Context: an optimization exercise on an open-source flow, tuned for small area and a short achievable clock period. The choices shown serve that exercise and are no tape-out recipe.
The RTL was checked by simulation tests, not by an equivalence proof against the original design.
The series may have gaps, and a smaller design here may also do less where the tests do not look.

==> flow/design.v <==
package tiny_nn_pkg;
  parameter FPExpWidth  = 8;
  parameter FPMantWidth = 7;
  parameter FPWidth     = 1 + FPExpWidth + FPMantWidth;
  parameter FPSgnBit = FPWidth - 1;
  parameter FPExpLsb = FPMantWidth;
  parameter FPExpMsb = FPMantWidth + FPExpWidth - 1;
  parameter logic [FPWidth-1:0] FPZero   = {1'b0, {FPExpWidth{1'b0}}, {FPMantWidth{1'b0}}};
  parameter logic [FPWidth-1:0] FPStdNaN = {1'b1, {FPExpWidth{1'b1}}, {FPMantWidth{1'b1}}};
  parameter logic [FPWidth-1:0] FPPosInf = {1'b0, {FPExpWidth{1'b1}}, {FPMantWidth{1'b0}}};
  parameter logic [FPWidth-1:0] FPNegInf = {1'b1, {FPExpWidth{1'b1}}, {FPMantWidth{1'b0}}};
  function automatic logic is_nan(logic [FPWidth-1:0] x);
    if (x[FPExpMsb:FPExpLsb] == {FPExpWidth{1'b0}}) begin
      if (x[FPMantWidth-1:0] != {FPMantWidth{1'b0}}) begin
        is_nan = 1'b1;
      end else if (x[FPSgnBit] == 1'b1) begin
        is_nan = 1'b1;
      end else begin
        is_nan = 1'b0;
      end
    end else if (x[FPExpMsb:FPExpLsb] == {FPExpWidth{1'b1}}) begin
      if (x[FPMantWidth-1:0] != {FPMantWidth{1'b0}}) begin
        is_nan = 1'b1;
      end else begin
        is_nan = 1'b0;
      end
    end else begin
      is_nan = 1'b0;
    end
  endfunction
  function automatic logic is_inf(logic [FPWidth-1:0] x);
    is_inf = (x == FPPosInf) || (x == FPNegInf);
  endfunction
  parameter logic [3:0] CmdOpConvolve    = 4'h1;
  parameter logic [3:0] CmdOpAccumulate  = 4'h2;
  parameter logic [3:0] CmdOpMulAcc      = 4'h3;
  parameter logic [3:0] CmdOpFixedMulAcc = 4'h4;
  parameter logic [3:0] CmdOpMaxPool     = 4'h5;
  parameter logic [3:0] CmdOpTest        = 4'hf;
endpackage
module fp_add (
  input  logic [15:0] op_a_i,
  input  logic [15:0] op_b_i,
  output logic [15:0] result_o
);
  localparam FPExpWidth  = tiny_nn_pkg::FPExpWidth;
  localparam FPMantWidth = tiny_nn_pkg::FPMantWidth;
  localparam ShiftWidth  = $clog2(FPMantWidth);
  logic [15:0] op_x, op_y;
  localparam FPMantWidthExt = 1 + 1 + 1 + FPMantWidth + 1;
  logic [FPMantWidthExt-1:0]        op_x_full_mant, op_y_full_mant;
  logic [FPMantWidthExt-1:0]        op_y_full_mant_signed;
  logic [FPMantWidthExt-1:0]        op_x_full_mant_signed;
  logic signed [FPMantWidthExt-1:0] foo;
  logic [FPMantWidthExt-1:0]        op_y_full_mant_signed_shifted;
  logic [FPMantWidth-1:0]           op_y_dropped_bits;
  logic [FPExpWidth-1:0]            full_mant_shift;
  logic [ShiftWidth-1:0]            mant_shift;
  logic [FPMantWidthExt-1:0] mant_add_signed;
  logic [FPMantWidthExt-1:0] mant_add;
  logic                      mant_add_sign;
  logic [FPMantWidth:0]      mant_add_norm;
  logic [ShiftWidth-1:0] exp_change;
  logic [FPMantWidth-1:0] result_mant;
  logic [FPExpWidth-1:0]  result_exp;
  always_comb begin
    if (op_a_i[14:7] >= op_b_i[14:7]) begin
      op_x = op_a_i;
      op_y = op_b_i;
    end else begin
      op_x = op_b_i;
      op_y = op_a_i;
    end
  end
  assign op_x_full_mant = {3'b001, op_x[6:0], 1'b0};
  assign op_y_full_mant = {3'b001, op_y[6:0], 1'b0};
  assign full_mant_shift = op_x[14:7] - op_y[14:7];
  assign mant_shift = full_mant_shift[ShiftWidth-1:0];
  assign op_x_full_mant_signed = op_x[15] ? ~(op_x_full_mant - 1'b1) : op_x_full_mant;
  assign op_y_full_mant_signed = op_y[15] ? ~(op_y_full_mant - 1'b1) : op_y_full_mant;
  always_comb begin
    op_y_dropped_bits = '0;
    for (int i = 0;i < FPMantWidth; ++i) begin
      if (mant_shift >= ShiftWidth'(i + 1)) begin
        op_y_dropped_bits[i] = op_y_full_mant_signed[i];
      end
    end
  end
  assign foo = $signed(op_y_full_mant_signed) >>> mant_shift;
  assign op_y_full_mant_signed_shifted =
    full_mant_shift <= FPExpWidth'(FPMantWidth) ?
      $unsigned(foo)                                          :
      {FPMantWidthExt{1'b0}};
  assign mant_add_signed = op_x_full_mant_signed + $unsigned(op_y_full_mant_signed_shifted);
  assign mant_add_sign = mant_add_signed[FPMantWidthExt-1];
  always_comb begin
    if (mant_add_sign) begin
      if (|op_y_dropped_bits && full_mant_shift <= FPExpWidth'(FPMantWidth)) begin
        mant_add = ~mant_add_signed;
      end else begin
        mant_add = ~mant_add_signed + 1'b1;
      end
    end else begin
      mant_add = mant_add_signed;
    end
  end
  logic [FPMantWidthExt+FPMantWidth-1:0] mant_add_ext;
  assign mant_add_ext = {mant_add, {FPMantWidth{1'b0}}};
  always_comb begin
    exp_change    = '0;
    mant_add_norm = '0;
    for(int i = 0;i < FPMantWidth + 3;i++) begin
      if (mant_add[i]) begin
        mant_add_norm = mant_add_ext[i +: FPMantWidth + 1];
        if (i <= FPMantWidth) begin
          exp_change = ShiftWidth'(FPMantWidth - i);
        end
      end
    end
  end
  assign result_exp = mant_add[FPMantWidth + 2] ? op_x[14:7] + 1'b1 :
                      mant_add[FPMantWidth + 1] ? op_x[14:7] :
                                                  op_x[14:7] - 1'b1 - FPExpWidth'(exp_change);
  assign result_mant = mant_add_norm[FPMantWidth-1:0];
  always_comb begin
    if (tiny_nn_pkg::is_nan(op_a_i) || tiny_nn_pkg::is_nan(op_b_i)) begin
      result_o = tiny_nn_pkg::FPStdNaN;
    end else if (tiny_nn_pkg::is_inf(op_a_i) && tiny_nn_pkg::is_inf(op_b_i)) begin
      if (op_a_i[15] != op_b_i[15]) begin
        result_o = tiny_nn_pkg::FPStdNaN;
      end else begin
        result_o = op_a_i;
      end
    end else if (tiny_nn_pkg::is_inf(op_a_i)) begin
      result_o = op_a_i;
    end else if (tiny_nn_pkg::is_inf(op_b_i)) begin
      result_o = op_b_i;
    end else if (op_a_i == tiny_nn_pkg::FPZero) begin
      result_o = op_b_i;
    end else if (op_b_i == tiny_nn_pkg::FPZero) begin
      result_o = op_a_i;
    end else if (mant_add_signed == '0) begin
      result_o = tiny_nn_pkg::FPZero;
    end else if (mant_add[FPMantWidth + 2] && op_x[14:7] == ({FPExpWidth{1'b1}} - 1'b1)) begin
      result_o = mant_add_sign ? tiny_nn_pkg::FPNegInf : tiny_nn_pkg::FPPosInf;
    end else if ((mant_add[FPMantWidth + 1 +: 2] == '0) && ((1'b1 + FPExpWidth'(exp_change)) >= op_x[14:7])) begin
      result_o = tiny_nn_pkg::FPZero;
    end else begin
      result_o = {mant_add_sign, result_exp, result_mant};
    end
  end
endmodule
module fp_mul (
  input  logic [15:0] op_a_i,
  input  logic [15:0] op_b_i,
  output logic [15:0] result_o
);
  localparam FPExpWidth  = tiny_nn_pkg::FPExpWidth;
  localparam FPMantWidth = tiny_nn_pkg::FPMantWidth;
  logic [FPMantWidth:0] op_a_full_mant, op_b_full_mant;
  logic [FPMantWidth*2+1:0] mant_mul;
  logic [FPExpWidth:0]      exp_add;
  logic [FPExpWidth:0]      exp_add_raw;
  logic [FPMantWidth-1:0] result_mant;
  logic [FPExpWidth-1:0]  result_exp;
  logic                   result_sgn;
  logic shift_output_mant;
  assign op_a_full_mant = {1'b1, op_a_i[FPMantWidth-1:0]};
  assign op_b_full_mant = {1'b1, op_b_i[FPMantWidth-1:0]};
  assign mant_mul    = op_a_full_mant * op_b_full_mant;
  assign exp_add_raw = op_a_i[14:7] + op_b_i[14:7] + (shift_output_mant ? {{(FPExpWidth){1'b0}}, 1'b1} : '0);
  assign exp_add     = exp_add_raw - {2'b00, {(FPExpWidth - 1){1'b1}}};
  assign shift_output_mant = mant_mul[FPMantWidth*2+1];
  assign result_mant = shift_output_mant ? mant_mul[FPMantWidth*2:FPMantWidth+1] :
                                           mant_mul[FPMantWidth*2-1:FPMantWidth];
  assign result_exp = exp_add[FPExpWidth-1:0];
  assign result_sgn = op_a_i[15] ^ op_b_i[15];
  always_comb begin
    result_o = tiny_nn_pkg::FPStdNaN;
    if (tiny_nn_pkg::is_nan(op_a_i) || tiny_nn_pkg::is_nan(op_b_i)) begin
      result_o = tiny_nn_pkg::FPStdNaN;
    end else if ((op_a_i == tiny_nn_pkg::FPZero) || (op_b_i == tiny_nn_pkg::FPZero)) begin
      result_o = tiny_nn_pkg::FPZero;
    end else if (tiny_nn_pkg::is_inf(op_a_i) || tiny_nn_pkg::is_inf(op_b_i)) begin
      result_o = result_sgn ? tiny_nn_pkg::FPNegInf : tiny_nn_pkg::FPPosInf;
    end else if (exp_add_raw <= {2'b00, {(FPExpWidth - 1){1'b1}}}) begin
      result_o = tiny_nn_pkg::FPZero;
    end else if (exp_add >= {1'b0, {(FPExpWidth){1'b1}}}) begin
      result_o = result_sgn ? tiny_nn_pkg::FPNegInf : tiny_nn_pkg::FPPosInf;
    end else begin
      result_o = {result_sgn, result_exp, result_mant};
    end
  end
endmodule
module fp_cmp (
  input  logic [15:0] op_a_i,
  input  logic [15:0] op_b_i,
  output logic op_a_greater_o,
  output logic invalid_nan_o
);
  always_comb begin
    op_a_greater_o = 1'b0;
    invalid_nan_o = 1'b0;
    if (tiny_nn_pkg::is_nan(op_a_i) || tiny_nn_pkg::is_nan(op_b_i)) begin
      invalid_nan_o = 1'b1;
    end else if (op_a_i == op_b_i) begin
      op_a_greater_o = 1'b0;
    end else if (tiny_nn_pkg::is_inf(op_a_i)) begin
      op_a_greater_o = op_a_i[15] ? 1'b0 : 1'b1;
    end else if (tiny_nn_pkg::is_inf(op_b_i)) begin
      op_a_greater_o = op_b_i[15] ? 1'b1 : 1'b0;
    end else if (op_a_i == tiny_nn_pkg::FPZero) begin
      op_a_greater_o = op_b_i[15] ? 1'b1 : 1'b0;
    end else if (op_b_i == tiny_nn_pkg::FPZero) begin
      op_a_greater_o = op_a_i[15] ? 1'b0 : 1'b1;
    end else if (op_a_i[15] != op_b_i[15]) begin
      op_a_greater_o = op_a_i[15] ? 1'b0 : 1'b1;
    end else if (op_a_i[14:7] > op_b_i[14:7]) begin
      op_a_greater_o = op_a_i[15] ? 1'b0 : 1'b1;
    end else if (op_a_i[14:7] < op_b_i[14:7]) begin
      op_a_greater_o = op_a_i[15] ? 1'b1 : 1'b0;
    end else if (op_a_i[6:0] > op_b_i[6:0]) begin
      op_a_greater_o = op_a_i[15] ? 1'b0 : 1'b1;
    end
  end
endmodule
module tiny_nn_core #(
  parameter int unsigned ValArrayWidth = 4,
  parameter int unsigned ValArrayHeight = 2
) (
  input clk_i,
  input rst_ni,
  input logic [15:0]               val_i,
  input logic [ValArrayHeight-1:0] val_shift_i,
  input logic [15:0]                                 param_i,
  input logic [ValArrayHeight * ValArrayWidth - 1:0] param_write_i,
  input logic mul_row_sel_i,
  input logic mul_en_i,
  input logic accumulate_loopback_i,
  input logic accumulate_out_relu_i,
  input logic [15:0] mul_add_op_a_din_i,
  input logic [15:0] mul_add_op_b_din_i,
  input logic        mul_add_op_a_en_i,
  input logic        mul_add_op_b_en_i,
  input logic [15:0] accumulate_level_0_din_i,
  input              accumulate_level_0_en_i,
  input logic [1:0]   accumulate_mode_0_en_i,
  input logic [1:0]   accumulate_mode_1_en_i,
  input logic [1:0]   accumulate_mode_2_en_i,
  output logic [15:0] accumulate_o
);
  localparam int unsigned ValArraySize = ValArrayWidth * ValArrayHeight;
  localparam int unsigned NumAdd       = ValArrayWidth / 2;
  logic [ValArraySize*16-1:0] mul_val_op_q;
  logic [ValArraySize*16-1:0] param_val_op_q;
  for (genvar y = 0;y < ValArrayHeight; ++y) begin : g_val_row
    for (genvar x = 0;x < ValArrayWidth; ++x) begin : g_val_col
      always_ff @(posedge clk_i or negedge rst_ni) begin
        if (!rst_ni) begin
          param_val_op_q[(x * ValArrayHeight + y) * 16 +: 16] <= '0;
        end else if (param_write_i[x * ValArrayHeight +  y]) begin
          param_val_op_q[(x * ValArrayHeight + y) * 16 +: 16] <= param_i;
        end
      end
      if (x == (ValArrayWidth - 1)) begin : g_last
        always_ff @(posedge clk_i or negedge rst_ni) begin
          if (!rst_ni) begin
            mul_val_op_q[(x * ValArrayHeight + y) * 16 +: 16] <= '0;
          end else if (val_shift_i[y]) begin
            mul_val_op_q[(x * ValArrayHeight + y) * 16 +: 16] <= val_i;
          end
        end
      end else begin : g_shift
        always_ff @(posedge clk_i or negedge rst_ni) begin
          if (!rst_ni) begin
            mul_val_op_q[(x * ValArrayHeight + y) * 16 +: 16] <= '0;
          end else if (val_shift_i[y]) begin
            mul_val_op_q[(x * ValArrayHeight + y) * 16 +: 16] <=
              mul_val_op_q[((x + 1) * ValArrayHeight + y) * 16 +: 16];
          end
        end
      end
    end
  end
  logic [ValArrayWidth*16-1:0] mul_op_a;
  logic [ValArrayWidth*16-1:0] mul_op_b;
  logic [ValArrayWidth*16-1:0] mul_result;
  for (genvar x = 0;x < ValArrayWidth; ++x) begin : g_mul
    assign mul_op_a[x*16 +: 16] = mul_row_sel_i ? mul_val_op_q[(x * ValArrayHeight) * 16 +: 16] :
                                                  mul_val_op_q[(x * ValArrayHeight + 1) * 16 +: 16];
    assign mul_op_b[x*16 +: 16] = mul_row_sel_i ? param_val_op_q[(x * ValArrayHeight) * 16 +: 16] :
                                                  param_val_op_q[(x * ValArrayHeight + 1) * 16 +: 16];
    fp_mul u_mul (
      .op_a_i  (mul_op_a[x*16 +: 16]),
      .op_b_i  (mul_op_b[x*16 +: 16]),
      .result_o(mul_result[x*16 +: 16])
    );
  end
  logic [NumAdd-1:0]    mul_add_op_a_en, mul_add_op_b_en;
  logic [NumAdd*16-1:0] mul_add_op_a_q;
  logic [NumAdd*16-1:0] mul_add_op_a_d;
  logic [NumAdd*16-1:0] mul_add_op_b_q;
  logic [NumAdd*16-1:0] mul_add_op_b_d;
  logic [NumAdd*16-1:0] mul_add_op_a;
  logic [NumAdd*16-1:0] mul_add_result;
  logic [NumAdd-1:0]    accumulate_level_0_en;
  logic [NumAdd*16-1:0] accumulate_level_0_q;
  logic [NumAdd*16-1:0] accumulate_level_0_d;
  for (genvar x = 0;x < NumAdd; ++x) begin : g_accumulate_level_0_inner
    if (x == 1) begin : g_ext
      assign mul_add_op_a_d[x*16 +: 16] = mul_add_op_a_en_i ? mul_add_op_a_din_i :
                                                              mul_result[(x * 2) * 16 +: 16];
      assign mul_add_op_b_d[x*16 +: 16] = mul_add_op_b_en_i ? mul_add_op_b_din_i :
                                                              mul_result[(x * 2 + 1) * 16 +: 16];
      assign mul_add_op_a_en[x] = mul_en_i | mul_add_op_a_en_i;
      assign mul_add_op_b_en[x] = mul_en_i | mul_add_op_b_en_i;
      assign mul_add_op_a[x*16 +: 16] = accumulate_loopback_i ? accumulate_level_0_q[x*16 +: 16] :
                                                                mul_add_op_a_q[x*16 +: 16];
    end else begin : g_int
      assign mul_add_op_a_d[x*16 +: 16] = mul_result[(x * 2) * 16 +: 16];
      assign mul_add_op_b_d[x*16 +: 16] = mul_result[(x * 2 + 1) * 16 +: 16];
      assign mul_add_op_a_en[x] = mul_en_i;
      assign mul_add_op_b_en[x] = mul_en_i;
      assign mul_add_op_a[x*16 +: 16] = mul_add_op_a_q[x*16 +: 16];
    end
    always_ff @(posedge clk_i or negedge rst_ni) begin
      if (!rst_ni) begin
        mul_add_op_a_q[x*16 +: 16] <= '0;
      end else if (mul_add_op_a_en[x]) begin
        mul_add_op_a_q[x*16 +: 16] <= mul_add_op_a_d[x*16 +: 16];
      end
    end
    always_ff @(posedge clk_i or negedge rst_ni) begin
      if (!rst_ni) begin
        mul_add_op_b_q[x*16 +: 16] <= '0;
      end else if (mul_add_op_b_en[x]) begin
        mul_add_op_b_q[x*16 +: 16] <= mul_add_op_b_d[x*16 +: 16];
      end
    end
    fp_add u_add (
      .op_a_i  (mul_add_op_a[x*16 +: 16]),
      .op_b_i  (mul_add_op_b_q[x*16 +: 16]),
      .result_o(mul_add_result[x*16 +: 16])
    );
    if (x == 0) begin : g_en0
      assign accumulate_level_0_en[x] = accumulate_level_0_en_i | accumulate_mode_0_en_i[0];
      assign accumulate_level_0_d[x*16 +: 16] = accumulate_level_0_en_i ? accumulate_level_0_din_i :
                                                                          mul_add_result[x*16 +: 16];
    end else begin : g_en1
      assign accumulate_level_0_en[x] = accumulate_mode_2_en_i[0] | accumulate_mode_1_en_i[0] |
                                        accumulate_mode_0_en_i[0];
      assign accumulate_level_0_d[x*16 +: 16]  = mul_add_result[x*16 +: 16];
    end
    always_ff @(posedge clk_i or negedge rst_ni) begin
      if (!rst_ni) begin
        accumulate_level_0_q[x*16 +: 16] <= '0;
      end else if (accumulate_level_0_en[x]) begin
        accumulate_level_0_q[x*16 +: 16] <= accumulate_level_0_d[x*16 +: 16];
      end
    end
  end
  logic [15:0]                  accumulate_level_0_result;
  logic [ValArrayHeight*16-1:0] accumulate_level_1_q;
  logic [ValArrayHeight-1:0]    accumulate_level_1_en;
  fp_add u_add (
    .op_a_i  (accumulate_level_0_q[15:0]),
    .op_b_i  (accumulate_level_0_q[31:16]),
    .result_o(accumulate_level_0_result)
  );
  for (genvar y = 0;y < ValArrayHeight; ++y) begin : g_level_1
    assign accumulate_level_1_en[y] = (accumulate_mode_0_en_i[0] & (mul_row_sel_i == y));
    always_ff @(posedge clk_i or negedge rst_ni) begin
      if (!rst_ni) begin
        accumulate_level_1_q[y*16 +: 16] <= '0;
      end else if (accumulate_level_1_en[y]) begin
        accumulate_level_1_q[y*16 +: 16] <= accumulate_level_0_result;
      end
    end
  end
  logic [15:0] accumulate_final_q, accumulate_final_d, accumulate_final_result;
  logic        accumulate_final_en;
  fp_add u_add_accumulate_final (
    .op_a_i  (accumulate_level_1_q[15:0]),
    .op_b_i  (accumulate_level_1_q[31:16]),
    .result_o(accumulate_final_result)
  );
  always_comb begin
    if (accumulate_mode_1_en_i[1]) begin
      if (accumulate_out_relu_i && accumulate_level_0_result[15]) begin
        accumulate_final_d = tiny_nn_pkg::FPZero;
      end else begin
        accumulate_final_d = accumulate_level_0_result;
      end
    end else if (accumulate_mode_2_en_i[1]) begin
      accumulate_final_d = mul_add_result[31:16];
    end else begin
      accumulate_final_d = accumulate_final_result;
    end
  end
  assign accumulate_final_en = accumulate_mode_0_en_i[1] | accumulate_mode_1_en_i[1] |
                               accumulate_mode_2_en_i[1];
  always_ff @(posedge clk_i or negedge rst_ni) begin
    if (!rst_ni) begin
      accumulate_final_q <= '0;
    end else if (accumulate_final_en) begin
      accumulate_final_q <= accumulate_final_d;
    end
  end
  assign accumulate_o = accumulate_final_q;
endmodule
module tiny_nn_top #(
  parameter int unsigned ValArrayWidth  = 4,
  parameter int unsigned ValArrayHeight = 2
) (
  input clk_i,
  input rst_ni,
  input  logic [15:0] data_i,
  output logic [7:0]  data_o
);
  localparam int unsigned ValArraySize = ValArrayWidth * ValArrayHeight;
  localparam int unsigned CountWidth   = 8;
  logic                    phase_q, phase_d;
  logic [CountWidth-1:0]   counter_q, counter_d;
  logic [CountWidth-1:0]   start_count_q, start_count_d;
  logic [ValArraySize-1:0] param_write_q, param_write_d;
  logic                    relu_q, relu_d;
  logic                    convolve_run;
  logic [15:0]             max_val_q, max_val_d;
  logic [7:0]              max_val_skid_q, max_val_skid_d;
  logic [ValArrayHeight-1:0] core_val_shift;
  logic                      core_mul_row_sel, core_mul_en;
  logic [15:0]               core_accumulate_result;
  logic                      core_mul_add_op_a_en;
  logic                      core_mul_add_op_b_en;
  logic [1:0]                core_accumulate_mode_0_en;
  logic [1:0]                core_accumulate_mode_1_en;
  logic [1:0]                core_accumulate_mode_2_en;
  logic                      core_accumulate_loopback;
  logic                      core_accumulate_out_relu;
  logic                      core_accumulate_level_0_en;
  logic data_i_q_is_greater;
  logic [15:0] data_i_q;
  logic [7:0]  data_o_d, data_o_q;
  localparam logic [4:0] NNIdle               = 5'h00;
  localparam logic [4:0] NNConvolveParamIn    = 5'h01;
  localparam logic [4:0] NNConvolveExec       = 5'h02;
  localparam logic [4:0] NNConvolveExecEnd    = 5'h03;
  localparam logic [4:0] NNAccumulateBiasIn   = 5'h04;
  localparam logic [4:0] NNAccumulateExec     = 5'h05;
  localparam logic [4:0] NNAccumulateExecEnd  = 5'h06;
  localparam logic [4:0] NNMulAccBiasIn       = 5'h07;
  localparam logic [4:0] NNMulAccExec         = 5'h08;
  localparam logic [4:0] NNMulAccExecEnd      = 5'h09;
  localparam logic [4:0] NNFixedMulAccParamIn = 5'h0a;
  localparam logic [4:0] NNFixedMulAccExec    = 5'h0b;
  localparam logic [4:0] NNFixedMulAccExecEnd = 5'h0c;
  localparam logic [4:0] NNMaxPoolExec        = 5'h0d;
  localparam logic [4:0] NNMaxPoolExecEnd     = 5'h0e;
  localparam logic [4:0] NNTestCount          = 5'h1d;
  localparam logic [4:0] NNTestPulse          = 5'h1e;
  localparam logic [4:0] NNTestASCII          = 5'h1f;
  logic [4:0] state_q, state_d;
  always_ff @(posedge clk_i or negedge rst_ni) begin
    if (!rst_ni) begin
      data_i_q <= '0;
    end else begin
      data_i_q <= data_i;
    end
  end
  always_comb begin
    state_d       = state_q;
    counter_d     = counter_q;
    start_count_d = start_count_q;
    phase_d       = 1'b0;
    param_write_d = param_write_q;
    convolve_run  = 1'b0;
    relu_d        = relu_q;
    max_val_d     = max_val_q;
    core_val_shift             = '0;
    core_mul_row_sel           = 1'b0;
    core_mul_en                = 1'b0;
    core_mul_add_op_a_en       = 1'b0;
    core_mul_add_op_b_en       = 1'b0;
    core_accumulate_mode_0_en  = '0;
    core_accumulate_mode_1_en  = '0;
    core_accumulate_mode_2_en  = '0;
    core_accumulate_loopback   = 1'b0;
    core_accumulate_out_relu   = 1'b0;
    core_accumulate_level_0_en = 1'b0;
    case (state_q)
      NNIdle: begin
        case (data_i_q[15:12])
          tiny_nn_pkg::CmdOpConvolve: begin
            state_d   = NNConvolveParamIn;
            param_write_d    = '0;
            param_write_d[0] = 1'b1;
          end
          tiny_nn_pkg::CmdOpAccumulate: begin
            start_count_d = data_i_q[CountWidth-1:0];
            counter_d     = CountWidth'(1'b1);
            state_d       = NNAccumulateBiasIn;
            relu_d        = data_i_q[8];
          end
          tiny_nn_pkg::CmdOpTest: begin
            case (data_i_q[11:8])
              4'hf: begin
                state_d   = NNTestASCII;
                counter_d = 8'd3;
              end
              4'h1: begin
                state_d   = NNTestCount;
                counter_d = data_i_q[CountWidth-1:0];
              end
              4'h0: begin
                state_d   = NNTestPulse;
                counter_d = 8'd1;
              end
              default: ;
            endcase
          end
          tiny_nn_pkg::CmdOpMulAcc: begin
            state_d       = NNMulAccBiasIn;
            relu_d        = data_i_q[8];
            phase_d       = 1'b0;
            counter_d     = CountWidth'(2'd3);
          end
          tiny_nn_pkg::CmdOpFixedMulAcc: begin
            start_count_d    = data_i_q[CountWidth-1:0];
            counter_d        = CountWidth'(2'd2);
            state_d          = NNFixedMulAccParamIn;
            param_write_d[6] = 1'b1;
          end
          tiny_nn_pkg::CmdOpMaxPool: begin
            max_val_d     = tiny_nn_pkg::FPNegInf;
            start_count_d = data_i_q[CountWidth-1:0];
            counter_d     = data_i_q[CountWidth-1:0];
            state_d       = NNMaxPoolExec;
          end
          default: ;
        endcase
      end
      NNConvolveParamIn: begin
        if (param_write_q[ValArraySize-1]) begin
          param_write_d = '0;
          state_d = NNConvolveExec;
        end else begin
          param_write_d = {param_write_q[ValArraySize-2:0], 1'b0};
        end
      end
      NNConvolveExec, NNConvolveExecEnd: begin
        phase_d      = ~phase_q;
        convolve_run = 1'b1;
        core_val_shift[0] = ~phase_q;
        core_val_shift[1] =  phase_q;
        core_mul_row_sel  =  phase_q;
        core_mul_en       = 1'b1;
        core_accumulate_mode_0_en[0] = 1'b1;
        core_accumulate_mode_0_en[1] = phase_q;
        if (state_q == NNConvolveExec) begin
          if (data_i_q == tiny_nn_pkg::FPStdNaN) begin
            state_d = NNConvolveExecEnd;
            counter_d = 8'd4;
          end
        end else begin
          if (counter_q != '0) begin
            counter_d = counter_q - 1'b1;
          end else begin
            state_d = NNIdle;
          end
        end
      end
      NNAccumulateBiasIn: begin
        core_accumulate_level_0_en = 1'b1;
        state_d                    = NNAccumulateExec;
      end
      NNAccumulateExec: begin
        core_accumulate_mode_1_en[0] = 1'b1;
        core_accumulate_out_relu     = relu_q;
        core_mul_add_op_b_en         = 1'b1;
        if (counter_q == '0) begin
          core_accumulate_mode_1_en[1] = 1'b1;
          core_accumulate_loopback     = 1'b0;
          counter_d                    = start_count_q;
        end else begin
          if (counter_q == CountWidth'(1'b1)) begin
            core_mul_add_op_a_en = 1'b1;
          end
          core_accumulate_loopback = 1'b1;
          counter_d                = counter_q - 1'b1;
          if (data_i_q == tiny_nn_pkg::FPStdNaN) begin
            state_d   = NNAccumulateExecEnd;
            counter_d = 8'd2;
          end
        end
      end
      NNAccumulateExecEnd: begin
        core_accumulate_out_relu = relu_q;
        if (counter_q == 8'd2) begin
          core_accumulate_mode_1_en[1] = 1'b1;
        end else if (counter_q == '0) begin
          state_d = NNIdle;
        end
        counter_d = counter_q - 1'b1;
      end
      NNMulAccBiasIn: begin
        core_accumulate_level_0_en = 1'b1;
        core_mul_add_op_a_en       = 1'b1;
        state_d                    = NNMulAccExec;
      end
      NNMulAccExec: begin
        phase_d          = ~phase_q;
        core_mul_row_sel = 1'b1;
        if (phase_q) begin
          core_val_shift[0]            = 1'b0;
          param_write_d[6]             = 1'b0;
          core_accumulate_mode_1_en[0] = 1'b1;
          core_accumulate_loopback     = counter_q == '0;
        end else begin
          core_val_shift[0] = 1'b1;
          param_write_d[6]  = 1'b1;
          core_mul_en = counter_q != CountWidth'(2'd3);
          if (counter_q != '0) begin
            counter_d = counter_q - 1'b1;
          end
          if (data_i_q == tiny_nn_pkg::FPStdNaN) begin
            state_d   = NNMulAccExecEnd;
            counter_d = 8'd3;
          end
        end
      end
      NNMulAccExecEnd: begin
        if (counter_q == 8'd3) begin
          core_accumulate_loopback     = 1'b1;
          core_accumulate_mode_1_en[0] = 1'b1;
        end else if (counter_q == 8'd2) begin
          core_accumulate_mode_1_en[1] = 1'b1;
          core_accumulate_out_relu = relu_q;
        end else if (counter_q == '0) begin
          state_d = NNIdle;
        end
        counter_d = counter_q - 1'b1;
      end
      NNFixedMulAccParamIn: begin
        param_write_d[6]     = 1'b0;
        state_d              = NNFixedMulAccExec;
      end
      NNFixedMulAccExec: begin
        core_mul_en                  = 1'b1;
        core_accumulate_mode_2_en[0] = 1'b1;
        core_val_shift[0]            = 1'b1;
        core_mul_row_sel             = 1'b1;
        if (counter_q == 8'd0) begin
          counter_d = start_count_q;
        end else begin
          core_accumulate_loopback = 1'b1;
          counter_d                = counter_q - 1'b1;
          if (counter_q == CountWidth'(1'b1)) begin
            core_accumulate_mode_2_en[1] = 1'b1;
            core_mul_add_op_a_en         = 1'b1;
          end else if (counter_q == CountWidth'(2'd2)) begin
            if (data_i_q == tiny_nn_pkg::FPStdNaN) begin
              counter_d = CountWidth'(2'd3);
              state_d   = NNFixedMulAccExecEnd;
            end
          end
        end
      end
      NNFixedMulAccExecEnd: begin
        if (counter_q == 8'd2) begin
          core_mul_row_sel             = 1'b1;
          core_accumulate_mode_2_en[1] = 1'b1;
          core_accumulate_loopback     = 1'b1;
        end else if (counter_q == '0) begin
          state_d = NNIdle;
        end
        counter_d = counter_q - 1'b1;
      end
      NNMaxPoolExec: begin
        if (data_i_q == tiny_nn_pkg::FPStdNaN) begin
          state_d = NNMaxPoolExecEnd;
        end
        if (counter_q == 8'd0) begin
          counter_d = start_count_q;
          max_val_d = tiny_nn_pkg::FPNegInf;
        end else begin
          counter_d = counter_q - 1'b1;
          if (data_i_q_is_greater) begin
            max_val_d = data_i_q;
          end
        end
      end
      NNMaxPoolExecEnd: begin
        state_d = NNIdle;
      end
      NNTestASCII: begin
        if (data_i_q[15:8] == 8'hff) begin
          if (counter_q == 0) begin
            counter_d = 8'd3;
          end else begin
            counter_d = counter_q - 1'b1;
          end
        end else begin
          state_d = NNIdle;
        end
      end
      NNTestPulse: begin
        if (data_i_q[15:8] == 8'hf0) begin
          counter_d = counter_q - 1'b1;
        end else begin
          state_d = NNIdle;
        end
      end
      NNTestCount: begin
        if (counter_q == '0) begin
          state_d = NNIdle;
        end else begin
          counter_d = counter_q - 1'b1;
        end
      end
      default: ;
    endcase
  end
  always_ff @(posedge clk_i or negedge rst_ni) begin
    if (!rst_ni) begin
      state_q <= NNIdle;
    end else begin
      state_q <= state_d;
    end
  end
  always_ff @(posedge clk_i or negedge rst_ni) begin
    if (!rst_ni) begin
      counter_q     <= '0;
      start_count_q <= '0;
      phase_q       <= 1'b0;
      param_write_q <= '0;
      relu_q        <= 1'b0;
      max_val_q     <= '0;
    end else begin
      counter_q     <= counter_d;
      start_count_q <= start_count_d;
      phase_q       <= phase_d;
      param_write_q <= param_write_d;
      relu_q        <= relu_d;
      max_val_q     <= max_val_d;
    end
  end
  tiny_nn_core #(
    .ValArrayWidth(ValArrayWidth),
    .ValArrayHeight(ValArrayHeight)
  ) u_core (
    .clk_i (clk_i),
    .rst_ni(rst_ni),
    .val_i      (data_i_q),
    .val_shift_i(core_val_shift),
    .param_i      (data_i_q),
    .param_write_i(param_write_q),
    .mul_row_sel_i(core_mul_row_sel),
    .mul_en_i     (core_mul_en),
    .accumulate_loopback_i(core_accumulate_loopback),
    .accumulate_out_relu_i(core_accumulate_out_relu),
    .mul_add_op_a_din_i('0),
    .mul_add_op_b_din_i(data_i_q),
    .mul_add_op_a_en_i (core_mul_add_op_a_en),
    .mul_add_op_b_en_i (core_mul_add_op_b_en),
    .accumulate_level_0_din_i(data_i_q),
    .accumulate_level_0_en_i (core_accumulate_level_0_en),
    .accumulate_mode_0_en_i(core_accumulate_mode_0_en),
    .accumulate_mode_1_en_i(core_accumulate_mode_1_en),
    .accumulate_mode_2_en_i(core_accumulate_mode_2_en),
    .accumulate_o   (core_accumulate_result)
  );
  fp_cmp u_fp_cmp (
    .op_a_i(data_i_q),
    .op_b_i(max_val_q),
    .op_a_greater_o(data_i_q_is_greater),
    .invalid_nan_o()
  );
  logic [7:0] test_out;
  always_comb begin
    test_out = '0;
    case (state_q)
      NNTestASCII: begin
        case (counter_q)
          8'd3:       test_out = 8'h54;
          8'd2:       test_out = 8'h2d;
          8'd0, 8'd1: test_out = 8'h4e;
          default:    test_out = '0;
        endcase
      end
      NNTestPulse: begin
        test_out = counter_q[0] ? 8'b1010_1010 :
                                  8'b0101_0101;
      end
      NNTestCount: begin
        test_out = counter_q;
      end
      default: ;
    endcase
  end
  always_comb begin
    data_o_d       = '1;
    max_val_skid_d = max_val_skid_q;
    case (state_q)
      NNConvolveExec, NNConvolveExecEnd: begin
        data_o_d = phase_q ? core_accumulate_result[15:8] :
                           core_accumulate_result[7:0];
      end
      NNAccumulateExec, NNFixedMulAccExec: begin
        if (counter_q == start_count_q) begin
          data_o_d = core_accumulate_result[7:0];
        end else begin
          data_o_d = core_accumulate_result[15:8];
        end
      end
      NNAccumulateExecEnd, NNMulAccExecEnd, NNFixedMulAccExecEnd: begin
        data_o_d = counter_q[0] ? core_accumulate_result[7:0] : core_accumulate_result[15:8];
      end
      NNTestASCII, NNTestPulse, NNTestCount: begin
        data_o_d = test_out;
      end
      NNMaxPoolExec: begin
        if (counter_q == '0) begin
          if (data_i_q_is_greater) begin
            data_o_d       = data_i_q[7:0];
            max_val_skid_d = data_i_q[15:8];
          end else begin
            data_o_d       = max_val_q[7:0];
            max_val_skid_d = max_val_q[15:8];
          end
        end else begin
          data_o_d = max_val_skid_q;
        end
      end
      NNMaxPoolExecEnd: begin
        data_o_d = max_val_skid_q;
      end
      default: ;
    endcase
  end
  always_ff @(posedge clk_i or negedge rst_ni) begin
    if (!rst_ni) begin
      data_o_q <= '1;
    end else begin
      data_o_q <= data_o_d;
    end
  end
  always_ff @(posedge clk_i or negedge rst_ni) begin
    if (!rst_ni) begin
      max_val_skid_q <= '0;
    end else begin
      max_val_skid_q <= max_val_skid_d;
    end
  end
  assign data_o = data_o_q;
endmodule
==> flow/run.sh <==
#!/bin/bash
# synth_recipe.tcl (not shown) runs the flow's synth.tcl, then flattens the netlist and writes it again
# the make line also repeats each setting of config.mk as NAME=value (left out here)
make -C /OpenROAD-flow-scripts/flow DESIGN_CONFIG=/design/flow/config.mk WORK_HOME=/design/flow/orfs CLKGATE_MAP_FILE= SYNTH_SCRIPT=/design/flow/synth_recipe.tcl finish
==> flow/config.mk <==
export PLATFORM = sky130hd
export DESIGN_NAME = tiny_nn_top
export DESIGN_NICKNAME = tiny_nn_top
export VERILOG_FILES = /design/flow/design.v
export SDC_FILE = /design/flow/constraint.sdc
export NUM_CORES = 4
export LEC_CHECK = 0
export CAP_MARGIN = 20
export CORE_MARGIN = 2
export CORE_UTILIZATION = 40
export SLEW_MARGIN = 20
==> flow/constraint.sdc <==
create_clock -name core_clock -period 11.0 [get_ports {clk_i}]
set_input_delay 2.2000 -clock core_clock [delete_from_list [all_inputs] [get_ports {clk_i}]]
set_output_delay 2.2000 -clock core_clock [all_outputs]
set_load 0.01 [all_outputs]
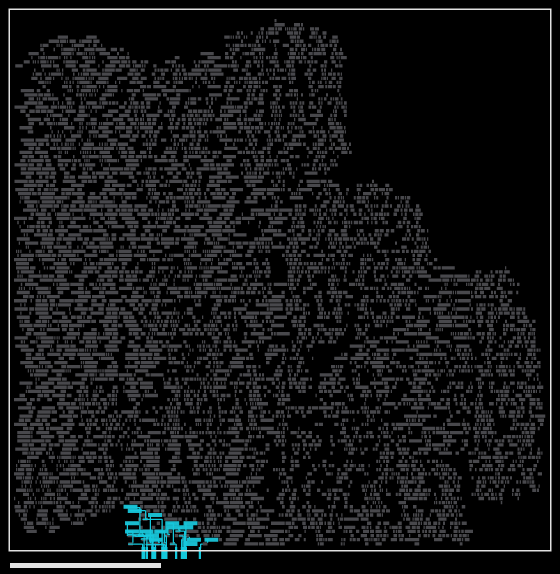
(run_1/io_fan.png)
Bar = 100 um.
Key: data_i = cyan [direction input, edge bottom, end cells 16, buffers 16, wire 368 um]

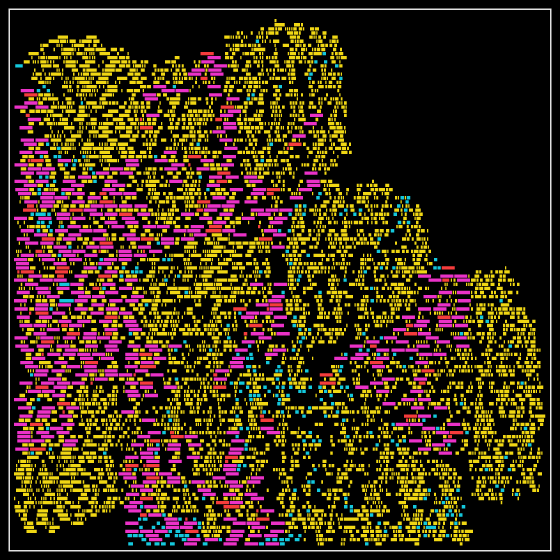
(run_1/placement_by_type.png)
Key: clock drivers and dummy loads = red [cells 104]; combinational and other logic = yellow [cells 5,355]; remaining buffers and delay cells = cyan [cells 320]; sequential cells = magenta [cells 479]

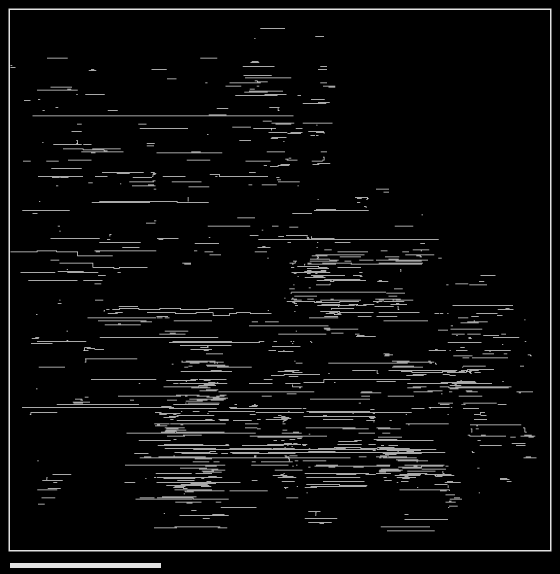
(run_1/layer_met3.png)
Bar = 100 um.
551 nets have wire on it. The layer holds 6.3% of the routed length. The wires run mostly horizontal. The longest straight run is 172 um.

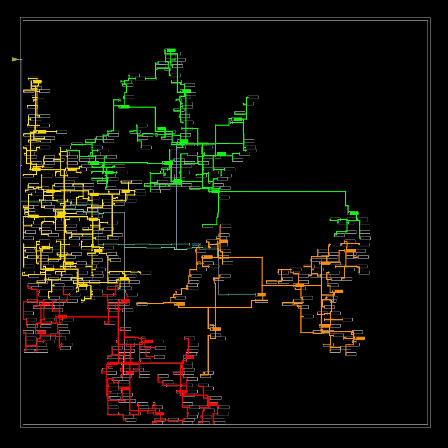
(run_1/clock_tree.png)
clock buffer count from CTS: 55
clk sinks: 479
H-tree Lvls: 2
root buf cell: clkbuf_16

==> results_dict.tcl, run 1 <==
set metrics [dict create \
    port_buffers 25 \
    die_height_um 357 \
    cts_tree "built" \
    die_w_um 357 \
    highest-signal-layer "met4" \
    max_stage_delay_ns 0.47 \
    nets 6697 \
    synth.area.top_cells "dfrtp_1 (24%), ha_1 (7.9%), fa_1 (6.3%), nand2_1 (5.6%), mux2_2 (5.4%)" \
    hold_end "u_core.mul_val_op_q[27]" \
    multi_input_area_sq_um 34800 \
    die_area_sq_um 127000 \
    yosys.area_share.simple_pct 19.1 \
    ant_nets 0 \
    r2r_end "u_core.accumulate_level_0_q[23]" \
    cp_top_family "compound AO/OA/AOI/OAI gates" \
    rrSetupSlack_ns 0.63 \
    setup_ws_ns 0.629 \
    cp-start-kind "flip-flop" \
    dr.pass1.iters 6 \
    buffers 320 \
    pre_cts_ws_ns 0.187 \
    whs_ns 0.477 \
    hold_path.class "reg -> reg" \
    core_area_sq_um 123000 \
    seq_share_pct 21.7 \
    fin_tns_setup_ns 0 \
    yosys_most_used_dff "dfrtp_1" \
    cp_max_fo 7 \
    path_depth 56 \
    finalNonFillerCells 7897 \
    clk_pin_slew_ns 0.06 \
    final_util_pct 44.8 \
    holdCritStartpoint "u_core.mul_val_op_q[27]" \
    multi_input_cells 4839 \
    inv_count 516 \
    dp_hpwl_mm 129 \
    fp-row-count 129 \
    start_util_pct 40.3 \
    timing.critical_path.mode_cell "ha_1" \
    drive_above_1_share_pct 12.9 \
    synthAdderAreaFrac_pct 14.1 \
    syn_nets 6634 \
    antenna_cells 2 \
    hold_viol_final 0 \
    biggestCellCategory "multi-input combinational cells" \
    m1WireLength_mm 75.6 \
    tightestPinTransition_ns 1.10 \
    synthXorXnorAreaFrac_pct 4.36 \
    grt_first_pass_wirelength_mm 263 \
    wl_met3_mm 10.7 \
    postCtsSetupBuffers 0 \
    drt_iter0_markers 4310 \
    cap_violations 0 \
    synth_cells 6148 \
    met1_usage_pct 35.9 \
    multi_input_area_share_pct 63.0 \
    nFlopsAndLatches 479 \
    grt_usage_pct 26.1 \
    synthTopCellsByCount "nand2_1 (739), nor2_1 (567), inv_1 (510)" \
    mostFrequentLayoutCells "nand2_1 (738), nor2_1 (566), inv_1 (509)" \
    outcome "finished clean" \
    viasPerCell 5.92 \
    hold_buffers 0 \
    period_share_pct 94.3 \
    globalplace.congestion 0.977 \
    clock_latency_ns 0.70 \
    n_fill_cell 12300 \
    endpoint "u_core.accumulate_level_0_q[23]" \
    synth_compound_gate_area_share_pct 21.2 \
    slew_viol_final 0 \
    clock_skew_ns 0.0532 \
    cts_resized 0 \
    synth-edff-count 0 \
    syn_area_per_cell_sq_um 8.09 \
    fin_crit_ns 10.37 \
    max_freq_ghz 0.0964 \
    design_area_sq_um 55300 \
    slowest_stage "dfrtp_1" \
    wl_met2_mm 78.4 \
    regArea_sq_um 12000 \
    reg_top3 "u_core.mul_val_op_q x128, u_core.param_val_op_q x128" \
    taps 1637 \
    clockBufferCount 74 \
    grtUsageMet2_pct 42.9 \
    dp_cells 7762 \
    grt.busiest_layer "met2" \
    critical_path_required_ns 11.54 \
    yosys.cell_types.count 120 \
    setup_viol 0 \
    hold_path_depth 2 \
    drt_wl_total_mm 170 \
    clk_path_buf_depth 3 \
    synth-seq-cells 479 \
    r2r-start "state_q[1]" \
    synth_top_family_by_area "compound AO/OA/AOI/OAI gates" \
    synth_seq_area_share_pct 24.1 \
]
--- run 2 (changed files replaced; the others as in run 1) ---
==> flow/design.v <==
package tiny_nn_pkg;
  parameter FPExpWidth  = 8;
  parameter FPMantWidth = 7;
  parameter FPWidth     = 1 + FPExpWidth + FPMantWidth;
  parameter FPSgnBit = FPWidth - 1;
  parameter FPExpLsb = FPMantWidth;
  parameter FPExpMsb = FPMantWidth + FPExpWidth - 1;
  parameter logic [FPWidth-1:0] FPZero   = {1'b0, {FPExpWidth{1'b0}}, {FPMantWidth{1'b0}}};
  parameter logic [FPWidth-1:0] FPStdNaN = {1'b1, {FPExpWidth{1'b1}}, {FPMantWidth{1'b1}}};
  parameter logic [FPWidth-1:0] FPPosInf = {1'b0, {FPExpWidth{1'b1}}, {FPMantWidth{1'b0}}};
  parameter logic [FPWidth-1:0] FPNegInf = {1'b1, {FPExpWidth{1'b1}}, {FPMantWidth{1'b0}}};
  function automatic logic is_nan(logic [FPWidth-1:0] x);
    if (x[FPExpMsb:FPExpLsb] == {FPExpWidth{1'b0}}) begin
      if (x[FPMantWidth-1:0] != {FPMantWidth{1'b0}}) begin
        is_nan = 1'b1;
      end else if (x[FPSgnBit] == 1'b1) begin
        is_nan = 1'b1;
      end else begin
        is_nan = 1'b0;
      end
    end else if (x[FPExpMsb:FPExpLsb] == {FPExpWidth{1'b1}}) begin
      if (x[FPMantWidth-1:0] != {FPMantWidth{1'b0}}) begin
        is_nan = 1'b1;
      end else begin
        is_nan = 1'b0;
      end
    end else begin
      is_nan = 1'b0;
    end
  endfunction
  function automatic logic is_inf(logic [FPWidth-1:0] x);
    is_inf = (x == FPPosInf) || (x == FPNegInf);
  endfunction
  parameter logic [3:0] CmdOpConvolve    = 4'h1;
  parameter logic [3:0] CmdOpAccumulate  = 4'h2;
  parameter logic [3:0] CmdOpMulAcc      = 4'h3;
  parameter logic [3:0] CmdOpFixedMulAcc = 4'h4;
  parameter logic [3:0] CmdOpMaxPool     = 4'h5;
  parameter logic [3:0] CmdOpTest        = 4'hf;
endpackage
module fp_add (
  input  logic [15:0] op_a_i,
  input  logic [15:0] op_b_i,
  output logic [15:0] result_o
);
  logic       swap;
  logic [15:0] op_x, op_y;
  logic [7:0] exp_x;
  logic [7:0] exp_diff_ab, exp_diff_ba, exp_diff;
  logic       sub;
  logic [8:0] mant_x, mant_y;
  logic [8:0] mant_y_shifted;
  logic       sticky;
  logic [9:0] mag;
  logic [3:0] lead;        
  logic [8:0] mag_norm;
  logic [6:0] norm_mant;
  logic [7:0] norm_exp;
  logic a_nan, b_nan, a_inf, b_inf, a_zero, b_zero;
  assign swap        = op_a_i[14:0] < op_b_i[14:0];
  assign op_x        = swap ? op_b_i : op_a_i;
  assign op_y        = swap ? op_a_i : op_b_i;
  assign exp_x       = op_x[14:7];
  assign exp_diff_ab = op_a_i[14:7] - op_b_i[14:7];
  assign exp_diff_ba = op_b_i[14:7] - op_a_i[14:7];
  assign exp_diff    = swap ? exp_diff_ba : exp_diff_ab;
  assign sub         = op_a_i[15] ^ op_b_i[15];
  assign mant_x = {1'b1, op_x[6:0], 1'b0};
  assign mant_y = {1'b1, op_y[6:0], 1'b0};
  always_comb begin
    mant_y_shifted = '0;
    sticky         = 1'b0;
    if (exp_diff[7:3] == '0) begin
      mant_y_shifted = mant_y >> exp_diff[2:0];
      sticky         = |(mant_y & ~(9'h1ff << exp_diff[2:0]));
    end
  end
  assign mag = sub ? {1'b0, mant_x} - {1'b0, mant_y_shifted} - {9'b0, sticky} :
                     {1'b0, mant_x} + {1'b0, mant_y_shifted};
  always_comb begin
    lead = 4'd8;
    for (int i = 0; i < 8; i++) begin
      if (mag[i]) lead = 4'(8 - i);
    end
  end
  assign mag_norm = mag[8:0] << lead;
  always_comb begin
    if (mag[9]) begin
      norm_mant = mag[8:2];
      norm_exp  = exp_x + 8'd1;
    end else if (mag[8]) begin
      norm_mant = mag[7:1];
      norm_exp  = exp_x;
    end else begin
      norm_mant = mag_norm[7:1];
      norm_exp  = exp_x - 8'(lead);
    end
  end
  assign a_nan  = tiny_nn_pkg::is_nan(op_a_i);
  assign b_nan  = tiny_nn_pkg::is_nan(op_b_i);
  assign a_inf  = tiny_nn_pkg::is_inf(op_a_i);
  assign b_inf  = tiny_nn_pkg::is_inf(op_b_i);
  assign a_zero = op_a_i == tiny_nn_pkg::FPZero;
  assign b_zero = op_b_i == tiny_nn_pkg::FPZero;
  always_comb begin
    if (a_nan || b_nan) begin
      result_o = tiny_nn_pkg::FPStdNaN;
    end else if (a_inf && b_inf && sub) begin
      result_o = tiny_nn_pkg::FPStdNaN;
    end else if (a_inf) begin
      result_o = op_a_i;
    end else if (b_inf) begin
      result_o = op_b_i;
    end else if (a_zero) begin
      result_o = op_b_i;
    end else if (b_zero) begin
      result_o = op_a_i;
    end else if (mag == '0) begin
      result_o = tiny_nn_pkg::FPZero;
    end else if (mag[9] && exp_x == 8'hfe) begin
      result_o = {op_x[15], 8'hff, 7'h00};
    end else if (mag[9:8] == 2'b00 && {4'b0, lead} >= exp_x) begin
      result_o = tiny_nn_pkg::FPZero;
    end else begin
      result_o = {op_x[15], norm_exp, norm_mant};
    end
  end
endmodule
module fp_mul (
  input  logic [15:0] op_a_i,
  input  logic [15:0] op_b_i,
  output logic [15:0] result_o
);
  logic [15:0] mant_mul;
  logic [8:0]  exp_sum;
  logic        shift;
  logic        underflow, overflow;
  logic [7:0]  result_exp;
  logic [6:0]  result_mant;
  logic        result_sgn;
  tiny_nn_mant_mul u_mant_mul (
    .a({1'b1, op_a_i[6:0]}),
    .b({1'b1, op_b_i[6:0]}),
    .p(mant_mul)
  );
  assign shift      = mant_mul[15];
  assign exp_sum    = {1'b0, op_a_i[14:7]} + {1'b0, op_b_i[14:7]};
  assign underflow  = shift ? (exp_sum < 9'd127) : (exp_sum < 9'd128);
  assign overflow   = shift ? (exp_sum >= 9'd381) : (exp_sum >= 9'd382);
  assign result_exp = shift ? exp_sum[7:0] + 8'd130 : exp_sum[7:0] + 8'd129;
  assign result_mant = shift ? mant_mul[14:8] : mant_mul[13:7];
  assign result_sgn = op_a_i[15] ^ op_b_i[15];
  always_comb begin
    if (tiny_nn_pkg::is_nan(op_a_i) || tiny_nn_pkg::is_nan(op_b_i)) begin
      result_o = tiny_nn_pkg::FPStdNaN;
    end else if ((op_a_i == tiny_nn_pkg::FPZero) || (op_b_i == tiny_nn_pkg::FPZero)) begin
      result_o = tiny_nn_pkg::FPZero;
    end else if (tiny_nn_pkg::is_inf(op_a_i) || tiny_nn_pkg::is_inf(op_b_i)) begin
      result_o = {result_sgn, 8'hff, 7'h00};
    end else if (underflow) begin
      result_o = tiny_nn_pkg::FPZero;
    end else if (overflow) begin
      result_o = {result_sgn, 8'hff, 7'h00};
    end else begin
      result_o = {result_sgn, result_exp, result_mant};
    end
  end
endmodule
module tiny_nn_mant_mul (
  input  logic [7:0]  a,
  input  logic [7:0]  b,
  output logic [15:0] p
);
  wire pp_0_0 = a[0] & b[0];
  wire pp_0_1 = a[0] & b[1];
  wire pp_0_2 = a[0] & b[2];
  wire pp_0_3 = a[0] & b[3];
  wire pp_0_4 = a[0] & b[4];
  wire pp_0_5 = a[0] & b[5];
  wire pp_0_6 = a[0] & b[6];
  wire pp_1_0 = a[1] & b[0];
  wire pp_1_1 = a[1] & b[1];
  wire pp_1_2 = a[1] & b[2];
  wire pp_1_3 = a[1] & b[3];
  wire pp_1_4 = a[1] & b[4];
  wire pp_1_5 = a[1] & b[5];
  wire pp_1_6 = a[1] & b[6];
  wire pp_2_0 = a[2] & b[0];
  wire pp_2_1 = a[2] & b[1];
  wire pp_2_2 = a[2] & b[2];
  wire pp_2_3 = a[2] & b[3];
  wire pp_2_4 = a[2] & b[4];
  wire pp_2_5 = a[2] & b[5];
  wire pp_2_6 = a[2] & b[6];
  wire pp_3_0 = a[3] & b[0];
  wire pp_3_1 = a[3] & b[1];
  wire pp_3_2 = a[3] & b[2];
  wire pp_3_3 = a[3] & b[3];
  wire pp_3_4 = a[3] & b[4];
  wire pp_3_5 = a[3] & b[5];
  wire pp_3_6 = a[3] & b[6];
  wire pp_4_0 = a[4] & b[0];
  wire pp_4_1 = a[4] & b[1];
  wire pp_4_2 = a[4] & b[2];
  wire pp_4_3 = a[4] & b[3];
  wire pp_4_4 = a[4] & b[4];
  wire pp_4_5 = a[4] & b[5];
  wire pp_4_6 = a[4] & b[6];
  wire pp_5_0 = a[5] & b[0];
  wire pp_5_1 = a[5] & b[1];
  wire pp_5_2 = a[5] & b[2];
  wire pp_5_3 = a[5] & b[3];
  wire pp_5_4 = a[5] & b[4];
  wire pp_5_5 = a[5] & b[5];
  wire pp_5_6 = a[5] & b[6];
  wire pp_6_0 = a[6] & b[0];
  wire pp_6_1 = a[6] & b[1];
  wire pp_6_2 = a[6] & b[2];
  wire pp_6_3 = a[6] & b[3];
  wire pp_6_4 = a[6] & b[4];
  wire pp_6_5 = a[6] & b[5];
  wire pp_6_6 = a[6] & b[6];
  wire s0 = pp_0_6 ^ pp_1_5;
  wire c0 = pp_0_6 & pp_1_5;
  wire s1 = a[0] ^ pp_1_6 ^ pp_2_5;
  wire c1 = (a[0] & pp_1_6) | (a[0] & pp_2_5) | (pp_1_6 & pp_2_5);
  wire s2 = pp_3_4 ^ pp_4_3;
  wire c2 = pp_3_4 & pp_4_3;
  wire s3 = a[1] ^ pp_2_6 ^ pp_3_5;
  wire c3 = (a[1] & pp_2_6) | (a[1] & pp_3_5) | (pp_2_6 & pp_3_5);
  wire s4 = pp_4_4 ^ pp_5_3;
  wire c4 = pp_4_4 & pp_5_3;
  wire s5 = a[2] ^ pp_3_6 ^ pp_4_5;
  wire c5 = (a[2] & pp_3_6) | (a[2] & pp_4_5) | (pp_3_6 & pp_4_5);
  wire s6 = pp_0_4 ^ pp_1_3;
  wire c6 = pp_0_4 & pp_1_3;
  wire s7 = pp_0_5 ^ pp_1_4 ^ pp_2_3;
  wire c7 = (pp_0_5 & pp_1_4) | (pp_0_5 & pp_2_3) | (pp_1_4 & pp_2_3);
  wire s8 = pp_3_2 ^ pp_4_1;
  wire c8 = pp_3_2 & pp_4_1;
  wire s9 = pp_2_4 ^ pp_3_3 ^ pp_4_2;
  wire c9 = (pp_2_4 & pp_3_3) | (pp_2_4 & pp_4_2) | (pp_3_3 & pp_4_2);
  wire s10 = pp_5_1 ^ pp_6_0 ^ s0;
  wire c10 = (pp_5_1 & pp_6_0) | (pp_5_1 & s0) | (pp_6_0 & s0);
  wire s11 = pp_5_2 ^ pp_6_1 ^ b[0];
  wire c11 = (pp_5_2 & pp_6_1) | (pp_5_2 & b[0]) | (pp_6_1 & b[0]);
  wire s12 = s1 ^ s2 ^ c0;
  wire c12 = (s1 & s2) | (s1 & c0) | (s2 & c0);
  wire s13 = pp_6_2 ^ b[1] ^ s3;
  wire c13 = (pp_6_2 & b[1]) | (pp_6_2 & s3) | (b[1] & s3);
  wire s14 = s4 ^ c1 ^ c2;
  wire c14 = (s4 & c1) | (s4 & c2) | (c1 & c2);
  wire s15 = pp_5_4 ^ pp_6_3 ^ b[2];
  wire c15 = (pp_5_4 & pp_6_3) | (pp_5_4 & b[2]) | (pp_6_3 & b[2]);
  wire s16 = s5 ^ c3 ^ c4;
  wire c16 = (s5 & c3) | (s5 & c4) | (c3 & c4);
  wire s17 = a[3] ^ pp_4_6 ^ pp_5_5;
  wire c17 = (a[3] & pp_4_6) | (a[3] & pp_5_5) | (pp_4_6 & pp_5_5);
  wire s18 = pp_6_4 ^ b[3] ^ c5;
  wire c18 = (pp_6_4 & b[3]) | (pp_6_4 & c5) | (b[3] & c5);
  wire s19 = a[4] ^ pp_5_6 ^ pp_6_5;
  wire c19 = (a[4] & pp_5_6) | (a[4] & pp_6_5) | (pp_5_6 & pp_6_5);
  wire s20 = pp_0_3 ^ pp_1_2;
  wire c20 = pp_0_3 & pp_1_2;
  wire s21 = pp_2_2 ^ pp_3_1 ^ pp_4_0;
  wire c21 = (pp_2_2 & pp_3_1) | (pp_2_2 & pp_4_0) | (pp_3_1 & pp_4_0);
  wire s22 = pp_5_0 ^ s7 ^ s8;
  wire c22 = (pp_5_0 & s7) | (pp_5_0 & s8) | (s7 & s8);
  wire s23 = s9 ^ s10 ^ c7;
  wire c23 = (s9 & s10) | (s9 & c7) | (s10 & c7);
  wire s24 = s11 ^ s12 ^ c9;
  wire c24 = (s11 & s12) | (s11 & c9) | (s12 & c9);
  wire s25 = s13 ^ s14 ^ c11;
  wire c25 = (s13 & s14) | (s13 & c11) | (s14 & c11);
  wire s26 = s15 ^ s16 ^ c13;
  wire c26 = (s15 & s16) | (s15 & c13) | (s16 & c13);
  wire s27 = s17 ^ s18 ^ c15;
  wire c27 = (s17 & s18) | (s17 & c15) | (s18 & c15);
  wire s28 = b[4] ^ s19 ^ c17;
  wire c28 = (b[4] & s19) | (b[4] & c17) | (s19 & c17);
  wire s29 = a[5] ^ pp_6_6 ^ b[5];
  wire c29 = (a[5] & pp_6_6) | (a[5] & b[5]) | (pp_6_6 & b[5]);
  wire s30 = pp_0_2 ^ pp_1_1;
  wire c30 = pp_0_2 & pp_1_1;
  wire s31 = pp_2_1 ^ pp_3_0 ^ s20;
  wire c31 = (pp_2_1 & pp_3_0) | (pp_2_1 & s20) | (pp_3_0 & s20);
  wire s32 = s6 ^ s21 ^ c20;
  wire c32 = (s6 & s21) | (s6 & c20) | (s21 & c20);
  wire s33 = c6 ^ s22 ^ c21;
  wire c33 = (c6 & s22) | (c6 & c21) | (s22 & c21);
  wire s34 = c8 ^ s23 ^ c22;
  wire c34 = (c8 & s23) | (c8 & c22) | (s23 & c22);
  wire s35 = c10 ^ s24 ^ c23;
  wire c35 = (c10 & s24) | (c10 & c23) | (s24 & c23);
  wire s36 = c12 ^ s25 ^ c24;
  wire c36 = (c12 & s25) | (c12 & c24) | (s25 & c24);
  wire s37 = c14 ^ s26 ^ c25;
  wire c37 = (c14 & s26) | (c14 & c25) | (s26 & c25);
  wire s38 = c16 ^ s27 ^ c26;
  wire c38 = (c16 & s27) | (c16 & c26) | (s27 & c26);
  wire s39 = c18 ^ s28 ^ c27;
  wire c39 = (c18 & s28) | (c18 & c27) | (s28 & c27);
  wire s40 = c19 ^ s29 ^ c28;
  wire c40 = (c19 & s29) | (c19 & c28) | (s29 & c28);
  wire s41 = a[6] ^ b[6] ^ c29;
  wire c41 = (a[6] & b[6]) | (a[6] & c29) | (b[6] & c29);
  wire [15:0] r0 = {1'b0, 1'b1, s41, s40, s39, s38, s37, s36, s35, s34, s33, s32, s31, pp_2_0, pp_0_1, pp_0_0};
  wire [15:0] r1 = {1'b0, c41, c40, c39, c38, c37, c36, c35, c34, c33, c32, c31, c30, s30, pp_1_0, 1'b0};
  assign p = r0 + r1;
endmodule
module fp_cmp (
  input  logic [15:0] op_a_i,
  input  logic [15:0] op_b_i,
  output logic op_a_greater_o,
  output logic invalid_nan_o
);
  always_comb begin
    op_a_greater_o = 1'b0;
    invalid_nan_o = 1'b0;
    if (tiny_nn_pkg::is_nan(op_a_i) || tiny_nn_pkg::is_nan(op_b_i)) begin
      invalid_nan_o = 1'b1;
    end else if (op_a_i == op_b_i) begin
      op_a_greater_o = 1'b0;
    end else if (tiny_nn_pkg::is_inf(op_a_i)) begin
      op_a_greater_o = op_a_i[15] ? 1'b0 : 1'b1;
    end else if (tiny_nn_pkg::is_inf(op_b_i)) begin
      op_a_greater_o = op_b_i[15] ? 1'b1 : 1'b0;
    end else if (op_a_i == tiny_nn_pkg::FPZero) begin
      op_a_greater_o = op_b_i[15] ? 1'b1 : 1'b0;
    end else if (op_b_i == tiny_nn_pkg::FPZero) begin
      op_a_greater_o = op_a_i[15] ? 1'b0 : 1'b1;
    end else if (op_a_i[15] != op_b_i[15]) begin
      op_a_greater_o = op_a_i[15] ? 1'b0 : 1'b1;
    end else if (op_a_i[14:7] > op_b_i[14:7]) begin
      op_a_greater_o = op_a_i[15] ? 1'b0 : 1'b1;
    end else if (op_a_i[14:7] < op_b_i[14:7]) begin
      op_a_greater_o = op_a_i[15] ? 1'b1 : 1'b0;
    end else if (op_a_i[6:0] > op_b_i[6:0]) begin
      op_a_greater_o = op_a_i[15] ? 1'b0 : 1'b1;
    end
  end
endmodule
module tiny_nn_core (
  input clk_i,
  input rst_ni,
  input logic [15:0] data_i,
  input logic [7:0]  param_write_i,
  input logic [1:0] val_shift_i,
  input logic       row_sel_i,
  input logic       mul_en_i,
  input logic       a1_en_i,
  input logic       a1_zero_i,
  input logic       b1_en_i,
  input logic       b1_din_i,
  input logic       loopback_i,
  input logic       l00_en_i,
  input logic       l00_din_i,
  input logic       l01_en_i,
  input logic [1:0] l1_en_i,
  input logic       fin_en_i,
  input logic       fin_sel1_i,
  input logic       fin_sel2_i,
  input logic       relu_i,
  output logic [15:0] accumulate_o
);
  logic [127:0] mul_val_op_q;
  logic [127:0] param_val_op_q;
  for (genvar y = 0; y < 2; ++y) begin : g_val_row
    for (genvar x = 0; x < 4; ++x) begin : g_val_col
      always_ff @(posedge clk_i or negedge rst_ni) begin
        if (!rst_ni) begin
          param_val_op_q[(x * 2 + y) * 16 +: 16] <= '0;
        end else if (param_write_i[x * 2 + y]) begin
          param_val_op_q[(x * 2 + y) * 16 +: 16] <= data_i;
        end
      end
      if (x == 3) begin : g_last
        always_ff @(posedge clk_i or negedge rst_ni) begin
          if (!rst_ni) begin
            mul_val_op_q[(x * 2 + y) * 16 +: 16] <= '0;
          end else if (val_shift_i[y]) begin
            mul_val_op_q[(x * 2 + y) * 16 +: 16] <= data_i;
          end
        end
      end else begin : g_shift
        always_ff @(posedge clk_i or negedge rst_ni) begin
          if (!rst_ni) begin
            mul_val_op_q[(x * 2 + y) * 16 +: 16] <= '0;
          end else if (val_shift_i[y]) begin
            mul_val_op_q[(x * 2 + y) * 16 +: 16] <= mul_val_op_q[((x + 1) * 2 + y) * 16 +: 16];
          end
        end
      end
    end
  end
  logic [63:0] mul_result;
  for (genvar x = 0; x < 4; ++x) begin : g_mul
    fp_mul u_mul (
      .op_a_i  (row_sel_i ? mul_val_op_q[(x * 2) * 16 +: 16] : mul_val_op_q[(x * 2 + 1) * 16 +: 16]),
      .op_b_i  (row_sel_i ? param_val_op_q[(x * 2) * 16 +: 16] : param_val_op_q[(x * 2 + 1) * 16 +: 16]),
      .result_o(mul_result[x*16 +: 16])
    );
  end
  logic [15:0] add_a0_q, add_b0_q, add_a1_q, add_b1_q;
  logic [15:0] level_0_0_q, level_0_1_q;
  logic [15:0] add0_result, add1_result;
  always_ff @(posedge clk_i or negedge rst_ni) begin
    if (!rst_ni) begin
      add_a0_q <= '0;
      add_b0_q <= '0;
    end else if (mul_en_i) begin
      add_a0_q <= mul_result[15:0];
      add_b0_q <= mul_result[31:16];
    end
  end
  always_ff @(posedge clk_i or negedge rst_ni) begin
    if (!rst_ni) begin
      add_a1_q <= '0;
    end else if (a1_en_i) begin
      add_a1_q <= a1_zero_i ? 16'h0000 : mul_result[47:32];
    end
  end
  always_ff @(posedge clk_i or negedge rst_ni) begin
    if (!rst_ni) begin
      add_b1_q <= '0;
    end else if (b1_en_i) begin
      add_b1_q <= b1_din_i ? data_i : mul_result[63:48];
    end
  end
  fp_add u_add0 (
    .op_a_i  (add_a0_q),
    .op_b_i  (add_b0_q),
    .result_o(add0_result)
  );
  fp_add u_add1 (
    .op_a_i  (loopback_i ? level_0_1_q : add_a1_q),
    .op_b_i  (add_b1_q),
    .result_o(add1_result)
  );
  always_ff @(posedge clk_i or negedge rst_ni) begin
    if (!rst_ni) begin
      level_0_0_q <= '0;
    end else if (l00_en_i) begin
      level_0_0_q <= l00_din_i ? data_i : add0_result;
    end
  end
  always_ff @(posedge clk_i or negedge rst_ni) begin
    if (!rst_ni) begin
      level_0_1_q <= '0;
    end else if (l01_en_i) begin
      level_0_1_q <= add1_result;
    end
  end
  logic [15:0] level_0_result;
  logic [15:0] level_1_0_q, level_1_1_q;
  fp_add u_add_level_0 (
    .op_a_i  (level_0_0_q),
    .op_b_i  (level_0_1_q),
    .result_o(level_0_result)
  );
  always_ff @(posedge clk_i or negedge rst_ni) begin
    if (!rst_ni) begin
      level_1_0_q <= '0;
    end else if (l1_en_i[0]) begin
      level_1_0_q <= level_0_result;
    end
  end
  always_ff @(posedge clk_i or negedge rst_ni) begin
    if (!rst_ni) begin
      level_1_1_q <= '0;
    end else if (l1_en_i[1]) begin
      level_1_1_q <= level_0_result;
    end
  end
  logic [15:0] final_result, final_d, final_q;
  fp_add u_add_final (
    .op_a_i  (level_1_0_q),
    .op_b_i  (level_1_1_q),
    .result_o(final_result)
  );
  always_comb begin
    if (fin_sel1_i) begin
      final_d = (relu_i && level_0_result[15]) ? 16'h0000 : level_0_result;
    end else if (fin_sel2_i) begin
      final_d = add1_result;
    end else begin
      final_d = final_result;
    end
  end
  always_ff @(posedge clk_i or negedge rst_ni) begin
    if (!rst_ni) begin
      final_q <= '0;
    end else if (fin_en_i) begin
      final_q <= final_d;
    end
  end
  assign accumulate_o = final_q;
endmodule
module tiny_nn_top #(
  parameter int unsigned ValArrayWidth  = 4,
  parameter int unsigned ValArrayHeight = 2
) (
  input clk_i,
  input rst_ni,
  input  logic [15:0] data_i,
  output logic [7:0]  data_o
);
  localparam int unsigned ValArraySize = ValArrayWidth * ValArrayHeight;
  localparam int unsigned CountWidth   = 8;
  logic                    phase_q, phase_d;
  logic [CountWidth-1:0]   counter_q, counter_d;
  logic [CountWidth-1:0]   start_count_q, start_count_d;
  logic [ValArraySize-1:0] param_write_q, param_write_d;
  logic                    relu_q, relu_d;
  logic                    convolve_run;
  logic [15:0]             max_val_q, max_val_d;
  logic [7:0]              max_val_skid_q, max_val_skid_d;
  logic [ValArrayHeight-1:0] core_val_shift;
  logic                      core_mul_row_sel, core_mul_en;
  logic [15:0]               core_accumulate_result;
  logic                      core_mul_add_op_a_en;
  logic                      core_mul_add_op_b_en;
  logic [1:0]                core_accumulate_mode_0_en;
  logic [1:0]                core_accumulate_mode_1_en;
  logic [1:0]                core_accumulate_mode_2_en;
  logic                      core_accumulate_loopback;
  logic                      core_accumulate_out_relu;
  logic                      core_accumulate_level_0_en;
  logic data_i_q_is_greater;
  logic [15:0] data_i_q;
  logic [7:0]  data_o_d, data_o_q;
  localparam logic [4:0] NNIdle               = 5'h00;
  localparam logic [4:0] NNConvolveParamIn    = 5'h01;
  localparam logic [4:0] NNConvolveExec       = 5'h02;
  localparam logic [4:0] NNConvolveExecEnd    = 5'h03;
  localparam logic [4:0] NNAccumulateBiasIn   = 5'h04;
  localparam logic [4:0] NNAccumulateExec     = 5'h05;
  localparam logic [4:0] NNAccumulateExecEnd  = 5'h06;
  localparam logic [4:0] NNMulAccBiasIn       = 5'h07;
  localparam logic [4:0] NNMulAccExec         = 5'h08;
  localparam logic [4:0] NNMulAccExecEnd      = 5'h09;
  localparam logic [4:0] NNFixedMulAccParamIn = 5'h0a;
  localparam logic [4:0] NNFixedMulAccExec    = 5'h0b;
  localparam logic [4:0] NNFixedMulAccExecEnd = 5'h0c;
  localparam logic [4:0] NNMaxPoolExec        = 5'h0d;
  localparam logic [4:0] NNMaxPoolExecEnd     = 5'h0e;
  localparam logic [4:0] NNTestCount          = 5'h1d;
  localparam logic [4:0] NNTestPulse          = 5'h1e;
  localparam logic [4:0] NNTestASCII          = 5'h1f;
  logic [4:0] state_q, state_d;
  always_ff @(posedge clk_i or negedge rst_ni) begin
    if (!rst_ni) begin
      data_i_q <= '0;
    end else begin
      data_i_q <= data_i;
    end
  end
  always_comb begin
    state_d       = state_q;
    counter_d     = counter_q;
    start_count_d = start_count_q;
    phase_d       = 1'b0;
    param_write_d = param_write_q;
    convolve_run  = 1'b0;
    relu_d        = relu_q;
    max_val_d     = max_val_q;
    core_val_shift             = '0;
    core_mul_row_sel           = 1'b0;
    core_mul_en                = 1'b0;
    core_mul_add_op_a_en       = 1'b0;
    core_mul_add_op_b_en       = 1'b0;
    core_accumulate_mode_0_en  = '0;
    core_accumulate_mode_1_en  = '0;
    core_accumulate_mode_2_en  = '0;
    core_accumulate_loopback   = 1'b0;
    core_accumulate_out_relu   = 1'b0;
    core_accumulate_level_0_en = 1'b0;
    case (state_q)
      NNIdle: begin
        case (data_i_q[15:12])
          tiny_nn_pkg::CmdOpConvolve: begin
            state_d   = NNConvolveParamIn;
            param_write_d    = '0;
            param_write_d[0] = 1'b1;
          end
          tiny_nn_pkg::CmdOpAccumulate: begin
            start_count_d = data_i_q[CountWidth-1:0];
            counter_d     = CountWidth'(1'b1);
            state_d       = NNAccumulateBiasIn;
            relu_d        = data_i_q[8];
          end
          tiny_nn_pkg::CmdOpTest: begin
            case (data_i_q[11:8])
              4'hf: begin
                state_d   = NNTestASCII;
                counter_d = 8'd3;
              end
              4'h1: begin
                state_d   = NNTestCount;
                counter_d = data_i_q[CountWidth-1:0];
              end
              4'h0: begin
                state_d   = NNTestPulse;
                counter_d = 8'd1;
              end
              default: ;
            endcase
          end
          tiny_nn_pkg::CmdOpMulAcc: begin
            state_d       = NNMulAccBiasIn;
            relu_d        = data_i_q[8];
            phase_d       = 1'b0;
            counter_d     = CountWidth'(2'd3);
          end
          tiny_nn_pkg::CmdOpFixedMulAcc: begin
            start_count_d    = data_i_q[CountWidth-1:0];
            counter_d        = CountWidth'(2'd2);
            state_d          = NNFixedMulAccParamIn;
            param_write_d[6] = 1'b1;
          end
          tiny_nn_pkg::CmdOpMaxPool: begin
            max_val_d     = tiny_nn_pkg::FPNegInf;
            start_count_d = data_i_q[CountWidth-1:0];
            counter_d     = data_i_q[CountWidth-1:0];
            state_d       = NNMaxPoolExec;
          end
          default: ;
        endcase
      end
      NNConvolveParamIn: begin
        if (param_write_q[ValArraySize-1]) begin
          param_write_d = '0;
          state_d = NNConvolveExec;
        end else begin
          param_write_d = {param_write_q[ValArraySize-2:0], 1'b0};
        end
      end
      NNConvolveExec, NNConvolveExecEnd: begin
        phase_d      = ~phase_q;
        convolve_run = 1'b1;
        core_val_shift[0] = ~phase_q;
        core_val_shift[1] =  phase_q;
        core_mul_row_sel  =  phase_q;
        core_mul_en       = 1'b1;
        core_accumulate_mode_0_en[0] = 1'b1;
        core_accumulate_mode_0_en[1] = phase_q;
        if (state_q == NNConvolveExec) begin
          if (data_i_q == tiny_nn_pkg::FPStdNaN) begin
            state_d = NNConvolveExecEnd;
            counter_d = 8'd4;
          end
        end else begin
          if (counter_q != '0) begin
            counter_d = counter_q - 1'b1;
          end else begin
            state_d = NNIdle;
          end
        end
      end
      NNAccumulateBiasIn: begin
        core_accumulate_level_0_en = 1'b1;
        state_d                    = NNAccumulateExec;
      end
      NNAccumulateExec: begin
        core_accumulate_mode_1_en[0] = 1'b1;
        core_accumulate_out_relu     = relu_q;
        core_mul_add_op_b_en         = 1'b1;
        if (counter_q == '0) begin
          core_accumulate_mode_1_en[1] = 1'b1;
          core_accumulate_loopback     = 1'b0;
          counter_d                    = start_count_q;
        end else begin
          if (counter_q == CountWidth'(1'b1)) begin
            core_mul_add_op_a_en = 1'b1;
          end
          core_accumulate_loopback = 1'b1;
          counter_d                = counter_q - 1'b1;
          if (data_i_q == tiny_nn_pkg::FPStdNaN) begin
            state_d   = NNAccumulateExecEnd;
            counter_d = 8'd2;
          end
        end
      end
      NNAccumulateExecEnd: begin
        core_accumulate_out_relu = relu_q;
        if (counter_q == 8'd2) begin
          core_accumulate_mode_1_en[1] = 1'b1;
        end else if (counter_q == '0) begin
          state_d = NNIdle;
        end
        counter_d = counter_q - 1'b1;
      end
      NNMulAccBiasIn: begin
        core_accumulate_level_0_en = 1'b1;
        core_mul_add_op_a_en       = 1'b1;
        state_d                    = NNMulAccExec;
      end
      NNMulAccExec: begin
        phase_d          = ~phase_q;
        core_mul_row_sel = 1'b1;
        if (phase_q) begin
          core_val_shift[0]            = 1'b0;
          param_write_d[6]             = 1'b0;
          core_accumulate_mode_1_en[0] = 1'b1;
          core_accumulate_loopback     = counter_q == '0;
        end else begin
          core_val_shift[0] = 1'b1;
          param_write_d[6]  = 1'b1;
          core_mul_en = counter_q != CountWidth'(2'd3);
          if (counter_q != '0) begin
            counter_d = counter_q - 1'b1;
          end
          if (data_i_q == tiny_nn_pkg::FPStdNaN) begin
            state_d   = NNMulAccExecEnd;
            counter_d = 8'd3;
          end
        end
      end
      NNMulAccExecEnd: begin
        if (counter_q == 8'd3) begin
          core_accumulate_loopback     = 1'b1;
          core_accumulate_mode_1_en[0] = 1'b1;
        end else if (counter_q == 8'd2) begin
          core_accumulate_mode_1_en[1] = 1'b1;
          core_accumulate_out_relu = relu_q;
        end else if (counter_q == '0) begin
          state_d = NNIdle;
        end
        counter_d = counter_q - 1'b1;
      end
      NNFixedMulAccParamIn: begin
        param_write_d[6]     = 1'b0;
        state_d              = NNFixedMulAccExec;
      end
      NNFixedMulAccExec: begin
        core_mul_en                  = 1'b1;
        core_accumulate_mode_2_en[0] = 1'b1;
        core_val_shift[0]            = 1'b1;
        core_mul_row_sel             = 1'b1;
        if (counter_q == 8'd0) begin
          counter_d = start_count_q;
        end else begin
          core_accumulate_loopback = 1'b1;
          counter_d                = counter_q - 1'b1;
          if (counter_q == CountWidth'(1'b1)) begin
            core_accumulate_mode_2_en[1] = 1'b1;
            core_mul_add_op_a_en         = 1'b1;
          end else if (counter_q == CountWidth'(2'd2)) begin
            if (data_i_q == tiny_nn_pkg::FPStdNaN) begin
              counter_d = CountWidth'(2'd3);
              state_d   = NNFixedMulAccExecEnd;
            end
          end
        end
      end
      NNFixedMulAccExecEnd: begin
        if (counter_q == 8'd2) begin
          core_mul_row_sel             = 1'b1;
          core_accumulate_mode_2_en[1] = 1'b1;
          core_accumulate_loopback     = 1'b1;
        end else if (counter_q == '0) begin
          state_d = NNIdle;
        end
        counter_d = counter_q - 1'b1;
      end
      NNMaxPoolExec: begin
        if (data_i_q == tiny_nn_pkg::FPStdNaN) begin
          state_d = NNMaxPoolExecEnd;
        end
        if (counter_q == 8'd0) begin
          counter_d = start_count_q;
          max_val_d = tiny_nn_pkg::FPNegInf;
        end else begin
          counter_d = counter_q - 1'b1;
          if (data_i_q_is_greater) begin
            max_val_d = data_i_q;
          end
        end
      end
      NNMaxPoolExecEnd: begin
        state_d = NNIdle;
      end
      NNTestASCII: begin
        if (data_i_q[15:8] == 8'hff) begin
          if (counter_q == 0) begin
            counter_d = 8'd3;
          end else begin
            counter_d = counter_q - 1'b1;
          end
        end else begin
          state_d = NNIdle;
        end
      end
      NNTestPulse: begin
        if (data_i_q[15:8] == 8'hf0) begin
          counter_d = counter_q - 1'b1;
        end else begin
          state_d = NNIdle;
        end
      end
      NNTestCount: begin
        if (counter_q == '0) begin
          state_d = NNIdle;
        end else begin
          counter_d = counter_q - 1'b1;
        end
      end
      default: ;
    endcase
  end
  logic [1:0] nc_val_shift, nc_m0, nc_m1, nc_m2;
  logic       nc_row_sel, nc_mul_en, nc_op_a_en, nc_op_b_en, nc_loopback, nc_out_relu, nc_l0_en;
  always_comb begin
    nc_val_shift = '0;
    nc_row_sel   = 1'b0;
    nc_mul_en    = 1'b0;
    nc_op_a_en   = 1'b0;
    nc_op_b_en   = 1'b0;
    nc_m0        = '0;
    nc_m1        = '0;
    nc_m2        = '0;
    nc_loopback  = 1'b0;
    nc_out_relu  = 1'b0;
    nc_l0_en     = 1'b0;
    case (state_d)
      NNConvolveExec, NNConvolveExecEnd: begin
        nc_val_shift[0] = ~phase_d;
        nc_val_shift[1] =  phase_d;
        nc_row_sel      =  phase_d;
        nc_mul_en       = 1'b1;
        nc_m0[0]        = 1'b1;
        nc_m0[1]        = phase_d;
      end
      NNAccumulateBiasIn: begin
        nc_l0_en = 1'b1;
      end
      NNAccumulateExec: begin
        nc_m1[0]    = 1'b1;
        nc_out_relu = relu_d;
        nc_op_b_en  = 1'b1;
        if (counter_d == '0) begin
          nc_m1[1] = 1'b1;
        end else begin
          if (counter_d == CountWidth'(1'b1)) begin
            nc_op_a_en = 1'b1;
          end
          nc_loopback = 1'b1;
        end
      end
      NNAccumulateExecEnd: begin
        nc_out_relu = relu_d;
        if (counter_d == 8'd2) begin
          nc_m1[1] = 1'b1;
        end
      end
      NNMulAccBiasIn: begin
        nc_l0_en   = 1'b1;
        nc_op_a_en = 1'b1;
      end
      NNMulAccExec: begin
        nc_row_sel = 1'b1;
        if (phase_d) begin
          nc_m1[0]    = 1'b1;
          nc_loopback = counter_d == '0;
        end else begin
          nc_val_shift[0] = 1'b1;
          nc_mul_en       = counter_d != CountWidth'(2'd3);
        end
      end
      NNMulAccExecEnd: begin
        if (counter_d == 8'd3) begin
          nc_loopback = 1'b1;
          nc_m1[0]    = 1'b1;
        end else if (counter_d == 8'd2) begin
          nc_m1[1]    = 1'b1;
          nc_out_relu = relu_d;
        end
      end
      NNFixedMulAccExec: begin
        nc_mul_en       = 1'b1;
        nc_m2[0]        = 1'b1;
        nc_val_shift[0] = 1'b1;
        nc_row_sel      = 1'b1;
        if (counter_d != 8'd0) begin
          nc_loopback = 1'b1;
          if (counter_d == CountWidth'(1'b1)) begin
            nc_m2[1]   = 1'b1;
            nc_op_a_en = 1'b1;
          end
        end
      end
      NNFixedMulAccExecEnd: begin
        if (counter_d == 8'd2) begin
          nc_row_sel  = 1'b1;
          nc_m2[1]    = 1'b1;
          nc_loopback = 1'b1;
        end
      end
      default: ;
    endcase
  end
  logic [1:0] ctl_val_shift_q, ctl_l1_en_q;
  logic       ctl_row_sel_q, ctl_mul_en_q, ctl_a1_en_q, ctl_a1_zero_q, ctl_b1_en_q, ctl_b1_din_q;
  logic       ctl_loopback_q, ctl_l00_en_q, ctl_l00_din_q, ctl_l01_en_q;
  logic       ctl_fin_en_q, ctl_fin_sel1_q, ctl_fin_sel2_q, ctl_relu_q;
  always_ff @(posedge clk_i or negedge rst_ni) begin
    if (!rst_ni) begin
      ctl_val_shift_q <= '0;
      ctl_l1_en_q     <= '0;
      ctl_row_sel_q   <= 1'b0;
      ctl_mul_en_q    <= 1'b0;
      ctl_a1_en_q     <= 1'b0;
      ctl_a1_zero_q   <= 1'b0;
      ctl_b1_en_q     <= 1'b0;
      ctl_b1_din_q    <= 1'b0;
      ctl_loopback_q  <= 1'b0;
      ctl_l00_en_q    <= 1'b0;
      ctl_l00_din_q   <= 1'b0;
      ctl_l01_en_q    <= 1'b0;
      ctl_fin_en_q    <= 1'b0;
      ctl_fin_sel1_q  <= 1'b0;
      ctl_fin_sel2_q  <= 1'b0;
      ctl_relu_q      <= 1'b0;
    end else begin
      ctl_val_shift_q <= nc_val_shift;
      ctl_l1_en_q     <= {nc_m0[0] & nc_row_sel, nc_m0[0] & ~nc_row_sel};
      ctl_row_sel_q   <= nc_row_sel;
      ctl_mul_en_q    <= nc_mul_en;
      ctl_a1_en_q     <= nc_mul_en | nc_op_a_en;
      ctl_a1_zero_q   <= nc_op_a_en;
      ctl_b1_en_q     <= nc_mul_en | nc_op_b_en;
      ctl_b1_din_q    <= nc_op_b_en;
      ctl_loopback_q  <= nc_loopback;
      ctl_l00_en_q    <= nc_l0_en | nc_m0[0];
      ctl_l00_din_q   <= nc_l0_en;
      ctl_l01_en_q    <= nc_m2[0] | nc_m1[0] | nc_m0[0];
      ctl_fin_en_q    <= nc_m0[1] | nc_m1[1] | nc_m2[1];
      ctl_fin_sel1_q  <= nc_m1[1];
      ctl_fin_sel2_q  <= ~nc_m1[1] & nc_m2[1];
      ctl_relu_q      <= nc_m1[1] & nc_out_relu;
    end
  end
  always_ff @(posedge clk_i or negedge rst_ni) begin
    if (!rst_ni) begin
      state_q <= NNIdle;
    end else begin
      state_q <= state_d;
    end
  end
  always_ff @(posedge clk_i or negedge rst_ni) begin
    if (!rst_ni) begin
      counter_q     <= '0;
      start_count_q <= '0;
      phase_q       <= 1'b0;
      param_write_q <= '0;
      relu_q        <= 1'b0;
      max_val_q     <= '0;
    end else begin
      counter_q     <= counter_d;
      start_count_q <= start_count_d;
      phase_q       <= phase_d;
      param_write_q <= param_write_d;
      relu_q        <= relu_d;
      max_val_q     <= max_val_d;
    end
  end
  tiny_nn_core u_core (
    .clk_i (clk_i),
    .rst_ni(rst_ni),
    .data_i       (data_i_q),
    .param_write_i(param_write_q),
    .val_shift_i (ctl_val_shift_q),
    .row_sel_i   (ctl_row_sel_q),
    .mul_en_i    (ctl_mul_en_q),
    .a1_en_i     (ctl_a1_en_q),
    .a1_zero_i   (ctl_a1_zero_q),
    .b1_en_i     (ctl_b1_en_q),
    .b1_din_i    (ctl_b1_din_q),
    .loopback_i  (ctl_loopback_q),
    .l00_en_i    (ctl_l00_en_q),
    .l00_din_i   (ctl_l00_din_q),
    .l01_en_i    (ctl_l01_en_q),
    .l1_en_i     (ctl_l1_en_q),
    .fin_en_i    (ctl_fin_en_q),
    .fin_sel1_i  (ctl_fin_sel1_q),
    .fin_sel2_i  (ctl_fin_sel2_q),
    .relu_i      (ctl_relu_q),
    .accumulate_o(core_accumulate_result)
  );
  fp_cmp u_fp_cmp (
    .op_a_i(data_i_q),
    .op_b_i(max_val_q),
    .op_a_greater_o(data_i_q_is_greater),
    .invalid_nan_o()
  );
  logic [7:0] test_out;
  always_comb begin
    test_out = '0;
    case (state_q)
      NNTestASCII: begin
        case (counter_q)
          8'd3:       test_out = 8'h54;
          8'd2:       test_out = 8'h2d;
          8'd0, 8'd1: test_out = 8'h4e;
          default:    test_out = '0;
        endcase
      end
      NNTestPulse: begin
        test_out = counter_q[0] ? 8'b1010_1010 :
                                  8'b0101_0101;
      end
      NNTestCount: begin
        test_out = counter_q;
      end
      default: ;
    endcase
  end
  always_comb begin
    data_o_d       = '1;
    max_val_skid_d = max_val_skid_q;
    case (state_q)
      NNConvolveExec, NNConvolveExecEnd: begin
        data_o_d = phase_q ? core_accumulate_result[15:8] :
                           core_accumulate_result[7:0];
      end
      NNAccumulateExec, NNFixedMulAccExec: begin
        if (counter_q == start_count_q) begin
          data_o_d = core_accumulate_result[7:0];
        end else begin
          data_o_d = core_accumulate_result[15:8];
        end
      end
      NNAccumulateExecEnd, NNMulAccExecEnd, NNFixedMulAccExecEnd: begin
        data_o_d = counter_q[0] ? core_accumulate_result[7:0] : core_accumulate_result[15:8];
      end
      NNTestASCII, NNTestPulse, NNTestCount: begin
        data_o_d = test_out;
      end
      NNMaxPoolExec: begin
        if (counter_q == '0) begin
          if (data_i_q_is_greater) begin
            data_o_d       = data_i_q[7:0];
            max_val_skid_d = data_i_q[15:8];
          end else begin
            data_o_d       = max_val_q[7:0];
            max_val_skid_d = max_val_q[15:8];
          end
        end else begin
          data_o_d = max_val_skid_q;
        end
      end
      NNMaxPoolExecEnd: begin
        data_o_d = max_val_skid_q;
      end
      default: ;
    endcase
  end
  always_ff @(posedge clk_i or negedge rst_ni) begin
    if (!rst_ni) begin
      data_o_q <= '1;
    end else begin
      data_o_q <= data_o_d;
    end
  end
  always_ff @(posedge clk_i or negedge rst_ni) begin
    if (!rst_ni) begin
      max_val_skid_q <= '0;
    end else begin
      max_val_skid_q <= max_val_skid_d;
    end
  end
  assign data_o = data_o_q;
endmodule
==> flow/config.mk <==
export PLATFORM = sky130hd
export DESIGN_NAME = tiny_nn_top
export DESIGN_NICKNAME = tiny_nn_top
export VERILOG_FILES = /design/flow/design.v
export SDC_FILE = /design/flow/constraint.sdc
export NUM_CORES = 4
export LEC_CHECK = 0
export ABC_AREA = 1
export CAP_MARGIN = 20
export CORE_MARGIN = 2
export CORE_UTILIZATION = 40
export SLEW_MARGIN = 20
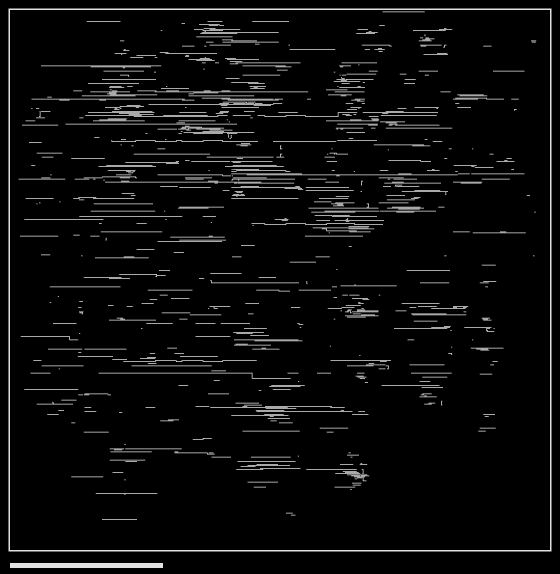
(run_2/layer_met3.png)
Bar = 100 um.
544 nets have wire on it. The layer carries 10,100 um of wire. The wires run mostly horizontal. The layer holds 6.1% of the routed length. The longest straight run is 138 um.

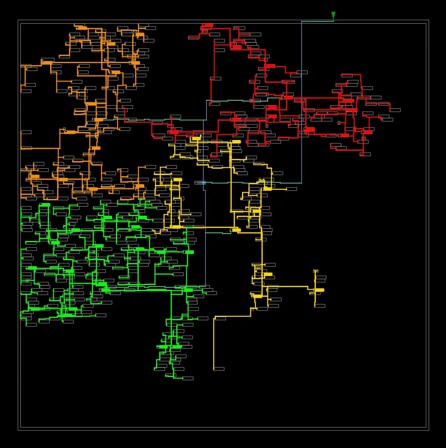
(run_2/clock_tree.png)
clock buffer count from CTS: 58
Seq cells: 497
clk sinks: 497

==> run 2 against run 1 <==
Compared with the run above: non-clock buffer count fell by 251; largest cell class unchanged; synthesized cell count rose by 18%; sequential share of layout area rose by 2.0 points; maximum frequency rose by 16%; final area fell by 5.0%; setup slack improved by 1.4 ns.
==> results_dict.tcl, run 2 <==
set metrics [dict create \
    outcome "finished clean" \
    synth-edff-count 0 \
    biggestCellCategory "multi-input combinational cells" \
    cp_top_family "simple AND/OR/NAND/NOR gates" \
    slowest_stage "dfrtp_1" \
    antenna_cells 0 \
    regArea_sq_um 12500 \
    syn_area_per_cell_sq_um 6.77 \
    drive_above_1_share_pct 4.54 \
    multi_input_cells 5332 \
    die_height_um 354 \
    reg_top3 "u_core.mul_val_op_q x128, u_core.param_val_op_q x128" \
    critical_path_required_ns 11.55 \
    yosys.cell_types.count 79 \
    setup_ws_ns 2.05 \
    wl_met2_mm 74.6 \
    synth_top_family_by_area "simple AND/OR/NAND/NOR gates" \
    hold_buffers 0 \
    inv_count 1152 \
    clock_skew_ns 0.0716 \
    synth_compound_gate_area_share_pct 18.5 \
    setup_viol 0 \
    fp-row-count 128 \
    seq_share_pct 23.7 \
    rrSetupSlack_ns 2.05 \
    grt_first_pass_wirelength_mm 259 \
    synth_cells 7230 \
    core_area_sq_um 122000 \
    slew_viol_final 0 \
    multi_input_area_sq_um 31000 \
    final_util_pct 43.2 \
    tightestPinTransition_ns 1.12 \
    synthTopCellsByCount "nand2_1 (1,722), inv_1 (1,109), o21ai_0 (720)" \
    r2r-start "ctl_loopback_q" \
    hold_path.class "reg -> reg" \
    path_depth 46 \
    highest-signal-layer "met5" \
    buffers 69 \
    hold_viol_final 0 \
    dp_hpwl_mm 128 \
    max_freq_ghz 0.112 \
    yosys.area_share.simple_pct 26.3 \
    holdCritStartpoint "u_core.mul_val_op_q[110]" \
    pre_cts_ws_ns 2.16 \
    synth_seq_area_share_pct 25.4 \
    dr.pass1.iters 6 \
    met1_usage_pct 36.9 \
    die_w_um 354 \
    clk_path_buf_depth 3 \
    max_stage_delay_ns 0.98 \
    cp-start-kind "flip-flop" \
    postCtsSetupBuffers 0 \
    yosys_most_used_dff "dfrtp_1" \
    m1WireLength_mm 76.2 \
    r2r_end "u_core.final_q[14]" \
    nets 7636 \
    cts_resized 0 \
    clock_latency_ns 0.70 \
    synth.area.top_cells "dfrtp_1 (25%), nand2_1 (13%), ha_1 (8.8%), inv_1 (8.5%), o21ai_0 (7.4%)" \
    globalplace.congestion 0.947 \
    fin_crit_ns 8.95 \
    die_area_sq_um 125000 \
    syn_nets 7756 \
    cts_htree_levels 2 \
    synthXorXnorAreaFrac_pct 2.97 \
    drt_iter0_markers 4321 \
    drt_wl_total_mm 165 \
    finalNonFillerCells 8785 \
    clk_pin_slew_ns 0.07 \
    hold_path_depth 2 \
    cp_max_fo 39 \
    grt.busiest_layer "met2" \
    grt_usage_pct 25.9 \
    synthAdderAreaFrac_pct 15.5 \
    whs_ns 0.459 \
    multi_input_area_share_pct 59.0 \
    taps 1625 \
    viasPerCell 5.43 \
]

[static timing again, ports no longer ideal]
How much do the figures lean on ideal ports? The routed layouts below were timed once more, with nothing changed but the port constraints. Step 1 assumes that a clkbuf_16 drives the clock port and a buf_2 every other input. Step 2 times the ports against the registers' clock, not the clock port: input delays grow and output delays shrink by t, the midpoint of the rising clock arrivals with the driver on. Slacks: ideal / step 1 / step 2; pairs: ideal / step 1.
run | shift t [ns] | setup slack, ns | worst hold slack (ns) | clock arrival spread, ns | worst data-port slew with drivers (ns)
run 1 | 0.737 | 0.629 / 0.629 / 0.629 | 0.477 / 0.477 / 0.477 | 0.054 / 0.054 | 0.05
run 2 | 0.732 | 2.046 / 2.046 / 2.046 | 0.459 / 0.459 / 0.459 | 0.072 / 0.072 | 0.05
After both steps every run listed still meets setup and hold.
